From an optimization exercise on the open Yosys and OpenROAD flow, aimed at small area and a short achievable clock period; shortcuts taken in it are not production practice.
Where RTL was checked, it was by simulation tests only, not by an equivalence proof against the original.
Not every run is shown, and edits may drop behaviour that the tests do not exercise.
The RTL of runs 2 to 6 was laid out without a check of its function.

Figure 1. Signal wires on met1 (run 1).
Scale bar: 50 microns.
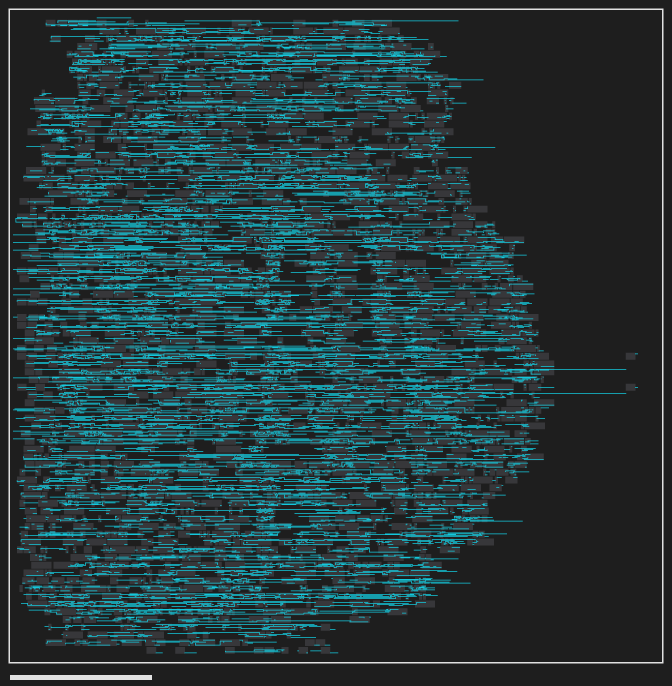
Figure 2. Metal 2 (run 1).
Scale bar: 50 microns.
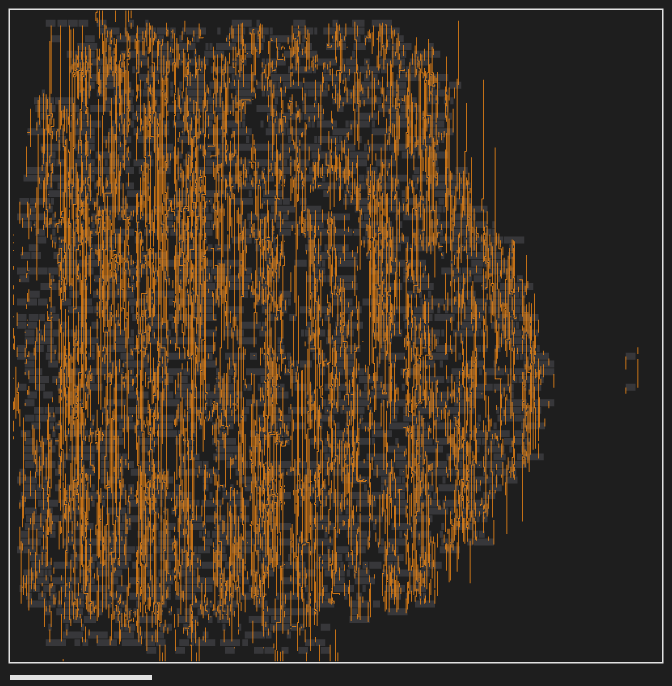
Figure 3. The metal 3 layer (run 1).
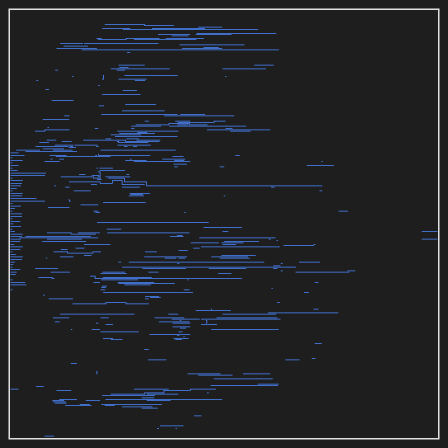
[design/flow/design.v]
module user_logic
(
  Bus2IP_Clk,                      
  Bus2IP_Reset,                    
  Bus2IP_Data,                     
  Bus2IP_BE,                       
  Bus2IP_RdCE,                     
  Bus2IP_WrCE,                     
  IP2Bus_Data,                     
  IP2Bus_RdAck,                    
  IP2Bus_WrAck,                    
  IP2Bus_Error                     
);  
parameter C_SLV_DWIDTH                   = 32;
parameter C_NUM_REG                      = 3;
input                                     Bus2IP_Clk;
input                                     Bus2IP_Reset;
input      [0 : C_SLV_DWIDTH-1]           Bus2IP_Data;
input      [0 : C_SLV_DWIDTH/8-1]         Bus2IP_BE;
input      [0 : C_NUM_REG-1]              Bus2IP_RdCE;
input      [0 : C_NUM_REG-1]              Bus2IP_WrCE;
output     [0 : C_SLV_DWIDTH-1]           IP2Bus_Data;
output                                    IP2Bus_RdAck;
output                                    IP2Bus_WrAck;
output                                    IP2Bus_Error;
  reg        [0 : C_SLV_DWIDTH-1]           slv_reg0;
  reg        [0 : C_SLV_DWIDTH-1]           slv_reg1;
  reg        [0 : C_SLV_DWIDTH-1]           slv_reg2;
  wire       [0 : 2]                        slv_reg_write_sel;
  wire       [0 : 2]                        slv_reg_read_sel;
  reg        [0 : C_SLV_DWIDTH-1]           slv_ip2bus_data;
  wire                                      slv_read_ack;
  wire                                      slv_write_ack;
  integer                                   byte_index, bit_index;
	reg [0: C_SLV_DWIDTH-1] tmp_reg;
	always @(posedge Bus2IP_Clk) begin
		if (Bus2IP_Reset == 1) begin
			slv_reg2 <= 0;
			tmp_reg <= 0;
			end
		else begin
			tmp_reg <= slv_reg0*slv_reg1;	 
			slv_reg2 <= tmp_reg;		 
			end
		end 
  assign
    slv_reg_write_sel = Bus2IP_WrCE[0:2],
    slv_reg_read_sel  = Bus2IP_RdCE[0:2],
    slv_write_ack     = Bus2IP_WrCE[0] || Bus2IP_WrCE[1] || Bus2IP_WrCE[2],
    slv_read_ack      = Bus2IP_RdCE[0] || Bus2IP_RdCE[1] || Bus2IP_RdCE[2];
  always @( posedge Bus2IP_Clk )
    begin: SLAVE_REG_WRITE_PROC
      if ( Bus2IP_Reset == 1 )
        begin
          slv_reg0 <= 0;
          slv_reg1 <= 0;
        end
      else
        case ( slv_reg_write_sel )
          3'b100 :
            for ( byte_index = 0; byte_index <= (C_SLV_DWIDTH/8)-1; byte_index = byte_index+1 )
              if ( Bus2IP_BE[byte_index] == 1 )
                for ( bit_index = byte_index*8; bit_index <= byte_index*8+7; bit_index = bit_index+1 )
                  slv_reg0[bit_index] <= Bus2IP_Data[bit_index];
          3'b010 :
            for ( byte_index = 0; byte_index <= (C_SLV_DWIDTH/8)-1; byte_index = byte_index+1 )
              if ( Bus2IP_BE[byte_index] == 1 )
                for ( bit_index = byte_index*8; bit_index <= byte_index*8+7; bit_index = bit_index+1 )
                  slv_reg1[bit_index] <= Bus2IP_Data[bit_index];
          default : ;
        endcase
    end  
  always @( slv_reg_read_sel or slv_reg0 or slv_reg1 or slv_reg2 )
    begin: SLAVE_REG_READ_PROC
      case ( slv_reg_read_sel )
        3'b100 : slv_ip2bus_data <= slv_reg0;
        3'b010 : slv_ip2bus_data <= slv_reg1;
        3'b001 : slv_ip2bus_data <= slv_reg2;
        default : slv_ip2bus_data <= 0;
      endcase
    end  
  assign IP2Bus_Data    = slv_ip2bus_data;
  assign IP2Bus_WrAck   = slv_write_ack;
  assign IP2Bus_RdAck   = slv_read_ack;
  assign IP2Bus_Error   = 0;
endmodule
[design/flow/run.sh]
#!/bin/bash
# synth_recipe.tcl (not shown) runs the flow's synth.tcl, then flattens the netlist and writes it again
# the make line also repeats each setting of config.mk as NAME=value (left out here)
make -C /OpenROAD-flow-scripts/flow DESIGN_CONFIG=/design/flow/config.mk WORK_HOME=/design/flow/orfs CLKGATE_MAP_FILE= SYNTH_SCRIPT=/design/flow/synth_recipe.tcl finish
[design/flow/config.mk]
export PLATFORM = sky130hd
export DESIGN_NAME = user_logic
export DESIGN_NICKNAME = user_logic
export VERILOG_FILES = /design/flow/design.v
export SDC_FILE = /design/flow/constraint.sdc
export NUM_CORES = 4
export LEC_CHECK = 0
export CAP_MARGIN = 20
export CORE_MARGIN = 2
export CORE_UTILIZATION = 40
export SLEW_MARGIN = 20
[design/flow/constraint.sdc]
create_clock -name core_clock -period 8.5 [get_ports {Bus2IP_Clk}]
set_input_delay 1.7000 -clock core_clock [delete_from_list [all_inputs] [get_ports {Bus2IP_Clk}]]
set_output_delay 1.7000 -clock core_clock [all_outputs]
set_load 0.01 [all_outputs]
==> notes.md, run 1 <==
clock latency on the worst-skew pair=0.44 ns; vias per inst=5.15; cts repair resizes=0; DRC viols=0; share of cells above drive strength 1=4.11%; Clock Sinks=128; largest net degree at the start of global routing=100; num rows=82; Crit. path cell count=22; multi-input logic area=15600 sq um; P&R area growth vs syn=10.2%; initial drt markers=1139; hold_sp=tmp_reg[29]; most common cell in the synthesized netlist=nand2_1; chip width=approximately 230 microns; RSZ-0062 raised after global routing=false; Top delay family on crit path=adder cells; TritonCTS clock tree=built; top cells by area, synth=fa_1 (40%), dfxtp_1 (13%), nand2_1 (8.1%); grt ovf=0; clock slew at reported path FFs=about 0.060 ns; Tmin final=8.05 ns; global-route wire length before repair=96600 microns; crit path to=tmp_reg[0]; Mean Syn Cell Area=8.76 sq um; Worst EP required=8.85 ns; mux cell area share after synthesis=0.506%; Worst Setup SP=slv_reg1[26]; skew final=0.00957 ns; TritonCTS Buffers=17; critical path cell sequence=buf_4 > nand2_1 > fa_1 > fa_1 > inv_1 > fa_1 > inv_1 > fa_1 > inv_1 > fa_1 > fa_1 > fa_1 > fa_1 > ha_1 > nand3_1 > nor3_1 > nand3_1 > o21ai_0 > nor2_2 > o211a_1 > or4_1 > a21oi_1; fillcell total=4974; design area=22300 sq um; r2r setup slk=0.45 ns; reg-to-reg critical path endpoint=tmp_reg[0]; chip height=229 microns; Routed Antenna Nets=0; critical path arrival=8.40 ns; Util after Layout=~45%; HP Class=reg -> reg; Placed Area=21800 sq um; Synth area leader=fa_1; Mapped Area=20300 sq um; period utilization=94.7%; gpl congestion=0.925; Seq. cell area=2560 sq um; Worst-Margin Slew=1.19 ns; CP max FO=17; hold slack=0.437 ns; WP buf/inv=4; reg-to-reg startpoint=slv_reg1[26]; Pins Over Slew Limit=0; DR WL/cell=20.1 microns; DP HPWL=46700 microns; outcome=complete, no violations; CP max stage cell=dfxtp_1; Highest Clock Rate=124 MHz; endpoints failing setup=0; register area share after synthesis=12.6%; Compound-Gate Fraction of Synth Area=5.75%; GRT Overall Usage=around 24%; hold_buf cts=0; most used cell, CP=fa_1; main flop type after synthesis=dfxtp_1; syn nets=roughly 2900; Yosys top cell area share=40.3%; port bufs=77; die footprint=52500 sq um; initial antenna violation count=2; slowest cell delay on critical path=between 1 and 1.5 ns; Setup Buffers After CTS=0; max capacitance violation total=0
Back to the opening pictures, Figure 1:
The layer carries 26.0 mm of wire. The layer holds 43% of the routed length. The wires run mostly horizontal. 2632 nets have wire on it. The longest straight run is 86.5 microns.
drt total wl: 60400 microns
via count: 15500
M1 GR Usage: 32.6%

Back to the opening pictures, Figure 2:
2422 nets have wire on it. The wires run mostly vertical. The layer holds 47% of the routed length.
met2 usage: 39.6%

Back to the opening pictures, Figure 3:
210 nets have wire on it. The longest straight run is 105 microns. The layer carries 4450 microns of wire.
M3 GR Usage: 3.72%

[run 1: layout make-up]
cell class              count  share of cell area (%)
diodes                      1                  0.0112
well taps                 672                    3.77
clock inverters            12                   0.504
flip-flops and latches    128                    11.5
multi-input cells        1637                    70.1
inverters                 406                    6.83
repair buffers            132                    5.35
clock buffers              19                    1.98
[run 1: worst min-delay path by stage]
stage,cells past startpoint,slack (ns),endpoint
finish,1,0.44,slv_reg2[29]
global route,1,0.45,slv_reg2[30]
CTS,1,0.44,slv_reg2[14]
detailed placement,1,0.42,slv_reg2[14]
global placement,1,0.42,slv_reg2[23]
floorplan,1,0.41,slv_reg2[0]
[run 1: cell families (layout without fill, tap and decap cells)]
logic type      after synthesis  count (layout)
compound gates              194             194
mux                          10              10
buf+inv                     547             569
simple gates                820             820
other cells                   1               2
xor+xnor                     81              81
fa+ha+maj                   531             531
flops                       128             128
[run 1: metrics by stage]
stage | setup slack [ns] | instances
finish | 0.450 | 3007
global route | 0.161 | 3006
CTS | 0.551 | 3006
detailed placement | 0.610 | 2975
global placement | 0.690 | 2975
floorplan | 1.65 | 2312
[run 1: worst reg2reg max path, cell delays in order, from the launching register on]
cell	delay [ns]
dfxtp_1	1.11
buf_4	0.30
nand2_1	0.10
fa_1	0.53
fa_1	0.51
inv_1	0.05
fa_1	0.49
inv_1	0.05
fa_1	0.48
inv_1	0.05
fa_1	0.48
fa_1	0.62
fa_1	0.45
fa_1	0.48
ha_1	0.40
nand3_1	0.20
nor3_1	0.30
nand3_1	0.13
o21ai_0	0.21
nor2_2	0.10
o211a_1	0.26
or4_1	0.51
a21oi_1	0.14
[run 1: layout by cell type (no fill, tap or decap), drive strengths merged, types with 2 or more instances in the layout]
cell and count:
nand3 8, nor3 8, buf 56, mux2i 8, a2111oi 2, nor2 44
clkbuf 19, fa 408, dfxtp 128, or3 3, nand2 438, a22oi 32
mux2 2, a21oi 81, clkinv 7, clkinvlp 2, clkdlybuf4s50 76, xnor2 57
o211ai 4, nand2b 2, a211oi 3, and2 259, o21ai 42, o21bai 3
a21o 11, and3 5, a21boi 2, inv 408, ha 123, nor3b 2
nand4 3, xor2 23, o31ai 4, nor4 2, nor2b 43
[run 1: routing by layer]
layer  vias to the layer above  GRT usage (%)  part of all wire [%]
met5                         -              0                     0
met4                         0           7.55                   3.0
met3                        99           3.72                   7.4
met2                       619           39.6                    47
met1                      7888           32.6                    43
li1                       6872              -                     -
## Run 2: files that changed since run 1, shown whole
==> design/flow/design.v <==
module user_logic
(
  Bus2IP_Clk,
  Bus2IP_Reset,
  Bus2IP_Data,
  Bus2IP_BE,
  Bus2IP_RdCE,
  Bus2IP_WrCE,
  IP2Bus_Data,
  IP2Bus_RdAck,
  IP2Bus_WrAck,
  IP2Bus_Error
);
parameter C_SLV_DWIDTH                   = 32;
parameter C_NUM_REG                      = 3;
input                                     Bus2IP_Clk;
input                                     Bus2IP_Reset;
input      [0 : C_SLV_DWIDTH-1]           Bus2IP_Data;
input      [0 : C_SLV_DWIDTH/8-1]         Bus2IP_BE;
input      [0 : C_NUM_REG-1]              Bus2IP_RdCE;
input      [0 : C_NUM_REG-1]              Bus2IP_WrCE;
output     [0 : C_SLV_DWIDTH-1]           IP2Bus_Data;
output                                    IP2Bus_RdAck;
output                                    IP2Bus_WrAck;
output                                    IP2Bus_Error;
  reg  [0:31] slv_reg0;
  reg  [0:31] slv_reg1;
  reg  [0:31] slv_reg2;
  reg         rst_d;
  integer     k;
  always @(posedge Bus2IP_Clk) begin
    if (Bus2IP_Reset) begin
      slv_reg0 <= 0;
      slv_reg1 <= 0;
    end else begin
      for (k = 0; k < 32; k = k + 1) begin
        if (Bus2IP_WrCE == 3'b100 && Bus2IP_BE[k/8]) slv_reg0[k] <= Bus2IP_Data[k];
        if (Bus2IP_WrCE == 3'b010 && Bus2IP_BE[k/8]) slv_reg1[k] <= Bus2IP_Data[k];
      end
    end
  end
  wire [31:0] a, b;
  genvar g;
  generate for (g = 0; g < 32; g = g + 1) begin : le
    assign a[g] = slv_reg0[31-g];
    assign b[g] = slv_reg1[31-g];
  end endgenerate
  wire neg0 = b[1];
  wire one0 = b[0] ^ 1'b0;
  wire two0 = (b[1] & ~b[0] & ~1'b0) | (~b[1] & b[0] & 1'b0);
  wire pp0_0 = one0 & a[0];
  wire nc0 = neg0 & ~(one0 & a[0]);
  wire pp0_1 = ((one0 & a[1]) | (two0 & a[0])) ^ neg0;
  wire pp0_2 = ((one0 & a[2]) | (two0 & a[1])) ^ neg0;
  wire pp0_3 = ((one0 & a[3]) | (two0 & a[2])) ^ neg0;
  wire pp0_4 = ((one0 & a[4]) | (two0 & a[3])) ^ neg0;
  wire pp0_5 = ((one0 & a[5]) | (two0 & a[4])) ^ neg0;
  wire pp0_6 = ((one0 & a[6]) | (two0 & a[5])) ^ neg0;
  wire pp0_7 = ((one0 & a[7]) | (two0 & a[6])) ^ neg0;
  wire pp0_8 = ((one0 & a[8]) | (two0 & a[7])) ^ neg0;
  wire pp0_9 = ((one0 & a[9]) | (two0 & a[8])) ^ neg0;
  wire pp0_10 = ((one0 & a[10]) | (two0 & a[9])) ^ neg0;
  wire pp0_11 = ((one0 & a[11]) | (two0 & a[10])) ^ neg0;
  wire pp0_12 = ((one0 & a[12]) | (two0 & a[11])) ^ neg0;
  wire pp0_13 = ((one0 & a[13]) | (two0 & a[12])) ^ neg0;
  wire pp0_14 = ((one0 & a[14]) | (two0 & a[13])) ^ neg0;
  wire pp0_15 = ((one0 & a[15]) | (two0 & a[14])) ^ neg0;
  wire pp0_16 = ((one0 & a[16]) | (two0 & a[15])) ^ neg0;
  wire pp0_17 = ((one0 & a[17]) | (two0 & a[16])) ^ neg0;
  wire pp0_18 = ((one0 & a[18]) | (two0 & a[17])) ^ neg0;
  wire pp0_19 = ((one0 & a[19]) | (two0 & a[18])) ^ neg0;
  wire pp0_20 = ((one0 & a[20]) | (two0 & a[19])) ^ neg0;
  wire pp0_21 = ((one0 & a[21]) | (two0 & a[20])) ^ neg0;
  wire pp0_22 = ((one0 & a[22]) | (two0 & a[21])) ^ neg0;
  wire pp0_23 = ((one0 & a[23]) | (two0 & a[22])) ^ neg0;
  wire pp0_24 = ((one0 & a[24]) | (two0 & a[23])) ^ neg0;
  wire pp0_25 = ((one0 & a[25]) | (two0 & a[24])) ^ neg0;
  wire pp0_26 = ((one0 & a[26]) | (two0 & a[25])) ^ neg0;
  wire pp0_27 = ((one0 & a[27]) | (two0 & a[26])) ^ neg0;
  wire pp0_28 = ((one0 & a[28]) | (two0 & a[27])) ^ neg0;
  wire pp0_29 = ((one0 & a[29]) | (two0 & a[28])) ^ neg0;
  wire pp0_30 = ((one0 & a[30]) | (two0 & a[29])) ^ neg0;
  wire pp0_31 = ((one0 & a[31]) | (two0 & a[30])) ^ neg0;
  wire neg1 = b[3];
  wire one1 = b[2] ^ b[1];
  wire two1 = (b[3] & ~b[2] & ~b[1]) | (~b[3] & b[2] & b[1]);
  wire pp1_0 = one1 & a[0];
  wire nc1 = neg1 & ~(one1 & a[0]);
  wire pp1_1 = ((one1 & a[1]) | (two1 & a[0])) ^ neg1;
  wire pp1_2 = ((one1 & a[2]) | (two1 & a[1])) ^ neg1;
  wire pp1_3 = ((one1 & a[3]) | (two1 & a[2])) ^ neg1;
  wire pp1_4 = ((one1 & a[4]) | (two1 & a[3])) ^ neg1;
  wire pp1_5 = ((one1 & a[5]) | (two1 & a[4])) ^ neg1;
  wire pp1_6 = ((one1 & a[6]) | (two1 & a[5])) ^ neg1;
  wire pp1_7 = ((one1 & a[7]) | (two1 & a[6])) ^ neg1;
  wire pp1_8 = ((one1 & a[8]) | (two1 & a[7])) ^ neg1;
  wire pp1_9 = ((one1 & a[9]) | (two1 & a[8])) ^ neg1;
  wire pp1_10 = ((one1 & a[10]) | (two1 & a[9])) ^ neg1;
  wire pp1_11 = ((one1 & a[11]) | (two1 & a[10])) ^ neg1;
  wire pp1_12 = ((one1 & a[12]) | (two1 & a[11])) ^ neg1;
  wire pp1_13 = ((one1 & a[13]) | (two1 & a[12])) ^ neg1;
  wire pp1_14 = ((one1 & a[14]) | (two1 & a[13])) ^ neg1;
  wire pp1_15 = ((one1 & a[15]) | (two1 & a[14])) ^ neg1;
  wire pp1_16 = ((one1 & a[16]) | (two1 & a[15])) ^ neg1;
  wire pp1_17 = ((one1 & a[17]) | (two1 & a[16])) ^ neg1;
  wire pp1_18 = ((one1 & a[18]) | (two1 & a[17])) ^ neg1;
  wire pp1_19 = ((one1 & a[19]) | (two1 & a[18])) ^ neg1;
  wire pp1_20 = ((one1 & a[20]) | (two1 & a[19])) ^ neg1;
  wire pp1_21 = ((one1 & a[21]) | (two1 & a[20])) ^ neg1;
  wire pp1_22 = ((one1 & a[22]) | (two1 & a[21])) ^ neg1;
  wire pp1_23 = ((one1 & a[23]) | (two1 & a[22])) ^ neg1;
  wire pp1_24 = ((one1 & a[24]) | (two1 & a[23])) ^ neg1;
  wire pp1_25 = ((one1 & a[25]) | (two1 & a[24])) ^ neg1;
  wire pp1_26 = ((one1 & a[26]) | (two1 & a[25])) ^ neg1;
  wire pp1_27 = ((one1 & a[27]) | (two1 & a[26])) ^ neg1;
  wire pp1_28 = ((one1 & a[28]) | (two1 & a[27])) ^ neg1;
  wire pp1_29 = ((one1 & a[29]) | (two1 & a[28])) ^ neg1;
  wire neg2 = b[5];
  wire one2 = b[4] ^ b[3];
  wire two2 = (b[5] & ~b[4] & ~b[3]) | (~b[5] & b[4] & b[3]);
  wire pp2_0 = one2 & a[0];
  wire nc2 = neg2 & ~(one2 & a[0]);
  wire pp2_1 = ((one2 & a[1]) | (two2 & a[0])) ^ neg2;
  wire pp2_2 = ((one2 & a[2]) | (two2 & a[1])) ^ neg2;
  wire pp2_3 = ((one2 & a[3]) | (two2 & a[2])) ^ neg2;
  wire pp2_4 = ((one2 & a[4]) | (two2 & a[3])) ^ neg2;
  wire pp2_5 = ((one2 & a[5]) | (two2 & a[4])) ^ neg2;
  wire pp2_6 = ((one2 & a[6]) | (two2 & a[5])) ^ neg2;
  wire pp2_7 = ((one2 & a[7]) | (two2 & a[6])) ^ neg2;
  wire pp2_8 = ((one2 & a[8]) | (two2 & a[7])) ^ neg2;
  wire pp2_9 = ((one2 & a[9]) | (two2 & a[8])) ^ neg2;
  wire pp2_10 = ((one2 & a[10]) | (two2 & a[9])) ^ neg2;
  wire pp2_11 = ((one2 & a[11]) | (two2 & a[10])) ^ neg2;
  wire pp2_12 = ((one2 & a[12]) | (two2 & a[11])) ^ neg2;
  wire pp2_13 = ((one2 & a[13]) | (two2 & a[12])) ^ neg2;
  wire pp2_14 = ((one2 & a[14]) | (two2 & a[13])) ^ neg2;
  wire pp2_15 = ((one2 & a[15]) | (two2 & a[14])) ^ neg2;
  wire pp2_16 = ((one2 & a[16]) | (two2 & a[15])) ^ neg2;
  wire pp2_17 = ((one2 & a[17]) | (two2 & a[16])) ^ neg2;
  wire pp2_18 = ((one2 & a[18]) | (two2 & a[17])) ^ neg2;
  wire pp2_19 = ((one2 & a[19]) | (two2 & a[18])) ^ neg2;
  wire pp2_20 = ((one2 & a[20]) | (two2 & a[19])) ^ neg2;
  wire pp2_21 = ((one2 & a[21]) | (two2 & a[20])) ^ neg2;
  wire pp2_22 = ((one2 & a[22]) | (two2 & a[21])) ^ neg2;
  wire pp2_23 = ((one2 & a[23]) | (two2 & a[22])) ^ neg2;
  wire pp2_24 = ((one2 & a[24]) | (two2 & a[23])) ^ neg2;
  wire pp2_25 = ((one2 & a[25]) | (two2 & a[24])) ^ neg2;
  wire pp2_26 = ((one2 & a[26]) | (two2 & a[25])) ^ neg2;
  wire pp2_27 = ((one2 & a[27]) | (two2 & a[26])) ^ neg2;
  wire neg3 = b[7];
  wire one3 = b[6] ^ b[5];
  wire two3 = (b[7] & ~b[6] & ~b[5]) | (~b[7] & b[6] & b[5]);
  wire pp3_0 = one3 & a[0];
  wire nc3 = neg3 & ~(one3 & a[0]);
  wire pp3_1 = ((one3 & a[1]) | (two3 & a[0])) ^ neg3;
  wire pp3_2 = ((one3 & a[2]) | (two3 & a[1])) ^ neg3;
  wire pp3_3 = ((one3 & a[3]) | (two3 & a[2])) ^ neg3;
  wire pp3_4 = ((one3 & a[4]) | (two3 & a[3])) ^ neg3;
  wire pp3_5 = ((one3 & a[5]) | (two3 & a[4])) ^ neg3;
  wire pp3_6 = ((one3 & a[6]) | (two3 & a[5])) ^ neg3;
  wire pp3_7 = ((one3 & a[7]) | (two3 & a[6])) ^ neg3;
  wire pp3_8 = ((one3 & a[8]) | (two3 & a[7])) ^ neg3;
  wire pp3_9 = ((one3 & a[9]) | (two3 & a[8])) ^ neg3;
  wire pp3_10 = ((one3 & a[10]) | (two3 & a[9])) ^ neg3;
  wire pp3_11 = ((one3 & a[11]) | (two3 & a[10])) ^ neg3;
  wire pp3_12 = ((one3 & a[12]) | (two3 & a[11])) ^ neg3;
  wire pp3_13 = ((one3 & a[13]) | (two3 & a[12])) ^ neg3;
  wire pp3_14 = ((one3 & a[14]) | (two3 & a[13])) ^ neg3;
  wire pp3_15 = ((one3 & a[15]) | (two3 & a[14])) ^ neg3;
  wire pp3_16 = ((one3 & a[16]) | (two3 & a[15])) ^ neg3;
  wire pp3_17 = ((one3 & a[17]) | (two3 & a[16])) ^ neg3;
  wire pp3_18 = ((one3 & a[18]) | (two3 & a[17])) ^ neg3;
  wire pp3_19 = ((one3 & a[19]) | (two3 & a[18])) ^ neg3;
  wire pp3_20 = ((one3 & a[20]) | (two3 & a[19])) ^ neg3;
  wire pp3_21 = ((one3 & a[21]) | (two3 & a[20])) ^ neg3;
  wire pp3_22 = ((one3 & a[22]) | (two3 & a[21])) ^ neg3;
  wire pp3_23 = ((one3 & a[23]) | (two3 & a[22])) ^ neg3;
  wire pp3_24 = ((one3 & a[24]) | (two3 & a[23])) ^ neg3;
  wire pp3_25 = ((one3 & a[25]) | (two3 & a[24])) ^ neg3;
  wire neg4 = b[9];
  wire one4 = b[8] ^ b[7];
  wire two4 = (b[9] & ~b[8] & ~b[7]) | (~b[9] & b[8] & b[7]);
  wire pp4_0 = one4 & a[0];
  wire nc4 = neg4 & ~(one4 & a[0]);
  wire pp4_1 = ((one4 & a[1]) | (two4 & a[0])) ^ neg4;
  wire pp4_2 = ((one4 & a[2]) | (two4 & a[1])) ^ neg4;
  wire pp4_3 = ((one4 & a[3]) | (two4 & a[2])) ^ neg4;
  wire pp4_4 = ((one4 & a[4]) | (two4 & a[3])) ^ neg4;
  wire pp4_5 = ((one4 & a[5]) | (two4 & a[4])) ^ neg4;
  wire pp4_6 = ((one4 & a[6]) | (two4 & a[5])) ^ neg4;
  wire pp4_7 = ((one4 & a[7]) | (two4 & a[6])) ^ neg4;
  wire pp4_8 = ((one4 & a[8]) | (two4 & a[7])) ^ neg4;
  wire pp4_9 = ((one4 & a[9]) | (two4 & a[8])) ^ neg4;
  wire pp4_10 = ((one4 & a[10]) | (two4 & a[9])) ^ neg4;
  wire pp4_11 = ((one4 & a[11]) | (two4 & a[10])) ^ neg4;
  wire pp4_12 = ((one4 & a[12]) | (two4 & a[11])) ^ neg4;
  wire pp4_13 = ((one4 & a[13]) | (two4 & a[12])) ^ neg4;
  wire pp4_14 = ((one4 & a[14]) | (two4 & a[13])) ^ neg4;
  wire pp4_15 = ((one4 & a[15]) | (two4 & a[14])) ^ neg4;
  wire pp4_16 = ((one4 & a[16]) | (two4 & a[15])) ^ neg4;
  wire pp4_17 = ((one4 & a[17]) | (two4 & a[16])) ^ neg4;
  wire pp4_18 = ((one4 & a[18]) | (two4 & a[17])) ^ neg4;
  wire pp4_19 = ((one4 & a[19]) | (two4 & a[18])) ^ neg4;
  wire pp4_20 = ((one4 & a[20]) | (two4 & a[19])) ^ neg4;
  wire pp4_21 = ((one4 & a[21]) | (two4 & a[20])) ^ neg4;
  wire pp4_22 = ((one4 & a[22]) | (two4 & a[21])) ^ neg4;
  wire pp4_23 = ((one4 & a[23]) | (two4 & a[22])) ^ neg4;
  wire neg5 = b[11];
  wire one5 = b[10] ^ b[9];
  wire two5 = (b[11] & ~b[10] & ~b[9]) | (~b[11] & b[10] & b[9]);
  wire pp5_0 = one5 & a[0];
  wire nc5 = neg5 & ~(one5 & a[0]);
  wire pp5_1 = ((one5 & a[1]) | (two5 & a[0])) ^ neg5;
  wire pp5_2 = ((one5 & a[2]) | (two5 & a[1])) ^ neg5;
  wire pp5_3 = ((one5 & a[3]) | (two5 & a[2])) ^ neg5;
  wire pp5_4 = ((one5 & a[4]) | (two5 & a[3])) ^ neg5;
  wire pp5_5 = ((one5 & a[5]) | (two5 & a[4])) ^ neg5;
  wire pp5_6 = ((one5 & a[6]) | (two5 & a[5])) ^ neg5;
  wire pp5_7 = ((one5 & a[7]) | (two5 & a[6])) ^ neg5;
  wire pp5_8 = ((one5 & a[8]) | (two5 & a[7])) ^ neg5;
  wire pp5_9 = ((one5 & a[9]) | (two5 & a[8])) ^ neg5;
  wire pp5_10 = ((one5 & a[10]) | (two5 & a[9])) ^ neg5;
  wire pp5_11 = ((one5 & a[11]) | (two5 & a[10])) ^ neg5;
  wire pp5_12 = ((one5 & a[12]) | (two5 & a[11])) ^ neg5;
  wire pp5_13 = ((one5 & a[13]) | (two5 & a[12])) ^ neg5;
  wire pp5_14 = ((one5 & a[14]) | (two5 & a[13])) ^ neg5;
  wire pp5_15 = ((one5 & a[15]) | (two5 & a[14])) ^ neg5;
  wire pp5_16 = ((one5 & a[16]) | (two5 & a[15])) ^ neg5;
  wire pp5_17 = ((one5 & a[17]) | (two5 & a[16])) ^ neg5;
  wire pp5_18 = ((one5 & a[18]) | (two5 & a[17])) ^ neg5;
  wire pp5_19 = ((one5 & a[19]) | (two5 & a[18])) ^ neg5;
  wire pp5_20 = ((one5 & a[20]) | (two5 & a[19])) ^ neg5;
  wire pp5_21 = ((one5 & a[21]) | (two5 & a[20])) ^ neg5;
  wire neg6 = b[13];
  wire one6 = b[12] ^ b[11];
  wire two6 = (b[13] & ~b[12] & ~b[11]) | (~b[13] & b[12] & b[11]);
  wire pp6_0 = one6 & a[0];
  wire nc6 = neg6 & ~(one6 & a[0]);
  wire pp6_1 = ((one6 & a[1]) | (two6 & a[0])) ^ neg6;
  wire pp6_2 = ((one6 & a[2]) | (two6 & a[1])) ^ neg6;
  wire pp6_3 = ((one6 & a[3]) | (two6 & a[2])) ^ neg6;
  wire pp6_4 = ((one6 & a[4]) | (two6 & a[3])) ^ neg6;
  wire pp6_5 = ((one6 & a[5]) | (two6 & a[4])) ^ neg6;
  wire pp6_6 = ((one6 & a[6]) | (two6 & a[5])) ^ neg6;
  wire pp6_7 = ((one6 & a[7]) | (two6 & a[6])) ^ neg6;
  wire pp6_8 = ((one6 & a[8]) | (two6 & a[7])) ^ neg6;
  wire pp6_9 = ((one6 & a[9]) | (two6 & a[8])) ^ neg6;
  wire pp6_10 = ((one6 & a[10]) | (two6 & a[9])) ^ neg6;
  wire pp6_11 = ((one6 & a[11]) | (two6 & a[10])) ^ neg6;
  wire pp6_12 = ((one6 & a[12]) | (two6 & a[11])) ^ neg6;
  wire pp6_13 = ((one6 & a[13]) | (two6 & a[12])) ^ neg6;
  wire pp6_14 = ((one6 & a[14]) | (two6 & a[13])) ^ neg6;
  wire pp6_15 = ((one6 & a[15]) | (two6 & a[14])) ^ neg6;
  wire pp6_16 = ((one6 & a[16]) | (two6 & a[15])) ^ neg6;
  wire pp6_17 = ((one6 & a[17]) | (two6 & a[16])) ^ neg6;
  wire pp6_18 = ((one6 & a[18]) | (two6 & a[17])) ^ neg6;
  wire pp6_19 = ((one6 & a[19]) | (two6 & a[18])) ^ neg6;
  wire neg7 = b[15];
  wire one7 = b[14] ^ b[13];
  wire two7 = (b[15] & ~b[14] & ~b[13]) | (~b[15] & b[14] & b[13]);
  wire pp7_0 = one7 & a[0];
  wire nc7 = neg7 & ~(one7 & a[0]);
  wire pp7_1 = ((one7 & a[1]) | (two7 & a[0])) ^ neg7;
  wire pp7_2 = ((one7 & a[2]) | (two7 & a[1])) ^ neg7;
  wire pp7_3 = ((one7 & a[3]) | (two7 & a[2])) ^ neg7;
  wire pp7_4 = ((one7 & a[4]) | (two7 & a[3])) ^ neg7;
  wire pp7_5 = ((one7 & a[5]) | (two7 & a[4])) ^ neg7;
  wire pp7_6 = ((one7 & a[6]) | (two7 & a[5])) ^ neg7;
  wire pp7_7 = ((one7 & a[7]) | (two7 & a[6])) ^ neg7;
  wire pp7_8 = ((one7 & a[8]) | (two7 & a[7])) ^ neg7;
  wire pp7_9 = ((one7 & a[9]) | (two7 & a[8])) ^ neg7;
  wire pp7_10 = ((one7 & a[10]) | (two7 & a[9])) ^ neg7;
  wire pp7_11 = ((one7 & a[11]) | (two7 & a[10])) ^ neg7;
  wire pp7_12 = ((one7 & a[12]) | (two7 & a[11])) ^ neg7;
  wire pp7_13 = ((one7 & a[13]) | (two7 & a[12])) ^ neg7;
  wire pp7_14 = ((one7 & a[14]) | (two7 & a[13])) ^ neg7;
  wire pp7_15 = ((one7 & a[15]) | (two7 & a[14])) ^ neg7;
  wire pp7_16 = ((one7 & a[16]) | (two7 & a[15])) ^ neg7;
  wire pp7_17 = ((one7 & a[17]) | (two7 & a[16])) ^ neg7;
  wire neg8 = b[17];
  wire one8 = b[16] ^ b[15];
  wire two8 = (b[17] & ~b[16] & ~b[15]) | (~b[17] & b[16] & b[15]);
  wire pp8_0 = one8 & a[0];
  wire nc8 = neg8 & ~(one8 & a[0]);
  wire pp8_1 = ((one8 & a[1]) | (two8 & a[0])) ^ neg8;
  wire pp8_2 = ((one8 & a[2]) | (two8 & a[1])) ^ neg8;
  wire pp8_3 = ((one8 & a[3]) | (two8 & a[2])) ^ neg8;
  wire pp8_4 = ((one8 & a[4]) | (two8 & a[3])) ^ neg8;
  wire pp8_5 = ((one8 & a[5]) | (two8 & a[4])) ^ neg8;
  wire pp8_6 = ((one8 & a[6]) | (two8 & a[5])) ^ neg8;
  wire pp8_7 = ((one8 & a[7]) | (two8 & a[6])) ^ neg8;
  wire pp8_8 = ((one8 & a[8]) | (two8 & a[7])) ^ neg8;
  wire pp8_9 = ((one8 & a[9]) | (two8 & a[8])) ^ neg8;
  wire pp8_10 = ((one8 & a[10]) | (two8 & a[9])) ^ neg8;
  wire pp8_11 = ((one8 & a[11]) | (two8 & a[10])) ^ neg8;
  wire pp8_12 = ((one8 & a[12]) | (two8 & a[11])) ^ neg8;
  wire pp8_13 = ((one8 & a[13]) | (two8 & a[12])) ^ neg8;
  wire pp8_14 = ((one8 & a[14]) | (two8 & a[13])) ^ neg8;
  wire pp8_15 = ((one8 & a[15]) | (two8 & a[14])) ^ neg8;
  wire neg9 = b[19];
  wire one9 = b[18] ^ b[17];
  wire two9 = (b[19] & ~b[18] & ~b[17]) | (~b[19] & b[18] & b[17]);
  wire pp9_0 = one9 & a[0];
  wire nc9 = neg9 & ~(one9 & a[0]);
  wire pp9_1 = ((one9 & a[1]) | (two9 & a[0])) ^ neg9;
  wire pp9_2 = ((one9 & a[2]) | (two9 & a[1])) ^ neg9;
  wire pp9_3 = ((one9 & a[3]) | (two9 & a[2])) ^ neg9;
  wire pp9_4 = ((one9 & a[4]) | (two9 & a[3])) ^ neg9;
  wire pp9_5 = ((one9 & a[5]) | (two9 & a[4])) ^ neg9;
  wire pp9_6 = ((one9 & a[6]) | (two9 & a[5])) ^ neg9;
  wire pp9_7 = ((one9 & a[7]) | (two9 & a[6])) ^ neg9;
  wire pp9_8 = ((one9 & a[8]) | (two9 & a[7])) ^ neg9;
  wire pp9_9 = ((one9 & a[9]) | (two9 & a[8])) ^ neg9;
  wire pp9_10 = ((one9 & a[10]) | (two9 & a[9])) ^ neg9;
  wire pp9_11 = ((one9 & a[11]) | (two9 & a[10])) ^ neg9;
  wire pp9_12 = ((one9 & a[12]) | (two9 & a[11])) ^ neg9;
  wire pp9_13 = ((one9 & a[13]) | (two9 & a[12])) ^ neg9;
  wire neg10 = b[21];
  wire one10 = b[20] ^ b[19];
  wire two10 = (b[21] & ~b[20] & ~b[19]) | (~b[21] & b[20] & b[19]);
  wire pp10_0 = one10 & a[0];
  wire nc10 = neg10 & ~(one10 & a[0]);
  wire pp10_1 = ((one10 & a[1]) | (two10 & a[0])) ^ neg10;
  wire pp10_2 = ((one10 & a[2]) | (two10 & a[1])) ^ neg10;
  wire pp10_3 = ((one10 & a[3]) | (two10 & a[2])) ^ neg10;
  wire pp10_4 = ((one10 & a[4]) | (two10 & a[3])) ^ neg10;
  wire pp10_5 = ((one10 & a[5]) | (two10 & a[4])) ^ neg10;
  wire pp10_6 = ((one10 & a[6]) | (two10 & a[5])) ^ neg10;
  wire pp10_7 = ((one10 & a[7]) | (two10 & a[6])) ^ neg10;
  wire pp10_8 = ((one10 & a[8]) | (two10 & a[7])) ^ neg10;
  wire pp10_9 = ((one10 & a[9]) | (two10 & a[8])) ^ neg10;
  wire pp10_10 = ((one10 & a[10]) | (two10 & a[9])) ^ neg10;
  wire pp10_11 = ((one10 & a[11]) | (two10 & a[10])) ^ neg10;
  wire neg11 = b[23];
  wire one11 = b[22] ^ b[21];
  wire two11 = (b[23] & ~b[22] & ~b[21]) | (~b[23] & b[22] & b[21]);
  wire pp11_0 = one11 & a[0];
  wire nc11 = neg11 & ~(one11 & a[0]);
  wire pp11_1 = ((one11 & a[1]) | (two11 & a[0])) ^ neg11;
  wire pp11_2 = ((one11 & a[2]) | (two11 & a[1])) ^ neg11;
  wire pp11_3 = ((one11 & a[3]) | (two11 & a[2])) ^ neg11;
  wire pp11_4 = ((one11 & a[4]) | (two11 & a[3])) ^ neg11;
  wire pp11_5 = ((one11 & a[5]) | (two11 & a[4])) ^ neg11;
  wire pp11_6 = ((one11 & a[6]) | (two11 & a[5])) ^ neg11;
  wire pp11_7 = ((one11 & a[7]) | (two11 & a[6])) ^ neg11;
  wire pp11_8 = ((one11 & a[8]) | (two11 & a[7])) ^ neg11;
  wire pp11_9 = ((one11 & a[9]) | (two11 & a[8])) ^ neg11;
  wire neg12 = b[25];
  wire one12 = b[24] ^ b[23];
  wire two12 = (b[25] & ~b[24] & ~b[23]) | (~b[25] & b[24] & b[23]);
  wire pp12_0 = one12 & a[0];
  wire nc12 = neg12 & ~(one12 & a[0]);
  wire pp12_1 = ((one12 & a[1]) | (two12 & a[0])) ^ neg12;
  wire pp12_2 = ((one12 & a[2]) | (two12 & a[1])) ^ neg12;
  wire pp12_3 = ((one12 & a[3]) | (two12 & a[2])) ^ neg12;
  wire pp12_4 = ((one12 & a[4]) | (two12 & a[3])) ^ neg12;
  wire pp12_5 = ((one12 & a[5]) | (two12 & a[4])) ^ neg12;
  wire pp12_6 = ((one12 & a[6]) | (two12 & a[5])) ^ neg12;
  wire pp12_7 = ((one12 & a[7]) | (two12 & a[6])) ^ neg12;
  wire neg13 = b[27];
  wire one13 = b[26] ^ b[25];
  wire two13 = (b[27] & ~b[26] & ~b[25]) | (~b[27] & b[26] & b[25]);
  wire pp13_0 = one13 & a[0];
  wire nc13 = neg13 & ~(one13 & a[0]);
  wire pp13_1 = ((one13 & a[1]) | (two13 & a[0])) ^ neg13;
  wire pp13_2 = ((one13 & a[2]) | (two13 & a[1])) ^ neg13;
  wire pp13_3 = ((one13 & a[3]) | (two13 & a[2])) ^ neg13;
  wire pp13_4 = ((one13 & a[4]) | (two13 & a[3])) ^ neg13;
  wire pp13_5 = ((one13 & a[5]) | (two13 & a[4])) ^ neg13;
  wire neg14 = b[29];
  wire one14 = b[28] ^ b[27];
  wire two14 = (b[29] & ~b[28] & ~b[27]) | (~b[29] & b[28] & b[27]);
  wire pp14_0 = one14 & a[0];
  wire nc14 = neg14 & ~(one14 & a[0]);
  wire pp14_1 = ((one14 & a[1]) | (two14 & a[0])) ^ neg14;
  wire pp14_2 = ((one14 & a[2]) | (two14 & a[1])) ^ neg14;
  wire pp14_3 = ((one14 & a[3]) | (two14 & a[2])) ^ neg14;
  wire neg15 = b[31];
  wire one15 = b[30] ^ b[29];
  wire two15 = (b[31] & ~b[30] & ~b[29]) | (~b[31] & b[30] & b[29]);
  wire pp15_0 = one15 & a[0];
  wire pp15_1 = (one15 & (a[1] ^ (neg15 & a[0]))) | (two15 & a[0]);
  wire s1 = pp0_3 ^ nc1 ^ pp1_1;
  wire c2 = (pp0_3 & nc1) | (pp0_3 & pp1_1) | (nc1 & pp1_1);
  wire s3 = pp0_4 ^ pp1_2 ^ pp2_0;
  wire c4 = (pp0_4 & pp1_2) | (pp0_4 & pp2_0) | (pp1_2 & pp2_0);
  wire s5 = pp0_5 ^ pp1_3 ^ nc2;
  wire c6 = (pp0_5 & pp1_3) | (pp0_5 & nc2) | (pp1_3 & nc2);
  wire s7 = pp2_1 ^ c4 ^ s5;
  wire c8 = (pp2_1 & c4) | (pp2_1 & s5) | (c4 & s5);
  wire s9 = pp0_6 ^ pp1_4 ^ pp2_2;
  wire c10 = (pp0_6 & pp1_4) | (pp0_6 & pp2_2) | (pp1_4 & pp2_2);
  wire s11 = pp3_0 ^ c6 ^ s9;
  wire c12 = (pp3_0 & c6) | (pp3_0 & s9) | (c6 & s9);
  wire s13 = pp0_7 ^ pp1_5 ^ pp2_3;
  wire c14 = (pp0_7 & pp1_5) | (pp0_7 & pp2_3) | (pp1_5 & pp2_3);
  wire s15 = nc3 ^ pp3_1 ^ c10;
  wire c16 = (nc3 & pp3_1) | (nc3 & c10) | (pp3_1 & c10);
  wire s17 = s13 ^ c12 ^ s15;
  wire c18 = (s13 & c12) | (s13 & s15) | (c12 & s15);
  wire s19 = pp0_8 ^ pp1_6 ^ pp2_4;
  wire c20 = (pp0_8 & pp1_6) | (pp0_8 & pp2_4) | (pp1_6 & pp2_4);
  wire s21 = pp3_2 ^ pp4_0 ^ c14;
  wire c22 = (pp3_2 & pp4_0) | (pp3_2 & c14) | (pp4_0 & c14);
  wire s23 = s19 ^ c16 ^ s21;
  wire c24 = (s19 & c16) | (s19 & s21) | (c16 & s21);
  wire s25 = pp0_9 ^ pp1_7 ^ pp2_5;
  wire c26 = (pp0_9 & pp1_7) | (pp0_9 & pp2_5) | (pp1_7 & pp2_5);
  wire s27 = pp3_3 ^ nc4 ^ pp4_1;
  wire c28 = (pp3_3 & nc4) | (pp3_3 & pp4_1) | (nc4 & pp4_1);
  wire s29 = c20 ^ s25 ^ s27;
  wire c30 = (c20 & s25) | (c20 & s27) | (s25 & s27);
  wire s31 = c22 ^ s29 ^ c24;
  wire c32 = (c22 & s29) | (c22 & c24) | (s29 & c24);
  wire s33 = pp0_10 ^ pp1_8 ^ pp2_6;
  wire c34 = (pp0_10 & pp1_8) | (pp0_10 & pp2_6) | (pp1_8 & pp2_6);
  wire s35 = pp3_4 ^ pp4_2 ^ pp5_0;
  wire c36 = (pp3_4 & pp4_2) | (pp3_4 & pp5_0) | (pp4_2 & pp5_0);
  wire s37 = c26 ^ c28 ^ s33;
  wire c38 = (c26 & c28) | (c26 & s33) | (c28 & s33);
  wire s39 = s35 ^ c30 ^ s37;
  wire c40 = (s35 & c30) | (s35 & s37) | (c30 & s37);
  wire s41 = pp0_11 ^ pp1_9 ^ pp2_7;
  wire c42 = (pp0_11 & pp1_9) | (pp0_11 & pp2_7) | (pp1_9 & pp2_7);
  wire s43 = pp3_5 ^ pp4_3 ^ nc5;
  wire c44 = (pp3_5 & pp4_3) | (pp3_5 & nc5) | (pp4_3 & nc5);
  wire s45 = pp5_1 ^ c34 ^ c36;
  wire c46 = (pp5_1 & c34) | (pp5_1 & c36) | (c34 & c36);
  wire s47 = s41 ^ s43 ^ c38;
  wire c48 = (s41 & s43) | (s41 & c38) | (s43 & c38);
  wire s49 = s45 ^ c40 ^ s47;
  wire c50 = (s45 & c40) | (s45 & s47) | (c40 & s47);
  wire s51 = pp0_12 ^ pp1_10 ^ pp2_8;
  wire c52 = (pp0_12 & pp1_10) | (pp0_12 & pp2_8) | (pp1_10 & pp2_8);
  wire s53 = pp3_6 ^ pp4_4 ^ pp5_2;
  wire c54 = (pp3_6 & pp4_4) | (pp3_6 & pp5_2) | (pp4_4 & pp5_2);
  wire s55 = pp6_0 ^ c42 ^ c44;
  wire c56 = (pp6_0 & c42) | (pp6_0 & c44) | (c42 & c44);
  wire s57 = s51 ^ s53 ^ c46;
  wire c58 = (s51 & s53) | (s51 & c46) | (s53 & c46);
  wire s59 = s55 ^ c48 ^ s57;
  wire c60 = (s55 & c48) | (s55 & s57) | (c48 & s57);
  wire s61 = pp0_13 ^ pp1_11 ^ pp2_9;
  wire c62 = (pp0_13 & pp1_11) | (pp0_13 & pp2_9) | (pp1_11 & pp2_9);
  wire s63 = pp3_7 ^ pp4_5 ^ pp5_3;
  wire c64 = (pp3_7 & pp4_5) | (pp3_7 & pp5_3) | (pp4_5 & pp5_3);
  wire s65 = nc6 ^ pp6_1 ^ c52;
  wire c66 = (nc6 & pp6_1) | (nc6 & c52) | (pp6_1 & c52);
  wire s67 = c54 ^ s61 ^ s63;
  wire c68 = (c54 & s61) | (c54 & s63) | (s61 & s63);
  wire s69 = c56 ^ s65 ^ s67;
  wire c70 = (c56 & s65) | (c56 & s67) | (s65 & s67);
  wire s71 = c58 ^ s69 ^ c60;
  wire c72 = (c58 & s69) | (c58 & c60) | (s69 & c60);
  wire s73 = pp0_14 ^ pp1_12 ^ pp2_10;
  wire c74 = (pp0_14 & pp1_12) | (pp0_14 & pp2_10) | (pp1_12 & pp2_10);
  wire s75 = pp3_8 ^ pp4_6 ^ pp5_4;
  wire c76 = (pp3_8 & pp4_6) | (pp3_8 & pp5_4) | (pp4_6 & pp5_4);
  wire s77 = pp6_2 ^ pp7_0 ^ c62;
  wire c78 = (pp6_2 & pp7_0) | (pp6_2 & c62) | (pp7_0 & c62);
  wire s79 = c64 ^ s73 ^ s75;
  wire c80 = (c64 & s73) | (c64 & s75) | (s73 & s75);
  wire s81 = c66 ^ c68 ^ s77;
  wire c82 = (c66 & c68) | (c66 & s77) | (c68 & s77);
  wire s83 = s79 ^ c70 ^ s81;
  wire c84 = (s79 & c70) | (s79 & s81) | (c70 & s81);
  wire s85 = pp0_15 ^ pp1_13 ^ pp2_11;
  wire c86 = (pp0_15 & pp1_13) | (pp0_15 & pp2_11) | (pp1_13 & pp2_11);
  wire s87 = pp3_9 ^ pp4_7 ^ pp5_5;
  wire c88 = (pp3_9 & pp4_7) | (pp3_9 & pp5_5) | (pp4_7 & pp5_5);
  wire s89 = pp6_3 ^ nc7 ^ pp7_1;
  wire c90 = (pp6_3 & nc7) | (pp6_3 & pp7_1) | (nc7 & pp7_1);
  wire s91 = c74 ^ c76 ^ s85;
  wire c92 = (c74 & c76) | (c74 & s85) | (c76 & s85);
  wire s93 = s87 ^ s89 ^ c78;
  wire c94 = (s87 & s89) | (s87 & c78) | (s89 & c78);
  wire s95 = c80 ^ s91 ^ c82;
  wire c96 = (c80 & s91) | (c80 & c82) | (s91 & c82);
  wire s97 = s93 ^ c84 ^ s95;
  wire c98 = (s93 & c84) | (s93 & s95) | (c84 & s95);
  wire s99 = pp0_16 ^ pp1_14 ^ pp2_12;
  wire c100 = (pp0_16 & pp1_14) | (pp0_16 & pp2_12) | (pp1_14 & pp2_12);
  wire s101 = pp3_10 ^ pp4_8 ^ pp5_6;
  wire c102 = (pp3_10 & pp4_8) | (pp3_10 & pp5_6) | (pp4_8 & pp5_6);
  wire s103 = pp6_4 ^ pp7_2 ^ pp8_0;
  wire c104 = (pp6_4 & pp7_2) | (pp6_4 & pp8_0) | (pp7_2 & pp8_0);
  wire s105 = c86 ^ c88 ^ c90;
  wire c106 = (c86 & c88) | (c86 & c90) | (c88 & c90);
  wire s107 = s99 ^ s101 ^ s103;
  wire c108 = (s99 & s101) | (s99 & s103) | (s101 & s103);
  wire s109 = c92 ^ s105 ^ s107;
  wire c110 = (c92 & s105) | (c92 & s107) | (s105 & s107);
  wire s111 = c94 ^ s109 ^ c96;
  wire c112 = (c94 & s109) | (c94 & c96) | (s109 & c96);
  wire s113 = pp0_17 ^ pp1_15 ^ pp2_13;
  wire c114 = (pp0_17 & pp1_15) | (pp0_17 & pp2_13) | (pp1_15 & pp2_13);
  wire s115 = pp3_11 ^ pp4_9 ^ pp5_7;
  wire c116 = (pp3_11 & pp4_9) | (pp3_11 & pp5_7) | (pp4_9 & pp5_7);
  wire s117 = pp6_5 ^ pp7_3 ^ nc8;
  wire c118 = (pp6_5 & pp7_3) | (pp6_5 & nc8) | (pp7_3 & nc8);
  wire s119 = pp8_1 ^ c100 ^ c102;
  wire c120 = (pp8_1 & c100) | (pp8_1 & c102) | (c100 & c102);
  wire s121 = c104 ^ s113 ^ s115;
  wire c122 = (c104 & s113) | (c104 & s115) | (s113 & s115);
  wire s123 = s117 ^ c106 ^ c108;
  wire c124 = (s117 & c106) | (s117 & c108) | (c106 & c108);
  wire s125 = s119 ^ s121 ^ c110;
  wire c126 = (s119 & s121) | (s119 & c110) | (s121 & c110);
  wire s127 = s123 ^ s125 ^ c112;
  wire c128 = (s123 & s125) | (s123 & c112) | (s125 & c112);
  wire s129 = pp0_18 ^ pp1_16 ^ pp2_14;
  wire c130 = (pp0_18 & pp1_16) | (pp0_18 & pp2_14) | (pp1_16 & pp2_14);
  wire s131 = pp3_12 ^ pp4_10 ^ pp5_8;
  wire c132 = (pp3_12 & pp4_10) | (pp3_12 & pp5_8) | (pp4_10 & pp5_8);
  wire s133 = pp6_6 ^ pp7_4 ^ pp8_2;
  wire c134 = (pp6_6 & pp7_4) | (pp6_6 & pp8_2) | (pp7_4 & pp8_2);
  wire s135 = pp9_0 ^ c114 ^ c116;
  wire c136 = (pp9_0 & c114) | (pp9_0 & c116) | (c114 & c116);
  wire s137 = c118 ^ s129 ^ s131;
  wire c138 = (c118 & s129) | (c118 & s131) | (s129 & s131);
  wire s139 = s133 ^ c120 ^ c122;
  wire c140 = (s133 & c120) | (s133 & c122) | (c120 & c122);
  wire s141 = s135 ^ s137 ^ c124;
  wire c142 = (s135 & s137) | (s135 & c124) | (s137 & c124);
  wire s143 = s139 ^ c126 ^ s141;
  wire c144 = (s139 & c126) | (s139 & s141) | (c126 & s141);
  wire s145 = pp0_19 ^ pp1_17 ^ pp2_15;
  wire c146 = (pp0_19 & pp1_17) | (pp0_19 & pp2_15) | (pp1_17 & pp2_15);
  wire s147 = pp3_13 ^ pp4_11 ^ pp5_9;
  wire c148 = (pp3_13 & pp4_11) | (pp3_13 & pp5_9) | (pp4_11 & pp5_9);
  wire s149 = pp6_7 ^ pp7_5 ^ pp8_3;
  wire c150 = (pp6_7 & pp7_5) | (pp6_7 & pp8_3) | (pp7_5 & pp8_3);
  wire s151 = nc9 ^ pp9_1 ^ c130;
  wire c152 = (nc9 & pp9_1) | (nc9 & c130) | (pp9_1 & c130);
  wire s153 = c132 ^ c134 ^ s145;
  wire c154 = (c132 & c134) | (c132 & s145) | (c134 & s145);
  wire s155 = s147 ^ s149 ^ c136;
  wire c156 = (s147 & s149) | (s147 & c136) | (s149 & c136);
  wire s157 = c138 ^ s151 ^ s153;
  wire c158 = (c138 & s151) | (c138 & s153) | (s151 & s153);
  wire s159 = c140 ^ s155 ^ s157;
  wire c160 = (c140 & s155) | (c140 & s157) | (s155 & s157);
  wire s161 = c142 ^ s159 ^ c144;
  wire c162 = (c142 & s159) | (c142 & c144) | (s159 & c144);
  wire s163 = pp0_20 ^ pp1_18 ^ pp2_16;
  wire c164 = (pp0_20 & pp1_18) | (pp0_20 & pp2_16) | (pp1_18 & pp2_16);
  wire s165 = pp3_14 ^ pp4_12 ^ pp5_10;
  wire c166 = (pp3_14 & pp4_12) | (pp3_14 & pp5_10) | (pp4_12 & pp5_10);
  wire s167 = pp6_8 ^ pp7_6 ^ pp8_4;
  wire c168 = (pp6_8 & pp7_6) | (pp6_8 & pp8_4) | (pp7_6 & pp8_4);
  wire s169 = pp9_2 ^ pp10_0 ^ c146;
  wire c170 = (pp9_2 & pp10_0) | (pp9_2 & c146) | (pp10_0 & c146);
  wire s171 = c148 ^ c150 ^ s163;
  wire c172 = (c148 & c150) | (c148 & s163) | (c150 & s163);
  wire s173 = s165 ^ s167 ^ c152;
  wire c174 = (s165 & s167) | (s165 & c152) | (s167 & c152);
  wire s175 = c154 ^ s169 ^ s171;
  wire c176 = (c154 & s169) | (c154 & s171) | (s169 & s171);
  wire s177 = c156 ^ s173 ^ c158;
  wire c178 = (c156 & s173) | (c156 & c158) | (s173 & c158);
  wire s179 = s175 ^ c160 ^ s177;
  wire c180 = (s175 & c160) | (s175 & s177) | (c160 & s177);
  wire s181 = pp0_21 ^ pp1_19 ^ pp2_17;
  wire c182 = (pp0_21 & pp1_19) | (pp0_21 & pp2_17) | (pp1_19 & pp2_17);
  wire s183 = pp3_15 ^ pp4_13 ^ pp5_11;
  wire c184 = (pp3_15 & pp4_13) | (pp3_15 & pp5_11) | (pp4_13 & pp5_11);
  wire s185 = pp6_9 ^ pp7_7 ^ pp8_5;
  wire c186 = (pp6_9 & pp7_7) | (pp6_9 & pp8_5) | (pp7_7 & pp8_5);
  wire s187 = pp9_3 ^ nc10 ^ pp10_1;
  wire c188 = (pp9_3 & nc10) | (pp9_3 & pp10_1) | (nc10 & pp10_1);
  wire s189 = c164 ^ c166 ^ c168;
  wire c190 = (c164 & c166) | (c164 & c168) | (c166 & c168);
  wire s191 = s181 ^ s183 ^ s185;
  wire c192 = (s181 & s183) | (s181 & s185) | (s183 & s185);
  wire s193 = s187 ^ c170 ^ c172;
  wire c194 = (s187 & c170) | (s187 & c172) | (c170 & c172);
  wire s195 = s189 ^ s191 ^ c174;
  wire c196 = (s189 & s191) | (s189 & c174) | (s191 & c174);
  wire s197 = c176 ^ s193 ^ s195;
  wire c198 = (c176 & s193) | (c176 & s195) | (s193 & s195);
  wire s199 = c178 ^ s197 ^ c180;
  wire c200 = (c178 & s197) | (c178 & c180) | (s197 & c180);
  wire s201 = pp0_22 ^ pp1_20 ^ pp2_18;
  wire c202 = (pp0_22 & pp1_20) | (pp0_22 & pp2_18) | (pp1_20 & pp2_18);
  wire s203 = pp3_16 ^ pp4_14 ^ pp5_12;
  wire c204 = (pp3_16 & pp4_14) | (pp3_16 & pp5_12) | (pp4_14 & pp5_12);
  wire s205 = pp6_10 ^ pp7_8 ^ pp8_6;
  wire c206 = (pp6_10 & pp7_8) | (pp6_10 & pp8_6) | (pp7_8 & pp8_6);
  wire s207 = pp9_4 ^ pp10_2 ^ pp11_0;
  wire c208 = (pp9_4 & pp10_2) | (pp9_4 & pp11_0) | (pp10_2 & pp11_0);
  wire s209 = c182 ^ c184 ^ c186;
  wire c210 = (c182 & c184) | (c182 & c186) | (c184 & c186);
  wire s211 = c188 ^ s201 ^ s203;
  wire c212 = (c188 & s201) | (c188 & s203) | (s201 & s203);
  wire s213 = s205 ^ s207 ^ c190;
  wire c214 = (s205 & s207) | (s205 & c190) | (s207 & c190);
  wire s215 = c192 ^ s209 ^ s211;
  wire c216 = (c192 & s209) | (c192 & s211) | (s209 & s211);
  wire s217 = c194 ^ s213 ^ s215;
  wire c218 = (c194 & s213) | (c194 & s215) | (s213 & s215);
  wire s219 = c196 ^ s217 ^ c198;
  wire c220 = (c196 & s217) | (c196 & c198) | (s217 & c198);
  wire s221 = pp0_23 ^ pp1_21 ^ pp2_19;
  wire c222 = (pp0_23 & pp1_21) | (pp0_23 & pp2_19) | (pp1_21 & pp2_19);
  wire s223 = pp3_17 ^ pp4_15 ^ pp5_13;
  wire c224 = (pp3_17 & pp4_15) | (pp3_17 & pp5_13) | (pp4_15 & pp5_13);
  wire s225 = pp6_11 ^ pp7_9 ^ pp8_7;
  wire c226 = (pp6_11 & pp7_9) | (pp6_11 & pp8_7) | (pp7_9 & pp8_7);
  wire s227 = pp9_5 ^ pp10_3 ^ nc11;
  wire c228 = (pp9_5 & pp10_3) | (pp9_5 & nc11) | (pp10_3 & nc11);
  wire s229 = pp11_1 ^ c202 ^ c204;
  wire c230 = (pp11_1 & c202) | (pp11_1 & c204) | (c202 & c204);
  wire s231 = c206 ^ c208 ^ s221;
  wire c232 = (c206 & c208) | (c206 & s221) | (c208 & s221);
  wire s233 = s223 ^ s225 ^ s227;
  wire c234 = (s223 & s225) | (s223 & s227) | (s225 & s227);
  wire s235 = c210 ^ c212 ^ s229;
  wire c236 = (c210 & c212) | (c210 & s229) | (c212 & s229);
  wire s237 = s231 ^ s233 ^ c214;
  wire c238 = (s231 & s233) | (s231 & c214) | (s233 & c214);
  wire s239 = c216 ^ s235 ^ s237;
  wire c240 = (c216 & s235) | (c216 & s237) | (s235 & s237);
  wire s241 = c218 ^ s239 ^ c220;
  wire c242 = (c218 & s239) | (c218 & c220) | (s239 & c220);
  wire s243 = pp0_24 ^ pp1_22 ^ pp2_20;
  wire c244 = (pp0_24 & pp1_22) | (pp0_24 & pp2_20) | (pp1_22 & pp2_20);
  wire s245 = pp3_18 ^ pp4_16 ^ pp5_14;
  wire c246 = (pp3_18 & pp4_16) | (pp3_18 & pp5_14) | (pp4_16 & pp5_14);
  wire s247 = pp6_12 ^ pp7_10 ^ pp8_8;
  wire c248 = (pp6_12 & pp7_10) | (pp6_12 & pp8_8) | (pp7_10 & pp8_8);
  wire s249 = pp9_6 ^ pp10_4 ^ pp11_2;
  wire c250 = (pp9_6 & pp10_4) | (pp9_6 & pp11_2) | (pp10_4 & pp11_2);
  wire s251 = pp12_0 ^ c222 ^ c224;
  wire c252 = (pp12_0 & c222) | (pp12_0 & c224) | (c222 & c224);
  wire s253 = c226 ^ c228 ^ s243;
  wire c254 = (c226 & c228) | (c226 & s243) | (c228 & s243);
  wire s255 = s245 ^ s247 ^ s249;
  wire c256 = (s245 & s247) | (s245 & s249) | (s247 & s249);
  wire s257 = c230 ^ c232 ^ c234;
  wire c258 = (c230 & c232) | (c230 & c234) | (c232 & c234);
  wire s259 = s251 ^ s253 ^ s255;
  wire c260 = (s251 & s253) | (s251 & s255) | (s253 & s255);
  wire s261 = c236 ^ s257 ^ s259;
  wire c262 = (c236 & s257) | (c236 & s259) | (s257 & s259);
  wire s263 = c238 ^ s261 ^ c240;
  wire c264 = (c238 & s261) | (c238 & c240) | (s261 & c240);
  wire s265 = pp0_25 ^ pp1_23 ^ pp2_21;
  wire c266 = (pp0_25 & pp1_23) | (pp0_25 & pp2_21) | (pp1_23 & pp2_21);
  wire s267 = pp3_19 ^ pp4_17 ^ pp5_15;
  wire c268 = (pp3_19 & pp4_17) | (pp3_19 & pp5_15) | (pp4_17 & pp5_15);
  wire s269 = pp6_13 ^ pp7_11 ^ pp8_9;
  wire c270 = (pp6_13 & pp7_11) | (pp6_13 & pp8_9) | (pp7_11 & pp8_9);
  wire s271 = pp9_7 ^ pp10_5 ^ pp11_3;
  wire c272 = (pp9_7 & pp10_5) | (pp9_7 & pp11_3) | (pp10_5 & pp11_3);
  wire s273 = nc12 ^ pp12_1 ^ c244;
  wire c274 = (nc12 & pp12_1) | (nc12 & c244) | (pp12_1 & c244);
  wire s275 = c246 ^ c248 ^ c250;
  wire c276 = (c246 & c248) | (c246 & c250) | (c248 & c250);
  wire s277 = s265 ^ s267 ^ s269;
  wire c278 = (s265 & s267) | (s265 & s269) | (s267 & s269);
  wire s279 = s271 ^ c252 ^ c254;
  wire c280 = (s271 & c252) | (s271 & c254) | (c252 & c254);
  wire s281 = c256 ^ s273 ^ s275;
  wire c282 = (c256 & s273) | (c256 & s275) | (s273 & s275);
  wire s283 = s277 ^ c258 ^ c260;
  wire c284 = (s277 & c258) | (s277 & c260) | (c258 & c260);
  wire s285 = s279 ^ s281 ^ c262;
  wire c286 = (s279 & s281) | (s279 & c262) | (s281 & c262);
  wire s287 = s283 ^ s285 ^ c264;
  wire c288 = (s283 & s285) | (s283 & c264) | (s285 & c264);
  wire s289 = pp0_26 ^ pp1_24 ^ pp2_22;
  wire c290 = (pp0_26 & pp1_24) | (pp0_26 & pp2_22) | (pp1_24 & pp2_22);
  wire s291 = pp3_20 ^ pp4_18 ^ pp5_16;
  wire c292 = (pp3_20 & pp4_18) | (pp3_20 & pp5_16) | (pp4_18 & pp5_16);
  wire s293 = pp6_14 ^ pp7_12 ^ pp8_10;
  wire c294 = (pp6_14 & pp7_12) | (pp6_14 & pp8_10) | (pp7_12 & pp8_10);
  wire s295 = pp9_8 ^ pp10_6 ^ pp11_4;
  wire c296 = (pp9_8 & pp10_6) | (pp9_8 & pp11_4) | (pp10_6 & pp11_4);
  wire s297 = pp12_2 ^ pp13_0 ^ c266;
  wire c298 = (pp12_2 & pp13_0) | (pp12_2 & c266) | (pp13_0 & c266);
  wire s299 = c268 ^ c270 ^ c272;
  wire c300 = (c268 & c270) | (c268 & c272) | (c270 & c272);
  wire s301 = s289 ^ s291 ^ s293;
  wire c302 = (s289 & s291) | (s289 & s293) | (s291 & s293);
  wire s303 = s295 ^ c274 ^ c276;
  wire c304 = (s295 & c274) | (s295 & c276) | (c274 & c276);
  wire s305 = c278 ^ s297 ^ s299;
  wire c306 = (c278 & s297) | (c278 & s299) | (s297 & s299);
  wire s307 = s301 ^ c280 ^ c282;
  wire c308 = (s301 & c280) | (s301 & c282) | (c280 & c282);
  wire s309 = s303 ^ s305 ^ c284;
  wire c310 = (s303 & s305) | (s303 & c284) | (s305 & c284);
  wire s311 = s307 ^ c286 ^ s309;
  wire c312 = (s307 & c286) | (s307 & s309) | (c286 & s309);
  wire s313 = pp0_27 ^ pp1_25 ^ pp2_23;
  wire c314 = (pp0_27 & pp1_25) | (pp0_27 & pp2_23) | (pp1_25 & pp2_23);
  wire s315 = pp3_21 ^ pp4_19 ^ pp5_17;
  wire c316 = (pp3_21 & pp4_19) | (pp3_21 & pp5_17) | (pp4_19 & pp5_17);
  wire s317 = pp6_15 ^ pp7_13 ^ pp8_11;
  wire c318 = (pp6_15 & pp7_13) | (pp6_15 & pp8_11) | (pp7_13 & pp8_11);
  wire s319 = pp9_9 ^ pp10_7 ^ pp11_5;
  wire c320 = (pp9_9 & pp10_7) | (pp9_9 & pp11_5) | (pp10_7 & pp11_5);
  wire s321 = pp12_3 ^ nc13 ^ pp13_1;
  wire c322 = (pp12_3 & nc13) | (pp12_3 & pp13_1) | (nc13 & pp13_1);
  wire s323 = c290 ^ c292 ^ c294;
  wire c324 = (c290 & c292) | (c290 & c294) | (c292 & c294);
  wire s325 = c296 ^ s313 ^ s315;
  wire c326 = (c296 & s313) | (c296 & s315) | (s313 & s315);
  wire s327 = s317 ^ s319 ^ s321;
  wire c328 = (s317 & s319) | (s317 & s321) | (s319 & s321);
  wire s329 = c298 ^ c300 ^ c302;
  wire c330 = (c298 & c300) | (c298 & c302) | (c300 & c302);
  wire s331 = s323 ^ s325 ^ s327;
  wire c332 = (s323 & s325) | (s323 & s327) | (s325 & s327);
  wire s333 = c304 ^ c306 ^ s329;
  wire c334 = (c304 & c306) | (c304 & s329) | (c306 & s329);
  wire s335 = s331 ^ c308 ^ s333;
  wire c336 = (s331 & c308) | (s331 & s333) | (c308 & s333);
  wire s337 = c310 ^ s335 ^ c312;
  wire c338 = (c310 & s335) | (c310 & c312) | (s335 & c312);
  wire s339 = pp0_28 ^ pp1_26 ^ pp2_24;
  wire c340 = (pp0_28 & pp1_26) | (pp0_28 & pp2_24) | (pp1_26 & pp2_24);
  wire s341 = pp3_22 ^ pp4_20 ^ pp5_18;
  wire c342 = (pp3_22 & pp4_20) | (pp3_22 & pp5_18) | (pp4_20 & pp5_18);
  wire s343 = pp6_16 ^ pp7_14 ^ pp8_12;
  wire c344 = (pp6_16 & pp7_14) | (pp6_16 & pp8_12) | (pp7_14 & pp8_12);
  wire s345 = pp9_10 ^ pp10_8 ^ pp11_6;
  wire c346 = (pp9_10 & pp10_8) | (pp9_10 & pp11_6) | (pp10_8 & pp11_6);
  wire s347 = pp12_4 ^ pp13_2 ^ pp14_0;
  wire c348 = (pp12_4 & pp13_2) | (pp12_4 & pp14_0) | (pp13_2 & pp14_0);
  wire s349 = c314 ^ c316 ^ c318;
  wire c350 = (c314 & c316) | (c314 & c318) | (c316 & c318);
  wire s351 = c320 ^ c322 ^ s339;
  wire c352 = (c320 & c322) | (c320 & s339) | (c322 & s339);
  wire s353 = s341 ^ s343 ^ s345;
  wire c354 = (s341 & s343) | (s341 & s345) | (s343 & s345);
  wire s355 = s347 ^ c324 ^ c326;
  wire c356 = (s347 & c324) | (s347 & c326) | (c324 & c326);
  wire s357 = c328 ^ s349 ^ s351;
  wire c358 = (c328 & s349) | (c328 & s351) | (s349 & s351);
  wire s359 = s353 ^ c330 ^ c332;
  wire c360 = (s353 & c330) | (s353 & c332) | (c330 & c332);
  wire s361 = s355 ^ s357 ^ c334;
  wire c362 = (s355 & s357) | (s355 & c334) | (s357 & c334);
  wire s363 = s359 ^ c336 ^ s361;
  wire c364 = (s359 & c336) | (s359 & s361) | (c336 & s361);
  wire s365 = pp0_29 ^ pp1_27 ^ pp2_25;
  wire c366 = (pp0_29 & pp1_27) | (pp0_29 & pp2_25) | (pp1_27 & pp2_25);
  wire s367 = pp3_23 ^ pp4_21 ^ pp5_19;
  wire c368 = (pp3_23 & pp4_21) | (pp3_23 & pp5_19) | (pp4_21 & pp5_19);
  wire s369 = pp6_17 ^ pp7_15 ^ pp8_13;
  wire c370 = (pp6_17 & pp7_15) | (pp6_17 & pp8_13) | (pp7_15 & pp8_13);
  wire s371 = pp9_11 ^ pp10_9 ^ pp11_7;
  wire c372 = (pp9_11 & pp10_9) | (pp9_11 & pp11_7) | (pp10_9 & pp11_7);
  wire s373 = pp12_5 ^ pp13_3 ^ nc14;
  wire c374 = (pp12_5 & pp13_3) | (pp12_5 & nc14) | (pp13_3 & nc14);
  wire s375 = pp14_1 ^ c340 ^ c342;
  wire c376 = (pp14_1 & c340) | (pp14_1 & c342) | (c340 & c342);
  wire s377 = c344 ^ c346 ^ c348;
  wire c378 = (c344 & c346) | (c344 & c348) | (c346 & c348);
  wire s379 = s365 ^ s367 ^ s369;
  wire c380 = (s365 & s367) | (s365 & s369) | (s367 & s369);
  wire s381 = s371 ^ s373 ^ c350;
  wire c382 = (s371 & s373) | (s371 & c350) | (s373 & c350);
  wire s383 = c352 ^ c354 ^ s375;
  wire c384 = (c352 & c354) | (c352 & s375) | (c354 & s375);
  wire s385 = s377 ^ s379 ^ c356;
  wire c386 = (s377 & s379) | (s377 & c356) | (s379 & c356);
  wire s387 = s381 ^ c358 ^ s383;
  wire c388 = (s381 & c358) | (s381 & s383) | (c358 & s383);
  wire s389 = c360 ^ s385 ^ s387;
  wire c390 = (c360 & s385) | (c360 & s387) | (s385 & s387);
  wire s391 = c362 ^ s389 ^ c364;
  wire c392 = (c362 & s389) | (c362 & c364) | (s389 & c364);
  wire s393 = pp0_30 ^ pp1_28 ^ pp2_26;
  wire c394 = (pp0_30 & pp1_28) | (pp0_30 & pp2_26) | (pp1_28 & pp2_26);
  wire s395 = pp3_24 ^ pp4_22 ^ pp5_20;
  wire c396 = (pp3_24 & pp4_22) | (pp3_24 & pp5_20) | (pp4_22 & pp5_20);
  wire s397 = pp6_18 ^ pp7_16 ^ pp8_14;
  wire c398 = (pp6_18 & pp7_16) | (pp6_18 & pp8_14) | (pp7_16 & pp8_14);
  wire s399 = pp9_12 ^ pp10_10 ^ pp11_8;
  wire c400 = (pp9_12 & pp10_10) | (pp9_12 & pp11_8) | (pp10_10 & pp11_8);
  wire s401 = pp12_6 ^ pp13_4 ^ pp14_2;
  wire c402 = (pp12_6 & pp13_4) | (pp12_6 & pp14_2) | (pp13_4 & pp14_2);
  wire s403 = pp15_0 ^ c366 ^ c368;
  wire c404 = (pp15_0 & c366) | (pp15_0 & c368) | (c366 & c368);
  wire s405 = c370 ^ c372 ^ c374;
  wire c406 = (c370 & c372) | (c370 & c374) | (c372 & c374);
  wire s407 = s393 ^ s395 ^ s397;
  wire c408 = (s393 & s395) | (s393 & s397) | (s395 & s397);
  wire s409 = s399 ^ s401 ^ c376;
  wire c410 = (s399 & s401) | (s399 & c376) | (s401 & c376);
  wire s411 = c378 ^ c380 ^ s403;
  wire c412 = (c378 & c380) | (c378 & s403) | (c380 & s403);
  wire s413 = s405 ^ s407 ^ c382;
  wire c414 = (s405 & s407) | (s405 & c382) | (s407 & c382);
  wire s415 = c384 ^ s409 ^ s411;
  wire c416 = (c384 & s409) | (c384 & s411) | (s409 & s411);
  wire s417 = c386 ^ s413 ^ c388;
  wire c418 = (c386 & s413) | (c386 & c388) | (s413 & c388);
  wire s419 = s415 ^ c390 ^ s417;
  wire c420 = (s415 & c390) | (s415 & s417) | (c390 & s417);
  wire x31 = pp0_31 ^ pp1_29 ^ pp2_27 ^ pp3_25 ^ pp4_23 ^ pp5_21 ^ pp6_19 ^ pp7_17 ^ pp8_15 ^ pp9_13 ^ pp10_11 ^ pp11_9 ^ pp12_7 ^ pp13_5 ^ pp14_3 ^ pp15_1 ^ c394 ^ c396 ^ c398 ^ c400 ^ c402 ^ c404 ^ c406 ^ c408 ^ c410 ^ c412 ^ c414 ^ c416 ^ c418 ^ c420;
  wire [31:0] rx = {x31, c392, s391, c338, s337, c288, s287, c242, s241, c200, s199, c162, s161, c128, s127, c98, s97, c72, s71, c50, s49, c32, s31, c18, s17, c8, s7, c2, s1, pp0_2, nc0, pp0_0};
  wire [31:0] ry = {1'b0, s419, 1'b0, s363, 1'b0, s311, 1'b0, s263, 1'b0, s219, 1'b0, s179, 1'b0, s143, 1'b0, s111, 1'b0, s83, 1'b0, s59, 1'b0, s39, 1'b0, s23, 1'b0, s11, 1'b0, s3, 1'b0, pp1_0, pp0_1, 1'b0};
  reg  [31:0] tp;
  wire [31:0] psum = tp;
  always @(posedge Bus2IP_Clk)
    tp <= rx + ry;
  wire [31:0] pnext = (Bus2IP_Reset | rst_d) ? 32'd0 : psum;
  always @(posedge Bus2IP_Clk) begin
    rst_d <= Bus2IP_Reset;
    for (k = 0; k < 32; k = k + 1)
      slv_reg2[k] <= pnext[31-k];
  end
  reg [0:31] rdata;
  always @(*) begin
    case (Bus2IP_RdCE)
      3'b100:  rdata = slv_reg0;
      3'b010:  rdata = slv_reg1;
      3'b001:  rdata = slv_reg2;
      default: rdata = 32'd0;
    endcase
  end
  assign IP2Bus_Data  = rdata;
  assign IP2Bus_RdAck = |Bus2IP_RdCE;
  assign IP2Bus_WrAck = |Bus2IP_WrCE;
  assign IP2Bus_Error = 1'b0;
endmodule
==> design/flow/config.mk <==
export PLATFORM = sky130hd
export DESIGN_NAME = user_logic
export DESIGN_NICKNAME = user_logic
export VERILOG_FILES = /design/flow/design.v
export SDC_FILE = /design/flow/constraint.sdc
export NUM_CORES = 4
export LEC_CHECK = 0
export ABC_AREA = 1
export CAP_MARGIN = 20
export CORE_MARGIN = 2
export CORE_UTILIZATION = 40
export SLEW_MARGIN = 20
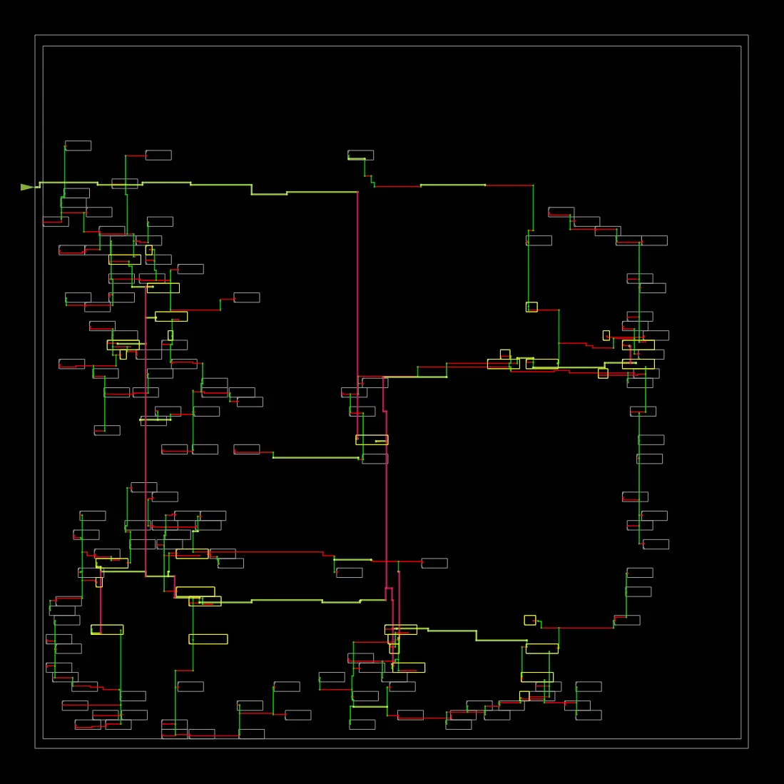
Figure 4: run 2, clock routing.
TritonCTS Buffers: 17
clk_buf instances: 18
Seq Cell Count: 129
skew final: 0.0160 ns

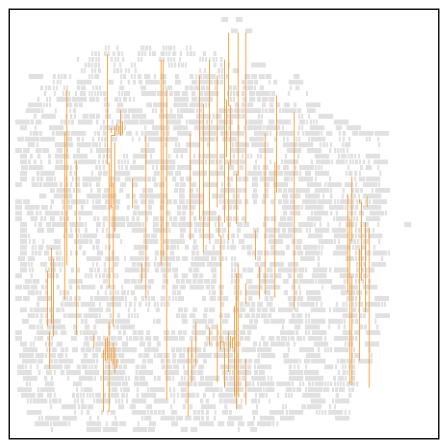
Figure 5: run 2, signal wires on met4.
62 nets have wire on it. The longest straight run is 148 microns.
drt total wl: 59500 microns
via count: 14800

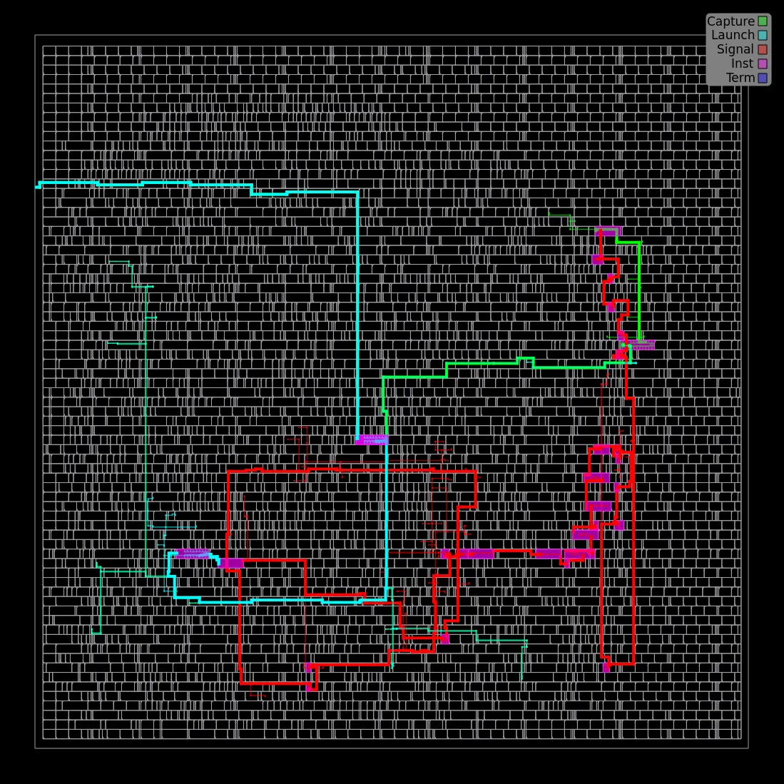
Figure 6: run 2, path with the least slack.
Final TNS setup: 0 ns
setup slack after layout: 0.977 ns
Util after Layout: 44.5%
Tmin final: 7.52 ns

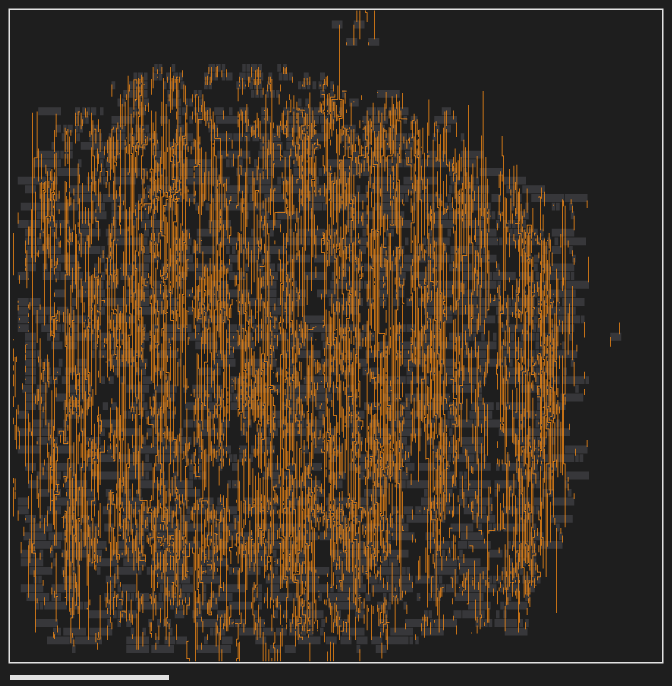
Figure 7: run 2, metal 2.
Scale bar: 50 microns.
1908 nets have wire on it. The layer holds 43% of the routed length. The longest straight run is 113 microns.
met2 usage: 43.9%

==> notes.md, run 2 <==
outcome=complete, no violations; clock latency on the worst-skew pair=0.46 ns (+0.02 ns); initial drt markers=1606 (+41%); syn nets=2335 (-19%); most frequent cells in the layout=inv_1 (348), nand2_1 (268), xor2_1 (267); share of cells above drive strength 1=4.32% (+0.21 points); Yosys top cell area share=26.3% (-14 points); most common cell in the synthesized netlist=inv_1; Mapped Area=16100 sq um (-21%); RSZ-0062 raised after global routing=false; endpoints failing setup=0 (unchanged); num rows=73 (-11%); root buffer cell=clkbuf_16; Pins Over Slew Limit=0 (unchanged); TritonCTS clock tree=built; GRT Overall Usage=29.0% (+5.0 points); Mean Syn Cell Area=7.79 sq um (-11%); met3 wire length=7040 microns (+58%); chip width=204 microns (-11%); most utilized layer in the global route result=met2; count of unique library cells instantiated by Yosys=46; H-tree levels=4; DR WL/cell=23.0 microns (+15%); DRC viols=0 (unchanged); HP Class=reg -> reg; gpl congestion=1.05 (+13%); fillcell total=3986 (-20%); Post-synth ARST share=0%; max capacitance violation total=0 (unchanged); period utilization=88.5% (-6.2 points); commonest non-fill, non-tap cell in the layout=inv_1; chip height=204 microns (-11%); Routed Antenna Nets=0 (unchanged); vias per inst=5.72 (+11%); P&R area growth vs syn=9.95%; Met1 Wirelength=23600 microns (-9.3%); DP HPWL=45000 microns (-3.7%); clock slew at reported path FFs=0.06 ns (about the same); WL met2=25800 microns (-8.4%); M3 GR Usage=8.39% (+4.7 points); register area share after synthesis=16.1% (+3.4 points); Initial Util=40.5%; Setup Buffers After CTS=0 (unchanged); initial antenna violation count=2 (unchanged); Placed Area=17100 sq um (-21%); Top Layer Used=met5; Worst EP required=8.84 ns (about the same); main flop type after synthesis=dfxtp_1; Clock Sinks=129 (+0.78%); top cells by area, synth=fa_1 (26%), dfxtp_1 (16%), xor2_1 (15%); CP max FO=21 (+4); worst rel slew slack=26.3%; design area=17700 sq um (-21%); grt ovf=0 (unchanged); post-synthesis cell count=about 2100; largest net degree at the start of global routing=65 (-35%); diodes inserted=0 (-1); fin nets=~2300; die footprint=41800 sq um (-20%); M1 GR Usage=37.7% (+5.1 points); final hold violations=0; Synth area leader=fa_1; port bufs=77 (unchanged); critical path arrival=7.86 ns (-0.54 ns); hold_buf cts=0 (unchanged); global-route wire length before repair=89600 microns (-7.3%); number of synthesized flops with an enable pin=0; cts repair resizes=0 (unchanged); Worst-Margin Slew=1.10 ns (-0.0921 ns); Highest Clock Rate=133 MHz (+7.0%); Worst setup SP type=flip-flop; total core area=39700 sq um
-- run 2: changes by cell type after synthesis, sizes merged, moves of 43 or more --
cell	before	now
and2	259	3
xor2	23	268
o22ai	0	241
fa	408	211
nand2	438	275
ha	123	16
nand3	8	64
o21ai	42	98
nor2	44	98
xnor2	57	8
nor2b	43	0
-- run 2: metrics by stage --
stage | std cells | worst slack (ns) | util, % | hold WS, ns
floorplan | 2064 | 2.58 | - | 0.394
detailed placement | 2554 | 1.23 | 43.1 | 0.399
global route | 2585 | 0.807 | 44.5 | 0.420
finish | 2585 | 0.977 | 44.5 | 0.406
global placement | 2554 | 1.22 | 43.1 | 0.396
CTS | 2585 | 1.21 | 44.5 | 0.410
-- run 2: worst max-delay path, cell delays in order (launching register included) --
cell	delay [ns]
dfxtp_1	0.88
inv_4	0.31
nand2_1	0.17
nand2_1	0.52
o22ai_1	0.43
xor2_1	0.23
fa_1	0.46
fa_1	0.52
inv_1	0.05
fa_1	0.36
inv_1	0.08
fa_1	0.16
inv_1	0.06
fa_1	0.41
fa_1	0.38
ha_1	0.35
nand2_1	0.10
o21ai_0	0.14
nand2_1	0.10
a21boi_0	0.61
nand3_1	0.39
nand3_1	0.18
o21ai_0	0.16
nand3_1	0.12
nand2_1	0.07
xor2_1	0.14
-- run 2: final cells by class --
cell class | count | area [sq um] | share of cell area, %
inverters | 378 | 1420 | 8.06
repair buffers | 105 | 981 | 5.55
clock inverters | 13 | 136 | 0.772
clock buffers | 18 | 429 | 2.43
multi-input cells | 1417 | 11500 | 64.9
flip-flops and latches | 129 | 2580 | 14.6
well taps | 525 | 657 | 3.72
-- run 2: path summary, 6_finish.rpt --
| path | end | cells after the start | start | slack, ns |
|---|---|---|---|---|
| worst max-delay path | tp[28] | 25 | slv_reg1[22] | 0.98 |
| worst min-delay path | slv_reg2[15] | 2 | tp[16] | 0.41 |
| worst max register to register | tp[28] | 25 | slv_reg1[22] | 0.98 |
| worst min register to register | slv_reg2[15] | 2 | tp[16] | 0.41 |
-- run 2: cells by family after synthesis --
family                     synth area share, %
buffers and inverters                     12.6
AOI/OAI and AO/OA                         17.1
and+or+nand+nor                           11.6
xor gates and xnor gates                  15.1
adders and majority gates                 27.5
DFF                                       16.1
other                                   0.0233
==> run 3: changes to the inputs <==
--- a/design/flow/design.v
+++ b/design/flow/design.v
@@ -805,6 +805,8 @@
   wire [31:0] ry = {1'b0, s419, 1'b0, s363, 1'b0, s311, 1'b0, s263, 1'b0, s219, 1'b0, s179, 1'b0, s143, 1'b0, s111, 1'b0, s83, 1'b0, s59, 1'b0, s39, 1'b0, s23, 1'b0, s11, 1'b0, s3, 1'b0, pp1_0, pp0_1, 1'b0};
-  reg  [31:0] tp;
-  wire [31:0] psum = tp;
-  always @(posedge Bus2IP_Clk)
-    tp <= rx + ry;
+  reg  [31:0] tx, ty;
+  wire [31:0] psum = tx + ty;
+  always @(posedge Bus2IP_Clk) begin
+    tx <= rx;
+    ty <= ry;
+  end
   wire [31:0] pnext = (Bus2IP_Reset | rst_d) ? 32'd0 : psum;
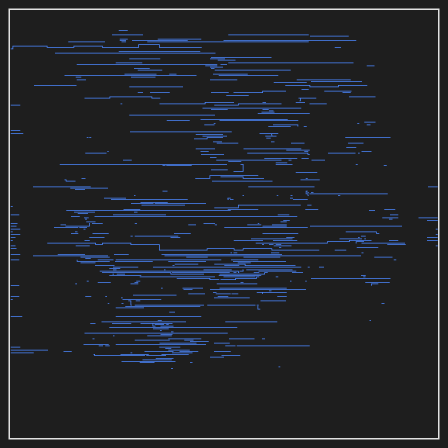
Figure 8: run 3, the metal 3 layer.
M3 GR Usage: 6.41%
via count: 14700

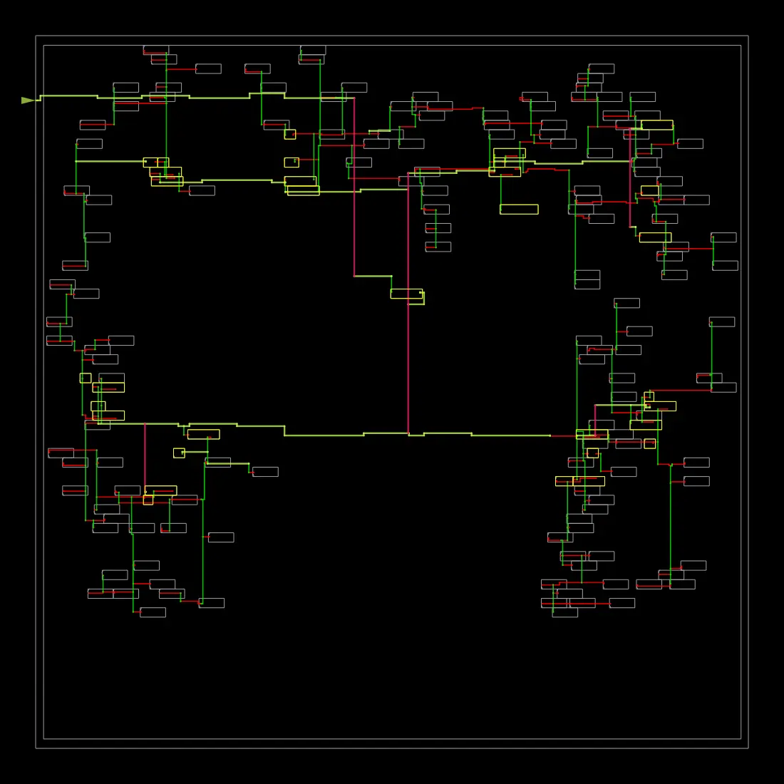
Figure 9: run 3, clock routing.
skew final: 0.0108 ns
Seq Cell Count: 145
clock latency on the worst-skew pair: 0.46 ns
clk_buf instances: 19

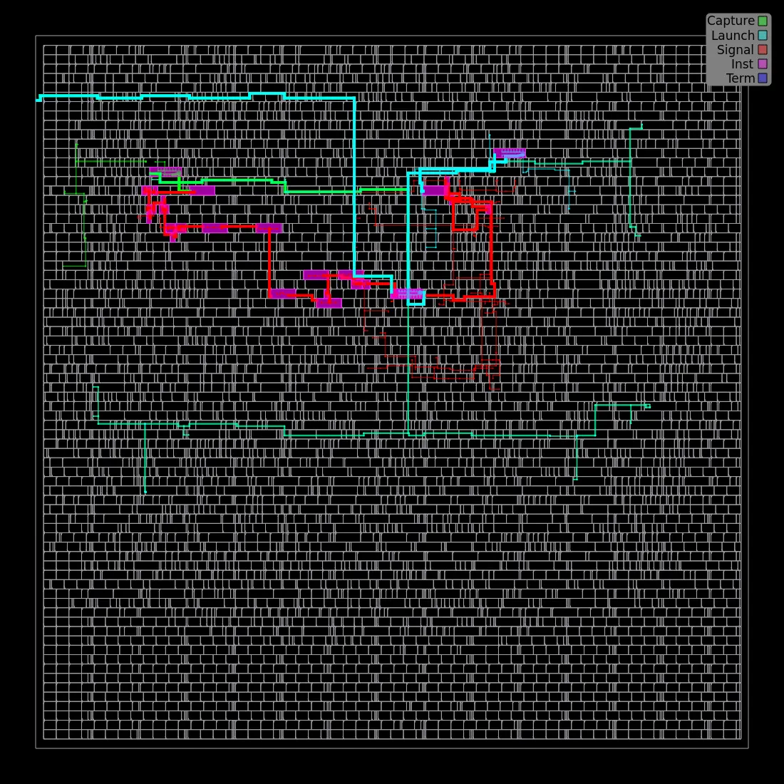
Figure 10: run 3, path with the least slack.
setup slack after layout: 2.08 ns
Util after Layout: 44.3%
Tmin final: 6.42 ns
Layout Cells excl Fill: 2591

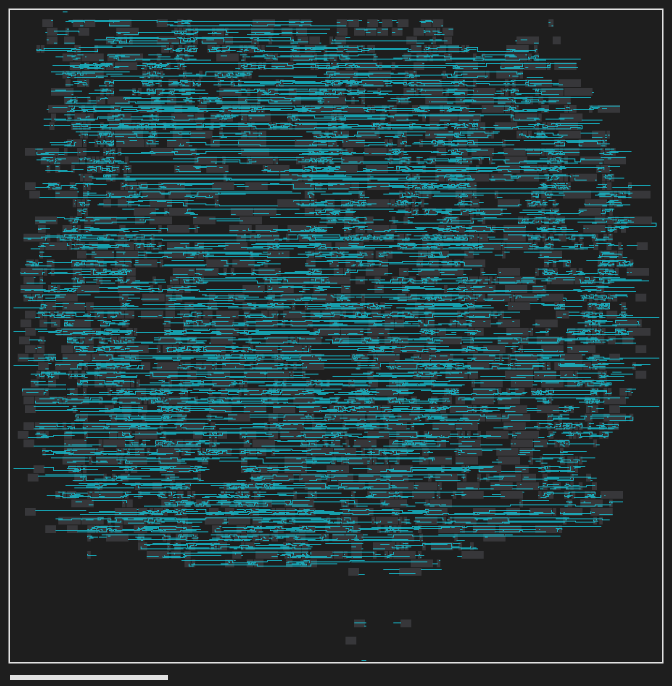
Figure 11: run 3, signal wires on met1.
Scale bar: 50 microns.
The longest straight run is 58.0 microns. The layer holds 42% of the routed length.
M1 GR Usage: 38.0%
drt total wl: 59200 microns

==> notes.md, run 3 <==
WS Path Type=reg -> reg; DRC viols=0 (unchanged); share of cells above drive strength 1=5.05% (+0.73 points); H-tree levels=4 (unchanged); number of synthesized flops with an enable pin=0 (unchanged); largest net degree at the start of global routing=67 (+3.1%); Synth area leader=fa_1; Worst-Margin Slew=1.11 ns (+0.00947 ns); fin nets=2317 (-0.086%); max capacitance violation total=0 (unchanged); Max clock buf depth=2; DP HPWL=45500 microns (+1.1%); die footprint=42800 sq um (+2.3%); Routed Antenna Nets=0 (unchanged); chip height=207 microns (+1.2%); design area=18000 sq um (+2.0%); outcome=complete, no violations; Yosys top cell area share=25.7% (-0.61 points); worst rel slew slack=26.1% (-0.26 points); endpoints failing setup=0 (unchanged); Initial Util=40.4% (-0.067 points); TritonCTS Buffers=17 (unchanged); RSZ-0062 raised after global routing=false; most frequent cells in the layout=inv_1 (310), nand2_1 (303), xor2_1 (245); Top Ports=around 80; Highest Clock Rate=156 MHz (+17%); port bufs=77 (unchanged); initial drt markers=1516 (-5.6%); #FFs+latches synth=between 100 and 150; crit end category=flip-flop; pre-CTS setup slack=2.17 ns (+0.937 ns); vias in the first global route=14400; commonest non-fill, non-tap cell in the layout=inv_1; count of unique library cells instantiated by Yosys=50 (+8.7%); most common cell in the synthesized netlist=inv_1; chip width=207 microns (+1.2%); slowest cell delay on critical path=0.78 ns (-0.10 ns); hold_buf cts=0 (unchanged); CP max stage cell=dfxtp_1; post-synthesis cell count=2070 (+0.29%); HP Class=reg -> reg; Post-synth ARST share=0% (unchanged); diodes inserted=0 (unchanged); P&R area growth vs syn=9.56%; Worst setup SP type=flip-flop; period utilization=75.6% (-13 points); main flop type after synthesis=dfxtp_1; syn nets=2341 (+0.26%); CP max FO=26 (+24%); num rows=74 (+1.4%); Mapped Area=16500 sq um (+2.4%); register area share after synthesis=17.6% (+1.6 points); yosys warns=1; Mean Syn Cell Area=7.95 sq um (+2.1%); root buffer cell=clkbuf_16; vias per inst=5.68 (-0.78%); critical path cell sequence=inv_2 > nand2_1 > nand2_1 > o22ai_1 > xor2_1 > fa_1 > fa_1 > inv_1 > fa_1 > fa_1 > fa_1 > fa_1 > xor2_1 > nand3b_1 > nand2_1 > inv_1 > nand2_1 > nand2_1 > inv_1 > nand2_1 > nand2_1 > inv_1 > nand2_1 > nand2_1; Synth top cells by count=inv_1 (310), nand2_1 (303), xor2_1 (245); top cells by area, synth=fa_1 (26%), dfxtp_1 (18%), xor2_1 (13%); global-route wire length before repair=88200 microns (-1.5%); grt ovf=0 (unchanged); cts repair resizes=0 (unchanged); TritonCTS clock tree=built; total core area=40700 sq um (+2.5%); gpl congestion=0.930 (-11%); Worst EP required=8.85 ns (about the same); most used cell, CP=nand2_1; Placed Area=17400 sq um (+1.9%); Setup Buffers After CTS=0 (unchanged); critical path arrival=6.77 ns (-1.09 ns); final hold violations=0 (unchanged); Detailed Routing Iterations Pass 1=8; clock slew at reported path FFs=0.07 ns (about the same); Clock Sinks=145 (+12%); initial antenna violation count=3 (+1); Pins Over Slew Limit=0 (unchanged); GRT Overall Usage=28.1% (-0.97 points); Final TNS setup=0 ns (unchanged); DR WL/cell=22.8 microns (-0.78%)
[run 3: metrics by stage]
stage          std cells  hold WS [ns]
6_report            2591         0.417
4_1_cts             2591         0.416
2_1_floorplan       2070         0.394
3_3_place_gp        2559         0.405
3_5_place_dp        2559         0.405
5_1_grt             2591         0.464
[run 3: cell families (layout without fill, tap and decap cells)]
family / after synthesis / in the layout / share of synthesized area [%]
fa+ha+maj: 227 / 227 / 26.9
simple gates: 519 / 519 / 13.1
buf+inv: 479 / 468 / 11.6
other cells: 1 / 1 / 0.0228
compound gates: 446 / 446 / 17.2
flops: 145 / 145 / 17.6
xor+xnor: 253 / 253 / 13.5
[run 3: layout make-up]
class | instances | area, sq um
repair buffers | 102 | 953
multi-input cells | 1446 | 11600
fillers | 4133 | 22700
flip-flops and latches | 145 | 2900
inverters | 334 | 1260
clock buffers | 19 | 453
clock inverters | 13 | 140
well taps | 532 | 666
[run 3: final timing paths]
path,to,cells past startpoint,startpoint,slack (ns)
setup reg to reg,tx[31],24,slv_reg1[26],2.08
hold / removal,slv_reg2[31],2,tx[0],0.42
setup / recovery,tx[31],24,slv_reg1[26],2.08
hold reg to reg,slv_reg2[31],2,tx[0],0.42
[run 3: metal layers]
metal	share of wire [%]	global-route usage [%]	wire length, microns
met4	4.0	10.4	2350
met3	9.3	6.41	5500
met5	0.078	0	46
met1	42	38.0	24900
met2	45	43.9	26400
[run 3: critical path, delay by kind of cell, from the launching register on]
family | cells | cell delay [ns]
AND/OR/NAND/NOR | 10 | 1.35
AO/OA/AOI/OAI | 1 | 0.43
flip-flops | 1 | 0.78
buffers and inverters | 5 | 0.64
XOR/XNOR | 2 | 0.39
adder cells (fa/ha/maj) | 6 | 2.71
## Run 4: large edit since run 3, in outline
design/flow/design.v: 831 -> 1070 lines; modules unchanged: 0
  user_logic: edited, 831 -> 1070 lines
--- a/design/flow/config.mk
+++ b/design/flow/config.mk
@@ -10,3 +10,4 @@
 export CORE_MARGIN = 2
 export CORE_UTILIZATION = 40
+export SETUP_SLACK_MARGIN = 4
 export SLEW_MARGIN = 20
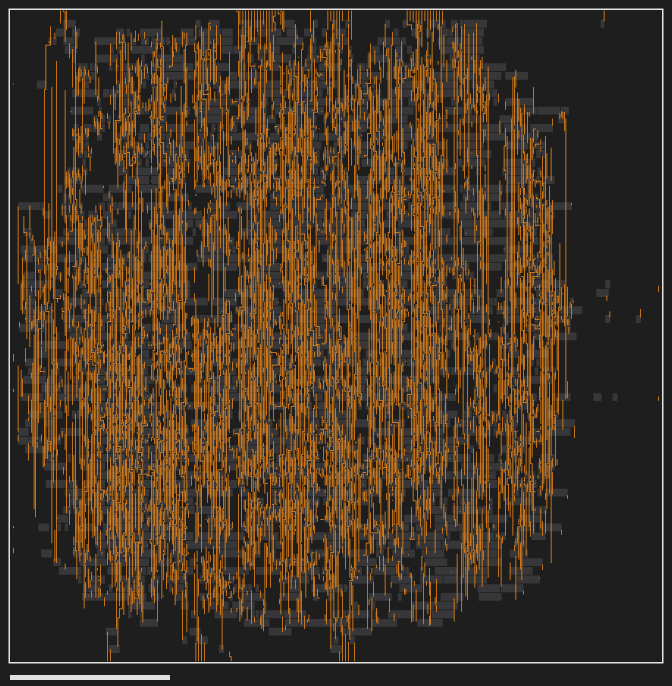
Figure 12: run 4, metal 2.
Scale bar: 50 microns.
via count: 15900
met2 usage: 49.5%

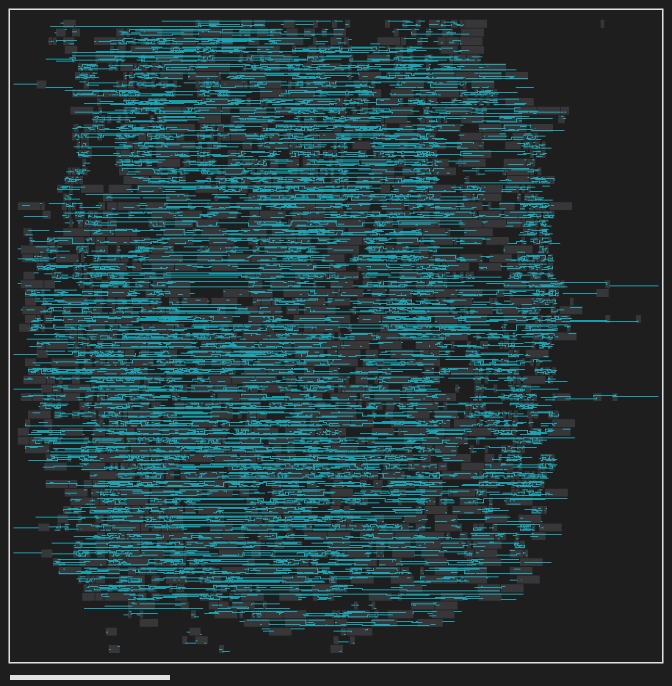
Figure 13: run 4, signal wires on met1.
Scale bar: 50 microns.
The layer carries 24.7 mm of wire. The wires run mostly horizontal. 2233 nets have wire on it. The layer holds 37% of the routed length. The longest straight run is 52.9 microns.
drt total wl: 67100 microns
M1 GR Usage: 40.1%

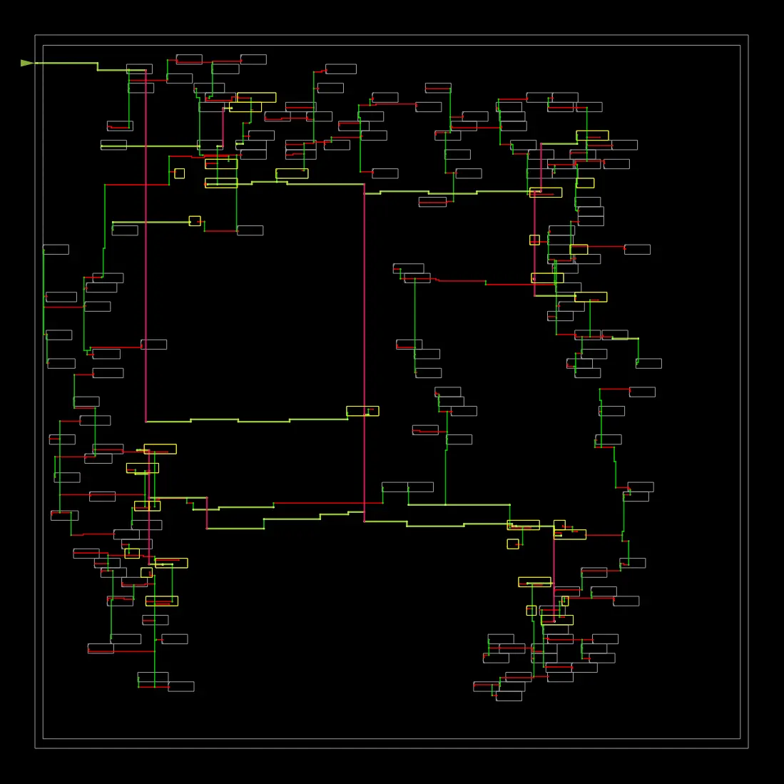
Figure 14: run 4, clock routing.
clock latency on the worst-skew pair: 0.48 ns
skew final: 0.0180 ns
Clock Sinks: 145

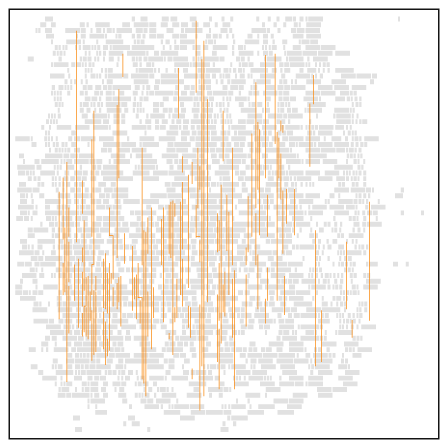
Figure 15: run 4, signal wires on met4.
The wires run mostly vertical. The layer carries 4060 microns of wire. The layer holds 6.1% of the routed length. The longest straight run is 169 microns.

==> notes.md, run 4 <==
most frequent cells in the layout=nand2_1 (239), xor2_1 (235), o22ai_1 (206); mux cell area share after synthesis=0% (unchanged); global-route wire length before repair=98700 microns (+12%); num rows=73 (-1.4%); Top Ports=79 (unchanged); HP Class=reg -> reg; Worst EP required=8.87 ns (+0.02 ns); RSZ-0062 raised after global routing=true; slowest cell delay on critical path=0.55 ns (-0.23 ns); DR WL/cell=25.4 microns (+11%); largest net degree at the start of global routing=67 (unchanged); count of unique library cells instantiated by Yosys=42 (-16%); chip height=204 microns (-1.3%); WP buf/inv=6 (+1); critical path cell sequence=clkinvlp_4 > buf_4 > o22ai_1 > xor2_1 > fa_2 > inv_1 > fa_1 > inv_1 > fa_1 > inv_1 > fa_1 > fa_2 > xnor2_2 > xor2_1 > nand3_1 > nand2_1 > nand2_1 > nand2_2 > inv_1 > nand2_1 > nand2_1; main flop type after synthesis=dfxtp_1; multi-input logic area=12500 sq um (+7.0%); outcome=complete, no violations; commonest non-fill, non-tap cell in the layout=nand2_1; TritonCTS Buffers=17 (unchanged); Initial Util=40.5% (+0.065 points); pre-CTS setup slack=2.76 ns (+0.587 ns); design area=20200 sq um (+12%); Compound-Gate Fraction of Synth Area=17.7% (+0.50 points); critical path arrival=5.14 ns (-1.63 ns); final hold violations=0 (unchanged); initial drt markers=2049 (+35%); DRC viols=0 (unchanged); TritonCTS clock tree=built; post-synthesis cell count=1981 (-4.3%); die footprint=41700 sq um (-2.5%); diodes inserted=0 (unchanged); register area share after synthesis=18.1% (+0.46 points); XOR/XNOR share of the synthesized area=14.0% (+0.46 points); Synth area leader=fa_1; Highest Clock Rate=210 MHz (+35%); crit end category=flip-flop; Synth top cells by count=nand2_1 (280), xor2_1 (246), o22ai_1 (243); Post-synth ARST share=0% (unchanged); max capacitance violation total=0 (unchanged); post-synthesis adder-cell area fraction=27.6% (+0.70 points); period utilization=56.1% (-19 points); Layout Cells excl Fill=2643 (+2.0%); worst rel slew slack=41.1% (+15 points); number of synthesized flops with an enable pin=0 (unchanged); Mapped Area=16000 sq um (-2.5%); CP max FO=6 (-77%); Pins Over Slew Limit=0 (unchanged); Tmin final=4.77 ns (-1.65 ns); r2r setup slk=3.73 ns (+1.65 ns); Final TNS setup=0 ns (unchanged); gpl congestion=0.933 (+0.28%); chip width=204 microns (-1.3%); share of cells above drive strength 1=23.2% (+18 points); most common cell in the synthesized netlist=nand2_1; Worst setup SP type=flip-flop
==> run 4: changes by cell type after synthesis, sizes merged, moves of 5 or more <==
cell | previous run | this run
a21oi | 42 | 47
buf | 42 | 33
clkbuf | 103 | 108
inv | 326 | 246
nand2 | 319 | 287
nand3 | 56 | 61
nor2 | 117 | 132
==> run 4: worst paths after layout <==
path / startpoint / to
setup / recovery: slv_reg0[19] / tx[31]
hold / removal: tx[0] / slv_reg2[31]
hold reg to reg: tx[0] / slv_reg2[31]
setup reg to reg: slv_reg0[19] / tx[31]
==> run 4: per-layer routing <==
| layer | track usage [%] | routed length, microns |
|---|---|---|
| met2 | 49.5 | 29800 |
| met1 | 40.1 | 24700 |
| met5 | 1.55 | 82 |
| met3 | 9.84 | 8460 |
| met4 | 17.9 | 4060 |
==> run 4: kinds of logic (layout without fill, tap and decap cells) <==
family,count (synthesis),count (layout)
flops,145,145
simple gates,504,507
fa+ha+maj,227,227
buf+inv,397,531
xor+xnor,255,255
compound gates,452,452
other cells,1,1
==> run 4: repair_timing <==
action / 4_1_cts / 5_1_grt
cloned: 23 / 1
endpoints found under the setup margin: 61 / 41
pin swaps: 99 / 53
setup buffers: 117 / 8
hold buffers: 0 / 0
gates resized for setup: 387 / 100
==> run 4: layout make-up <==
type                       count  area share (%)
timing repair buffer         229            10.8
inverter                     256            5.96
timing repair inverter        15           0.589
multi-input combinational   1442            61.7
clock inverter                12           0.614
clock buffer                  19            2.24
tap                          525            3.25
sequential                   145            14.8
==> run 4: worst min-delay path, cell delays in order, from the launching register on <==
cell,delay (ns)
dfxtp_1,0.30
inv_1,0.04
nor2_1,0.04
==> run 4: per-stage QoR <==
stage                     hold slack, ns  util [%]
after floorplan                    0.394         -
after global placement             0.403      43.2
after detailed placement           0.406      43.2
after CTS                          0.416      49.8
after global routing               0.434      50.9
final                              0.416      50.9
==> run 5: changes to the inputs <==
--- a/design/flow/config.mk
+++ b/design/flow/config.mk
@@ -11,3 +11,2 @@
 export CORE_UTILIZATION = 40
-export SETUP_SLACK_MARGIN = 4
 export SLEW_MARGIN = 20
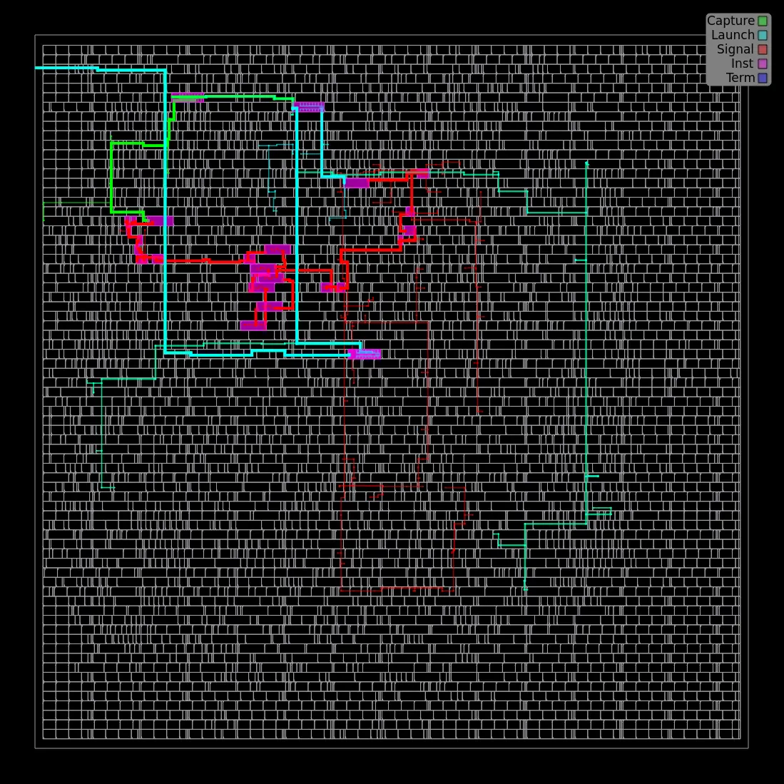
Figure 16: run 5, path with the least slack.
setup slack after layout: 2.43 ns
Util after Layout: 44.5%
Layout Cells excl Fill: 2499

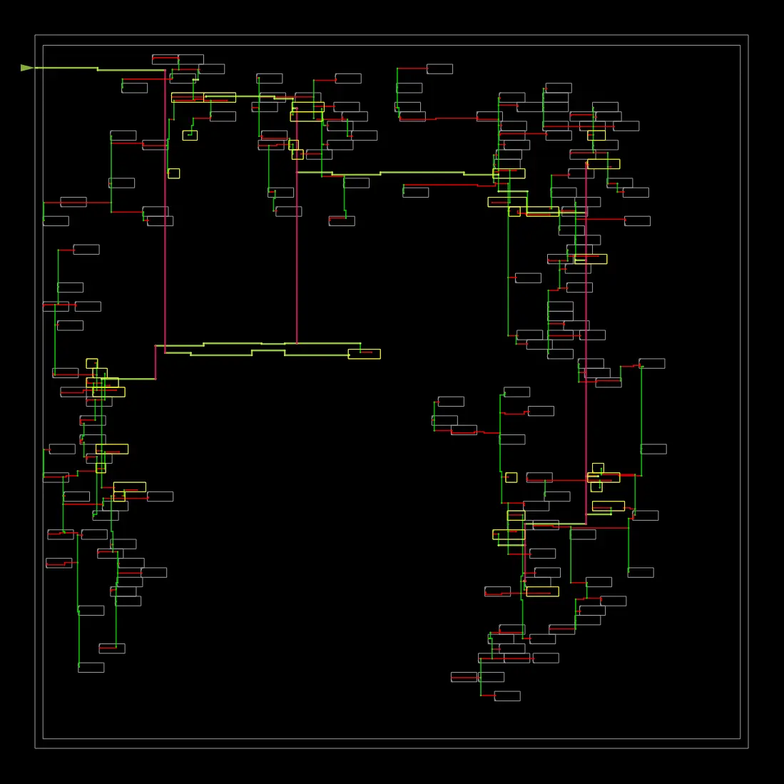
Figure 17: run 5, clock routing.
clock latency on the worst-skew pair: 0.46 ns
skew final: 0.0148 ns

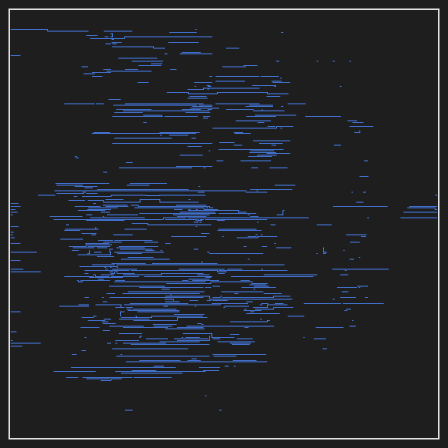
Figure 18: run 5, the metal 3 layer.
drt total wl: 56700 microns
via count: 14500
M3 GR Usage: 5.31%

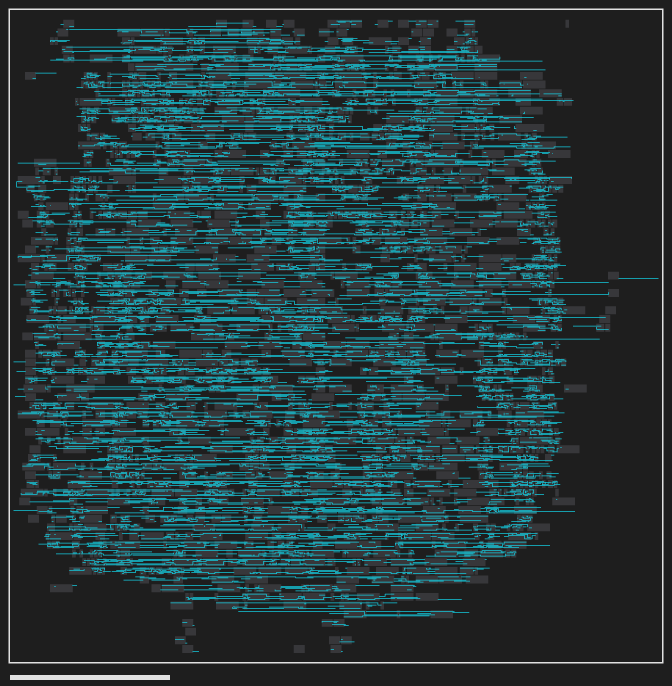
Figure 19: run 5, signal wires on met1.
Scale bar: 50 microns.
M1 GR Usage: 37.4%

==> notes.md, run 5 <==
outcome=complete, no violations; chip height=204 microns (unchanged); DR WL/cell=22.7 microns (-11%); top cells by area, synth=fa_1 (26%), dfxtp_1 (18%), xor2_1 (13%); Synth top cells by count=nand2_1 (280), xor2_1 (246), o22ai_1 (243); initial drt markers=1477 (-28%); number of synthesized flops with an enable pin=0 (unchanged); Worst Setup SP=slv_reg1[28]; Worst EP required=8.85 ns (-0.02 ns); global-route wire length before repair=85900 microns (-13%); initial antenna violation count=2; hold_buf cts=0 (unchanged); Top delay family on crit path=adder cells; R2R cell count=22; most frequent cells in the layout=nand2_1 (280), xor2_1 (246), o22ai_1 (243); DRC viols=0 (unchanged); CP max stage cell=dfxtp_1; Routed Antenna Nets=0; Worst-Margin Slew=1.09 ns; clock slew at reported path FFs=0.07 ns; vias per inst=a little under 6; vias in the first global route=14200; reg-to-reg startpoint=slv_reg1[28]; slowest cell delay on critical path=0.62 ns (+0.07 ns); TritonCTS clock tree=built; Setup Buffers After CTS=0 (-100%); Final TNS setup=0 ns (unchanged); Initial Util=40.5% (unchanged); critical path arrival=6.42 ns (+1.28 ns); TritonCTS Buffers=17 (unchanged); syn nets=around 2300; post-synthesis cell count=1981 (unchanged); Worst setup SP type=flip-flop; grt ovf=0; final hold violations=0 (unchanged); Tmin final=6.07 ns (+1.30 ns); Yosys top cell area share=26.3%; commonest non-fill, non-tap cell in the layout=nand2_1; count of unique library cells instantiated by Yosys=42 (unchanged); Top Ports=79 (unchanged); endpoints failing setup=0; #FFs+latches synth=~150; WP buf/inv=4 (-2); crit end category=flip-flop; register area share after synthesis=18.1% (unchanged); hold_sp=tx[0]; chip width=204 microns (unchanged); root buffer cell=clkbuf_16; Mean Syn Cell Area=8.10 sq um; max capacitance violation total=0 (unchanged); pre-CTS setup slack=2.52 ns (-0.236 ns); cts repair resizes=0 (-100%); Pins Over Slew Limit=0 (unchanged); worst rel slew slack=27.1% (-14 points); port bufs=77; Crit. path cell count=22; DP HPWL=~42000 microns; gpl congestion=0.993 (+6.5%); most used cell, CP=fa_1; GRT Overall Usage=27.6%; yosys warns=1; Hold Path Depth=2; most common cell in the synthesized netlist=nand2_1; die footprint=41700 sq um (unchanged); HP Class=reg -> reg; P&R area growth vs syn=10.1%; largest net degree at the start of global routing=67 (unchanged); period utilization=71.4% (+15 points); Placed Area=17000 sq um; Highest Clock Rate=165 MHz (-21%); Max clock buf depth=2; main flop type after synthesis=dfxtp_1; num rows=73 (unchanged); critical path cell sequence=inv_6 > nand2_2 > and2_4 > clkinv_1 > o22ai_1 > xor2_1 > fa_1 > fa_1 > fa_1 > fa_1 > inv_1 > fa_1 > fa_1 > xnor2_1 > xor2_1 > nand3_1 > nand2_1 > nand2_1 > nand2_1 > inv_1 > nand2_1 > nand2_1; H-tree levels=4; RSZ-0062 raised after global routing=false; fin nets=2231; share of cells above drive strength 1=4.46% (-19 points); Clock Sinks=145 (unchanged); total core area=39600 sq um; Mapped Area=16000 sq um (unchanged); CP max FO=28 (+22); Post-synth ARST share=0% (unchanged); design area=17700 sq um (-13%); WS Path Type=reg -> reg; Synth area leader=fa_1; Detailed Routing Iterations Pass 1=6
## run 5: cell counts after synthesis
Identical to the previous run, type by type.
## run 5: layout make-up
| type | instances | area [sq um] |
|---|---|---|
| timing repair buffer | 101 | 953 |
| multi-input combinational | 1439 | 11600 |
| sequential | 145 | 2900 |
| tap | 525 | 657 |
| antenna | 1 | 2.50 |
| fill | 3967 | 22000 |
| clock buffer | 19 | 453 |
| inverter | 256 | 978 |
| clock inverter | 13 | 138 |
## run 5: worst register-to-register path: cells and delay by family, from the launching register on
kind,cells,cell delay (ns)
AOI/OAI and AO/OA,1,0.40
xor gates and xnor gates,3,0.72
adders and majority gates,6,2.56
buffers and inverters,4,0.95
DFF,1,0.62
and+or+nand+nor,8,0.72
## run 5: logic make-up (layout without fill, tap and decap cells)
logic type	count (synthesis)	in the layout	synth area share (%)
buffers and inverters	397	389	9.78
AND/OR/NAND/NOR	504	504	12.8
adder cells (fa/ha/maj)	227	227	27.6
XOR/XNOR	255	255	14.0
other	1	2	0.0234
AO/OA/AOI/OAI	452	452	17.7
flip-flops	145	145	18.1
## run 5: per-stage QoR
stage                     hold slack (ns)  std cells  util [%]
after floorplan                     0.394       1981         -
final                               0.413       2499      44.5
after detailed placement            0.403       2465      43.0
after global routing                0.421       2498      44.5
after CTS                           0.412       2497      44.5
after global placement              0.402       2465      43.0
## run 5: path summary, 6_finish.rpt
check	end	slack (ns)
min	slv_reg2[31]	0.41
min reg2reg	slv_reg2[31]	0.41
max reg2reg	tx[31]	2.43
max	tx[31]	2.43
## run 5: layer usage
metal / GRT usage, % / wire length (microns)
met5: 0 / 13
met4: 12.7 / 2650
met3: 5.31 / 5580
met2: 42.5 / 25300
met1: 37.4 / 23100
==> run 6: changes to the inputs <==
--- a/design/flow/config.mk
+++ b/design/flow/config.mk
@@ -11,2 +11,4 @@
 export CORE_UTILIZATION = 40
+export SETUP_SLACK_MARGIN = 4
 export SLEW_MARGIN = 20
+export TNS_END_PERCENT = 5
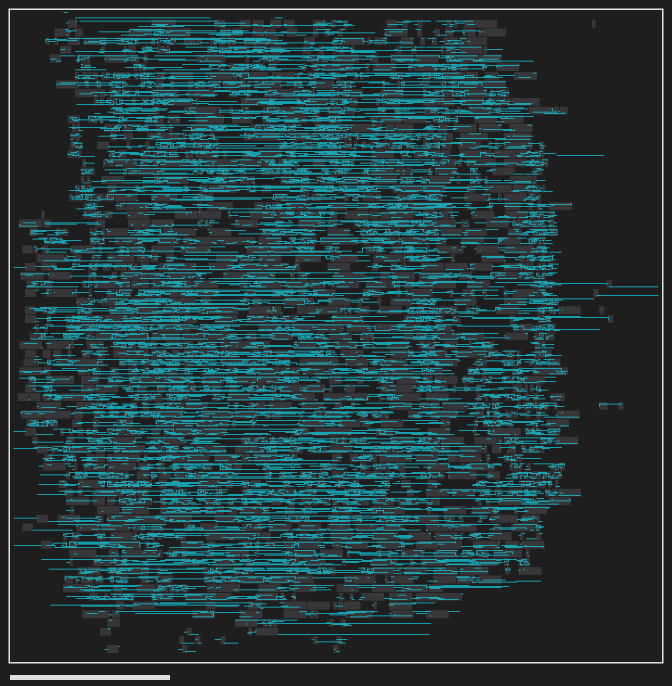
Figure 20: run 6, signal wires on met1.
Scale bar: 50 microns.
2190 nets have wire on it. The layer holds 39% of the routed length. The wires run mostly horizontal. The layer carries 24.9 mm of wire.
M1 GR Usage: 40.0%
via count: 15400
drt total wl: 64600 microns

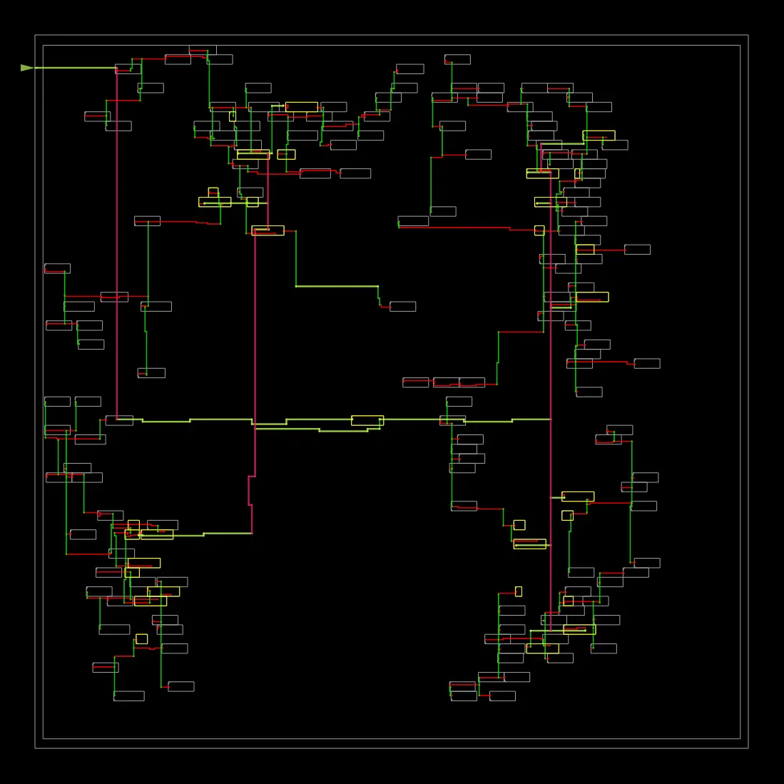
Figure 21: run 6, clock routing.
clock latency on the worst-skew pair: 0.47 ns
clk_buf instances: 20
skew final: 0.0138 ns

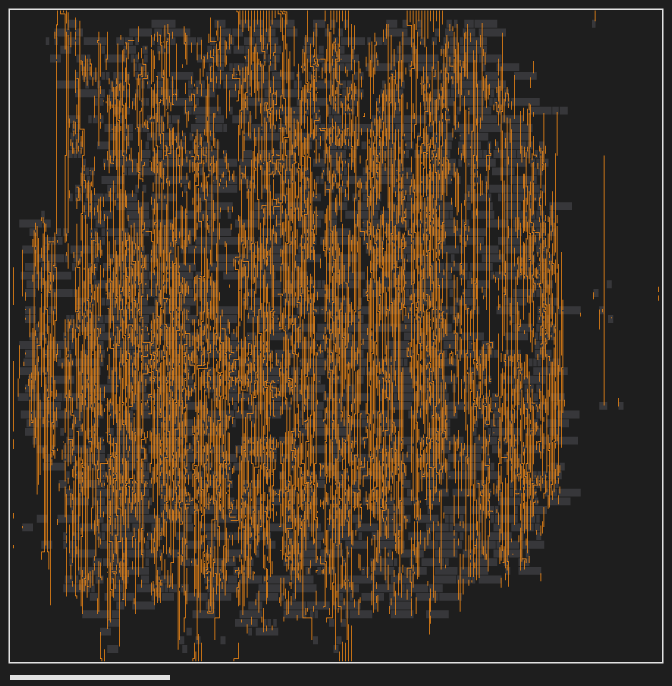
Figure 22: run 6, metal 2.
Scale bar: 50 microns.
The layer holds 44% of the routed length. 1967 nets have wire on it. The wires run mostly vertical.
met2 usage: 48.8%

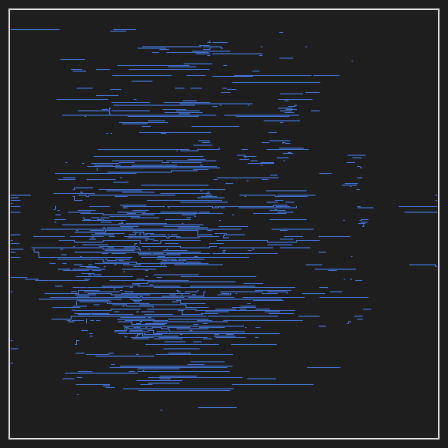
Figure 23: run 6, the metal 3 layer.
The longest straight run is 95.2 microns. The layer carries 7060 microns of wire. The layer holds 11% of the routed length.
M3 GR Usage: 8.15%

==> notes.md, run 6 <==
outcome=complete, no violations; Yosys top cell area share=26.3% (unchanged); period utilization=57.9% (-14 points); Synth area leader=fa_1; chip height=204 microns (unchanged); fillcell total=3850 (-2.9%); Seq. cell area=2960 sq um (+2.1%); P&R area growth vs syn=20.2%; endpoints failing setup=0 (unchanged); reg-to-reg critical path endpoint=tx[31]; r2r setup slk=3.58 ns (+1.15 ns); reg-to-reg startpoint=slv_reg1[19]; register area share after synthesis=18.1% (unchanged); XOR/XNOR share of the synthesized area=14.0% (unchanged); most frequent cells in the layout=nand2_1 (254), xor2_1 (240), o22ai_1 (229); TritonCTS Buffers=17 (unchanged); Crit. path cell count=22 (unchanged); syn nets=2252 (unchanged); slowest cell delay on critical path=0.53 ns (-0.09 ns); Worst setup SP type=flip-flop; yosys warns=1 (unchanged); initial antenna violation count=0 (-2); critical path arrival=5.29 ns (-1.13 ns); vias per inst=5.92 (+2.3%); multi-input logic area=12000 sq um (+3.8%); Worst-Margin Slew=0.886 ns (-0.206 ns); #FFs+latches synth=145 (unchanged); Worst Setup SP=slv_reg1[19]; critical path cell sequence=inv_1 > nand2_4 > and2_4 > clkinvlp_4 > buf_4 > o22ai_1 > xor2_1 > fa_1 > fa_1 > fa_1 > inv_1 > fa_1 > fa_2 > xnor2_2 > xor2_1 > inv_1 > nand2_1 > nand3_1 > nand2_1 > inv_1 > nand2_1 > nand2_1; vias in the first global route=15600 (+9.9%); CP max FO=6 (-79%); commonest non-fill, non-tap cell in the layout=nand2_1; count of unique library cells instantiated by Yosys=42 (unchanged); largest net degree at the start of global routing=67 (unchanged); max capacitance violation total=0 (unchanged); worst rel slew slack=40.9% (+14 points); Initial Util=40.5% (unchanged); chip width=204 microns (unchanged); fin nets=2339 (+4.8%); hold slack=0.421 ns (+0.00864 ns); Highest Clock Rate=203 MHz (+23%); Top Ports=79 (unchanged); Max clock buf depth=2 (unchanged); root buffer cell=clkbuf_16; DR WL/cell=24.8 microns (+9.2%); number of synthesized flops with an enable pin=0 (unchanged); global-route wire length before repair=97100 microns (+13%); initial drt markers=1909 (+29%); largest family of logic cells by synthesized area=adder cells; Top delay family on crit path=adder cells; WP buf/inv=6 (+2); WS Path Type=reg -> reg; CP max stage cell=fa_1; die footprint=41700 sq um (unchanged); Compound-Gate Fraction of Synth Area=17.7% (unchanged); DP HPWL=42400 microns (+1.6%); DRC viols=0 (unchanged); crit path to=tx[31]; total core area=39600 sq um (unchanged); Mapped Area=16000 sq um (unchanged); diodes inserted=0 (-1); gpl congestion=0.938 (-5.5%); crit end category=flip-flop; Post-synth ARST share=0% (unchanged); port bufs=77 (unchanged); Pins Over Slew Limit=0 (unchanged); Detailed Routing Iterations Pass 1=7 (+1); Clock Sinks=145 (unchanged); main flop type after synthesis=dfxtp_1; most common cell in the synthesized netlist=nand2_1; Final TNS setup=0 ns (unchanged); Synth Area in Simple Gates=12.8% (unchanged); Routed Antenna Nets=0 (unchanged); R2R cell count=22 (unchanged); clock slew at reported path FFs=0.07 ns (about the same); final hold violations=0 (unchanged); share of cells above drive strength 1=16.4% (+12 points); mux cell area share after synthesis=0% (unchanged); H-tree levels=4 (unchanged); top cells by area, synth=fa_1 (26%), dfxtp_1 (18%), xor2_1 (13%)
run 6: cells by family after synthesis:
family	count (synthesis)
other cells	1
buf+inv	397
compound gates	452
fa+ha+maj	227
simple gates	504
flops	145
xor+xnor	255
run 6: what timing repair did:
action / CTS / global route
resized for setup: 324 / 20
buffers inserted: 88 / 0
endpoints found under the setup margin: 59 / 58
hold buffers: 0 / 0
cloned: 20 / 2
hold endpoints to repair: 0 / 0
pin swaps: 65 / 9
run 6: worst min path at each step:
| stage | start | end | slack [ns] | cells after the start |
|---|---|---|---|---|
| 2_1_floorplan | tx[0] | slv_reg2[31] | 0.39 | 2 |
| 3_3_place_gp | tx[0] | slv_reg2[31] | 0.40 | 2 |
| 3_5_place_dp | tx[0] | slv_reg2[31] | 0.41 | 2 |
| 4_1_cts | tx[0] | slv_reg2[31] | 0.42 | 2 |
| 5_1_grt | tx[0] | slv_reg2[31] | 0.44 | 2 |
| 6_report | tx[0] | slv_reg2[31] | 0.42 | 2 |
run 6: cell type report:
cell class / count / area share (%)
Clock inverter: 12 / 0.513
Timing Repair Buffer: 196 / 9.60
Timing Repair inverter: 11 / 0.409
Clock buffer: 20 / 2.37
Sequential cell: 145 / 15.4
Multi-Input combinational cell: 1441 / 62.3
Inverter: 256 / 6.00
Tap cell: 525 / 3.41
run 6: per-layer routing:
metal  track usage [%]  vias to the layer above  wire, microns
li1                  -                     6720              -
met1              40.0                     7446          24900
met2              48.8                      998          28700
met3              8.15                      258           7060
met4              16.5                        4           3770
met5              1.07                        -            114
run 6: metrics by stage:
stage / area (sq um) / utilization (%) / cells / setup WS (ns)
after CTS: 19200 / 48.3 / 2604 / 3.66
after global routing: 19300 / 48.6 / 2606 / 3.41
after detailed placement: 17100 / 43.2 / 2464 / 2.79
after global placement: 17100 / 43.2 / 2464 / 2.60
final: 19300 / 48.6 / 2606 / 3.58
after floorplan: 16200 / - / 1981 / 3.97

-- afterwards: timing with drivers on the ports --
The flow's constraints put no driver on any port. The routed layouts listed below were extracted and timed again, unchanged, in two steps.
Step 1 (the two cells are an assumption about what drives the block):
set clk [get_ports {Bus2IP_Clk}]
set_driving_cell -lib_cell sky130_fd_sc_hd__clkbuf_16 $clk
set_driving_cell -lib_cell sky130_fd_sc_hd__buf_2 [delete_from_list [all_inputs] $clk]
Step 2 times the ports against the registers' clock, not the clock port: input delays grow and output delays shrink by t, the midpoint of the rising clock arrivals with the driver on.
Three values: ideal, step 1, step 2; two values: the first two.
run	t (ns)	slack for setup (ns)	latest minus earliest clock arrival (ns)	worst register clock-pin slew, ns	pins driven straight from the clock port
run 1	0.481	0.450 / 0.450 / 0.450	0.010 / 0.011	0.06 / 0.06	1
run 2	0.508	0.977 / 0.977 / 0.977	0.018 / 0.017	0.07 / 0.07	1
run 3	0.509	2.077 / 2.077 / 2.077	0.011 / 0.010	0.07 / 0.07	1
run 4	0.528	3.730 / 3.730 / 3.730	0.019 / 0.019	0.08 / 0.08	1
run 5	0.508	2.429 / 2.429 / 2.429	0.016 / 0.016	0.07 / 0.07	1
run 6	0.520	3.577 / 3.577 / 3.577	0.014 / 0.014	0.07 / 0.07	1
After both steps setup and hold are still met in every run listed.
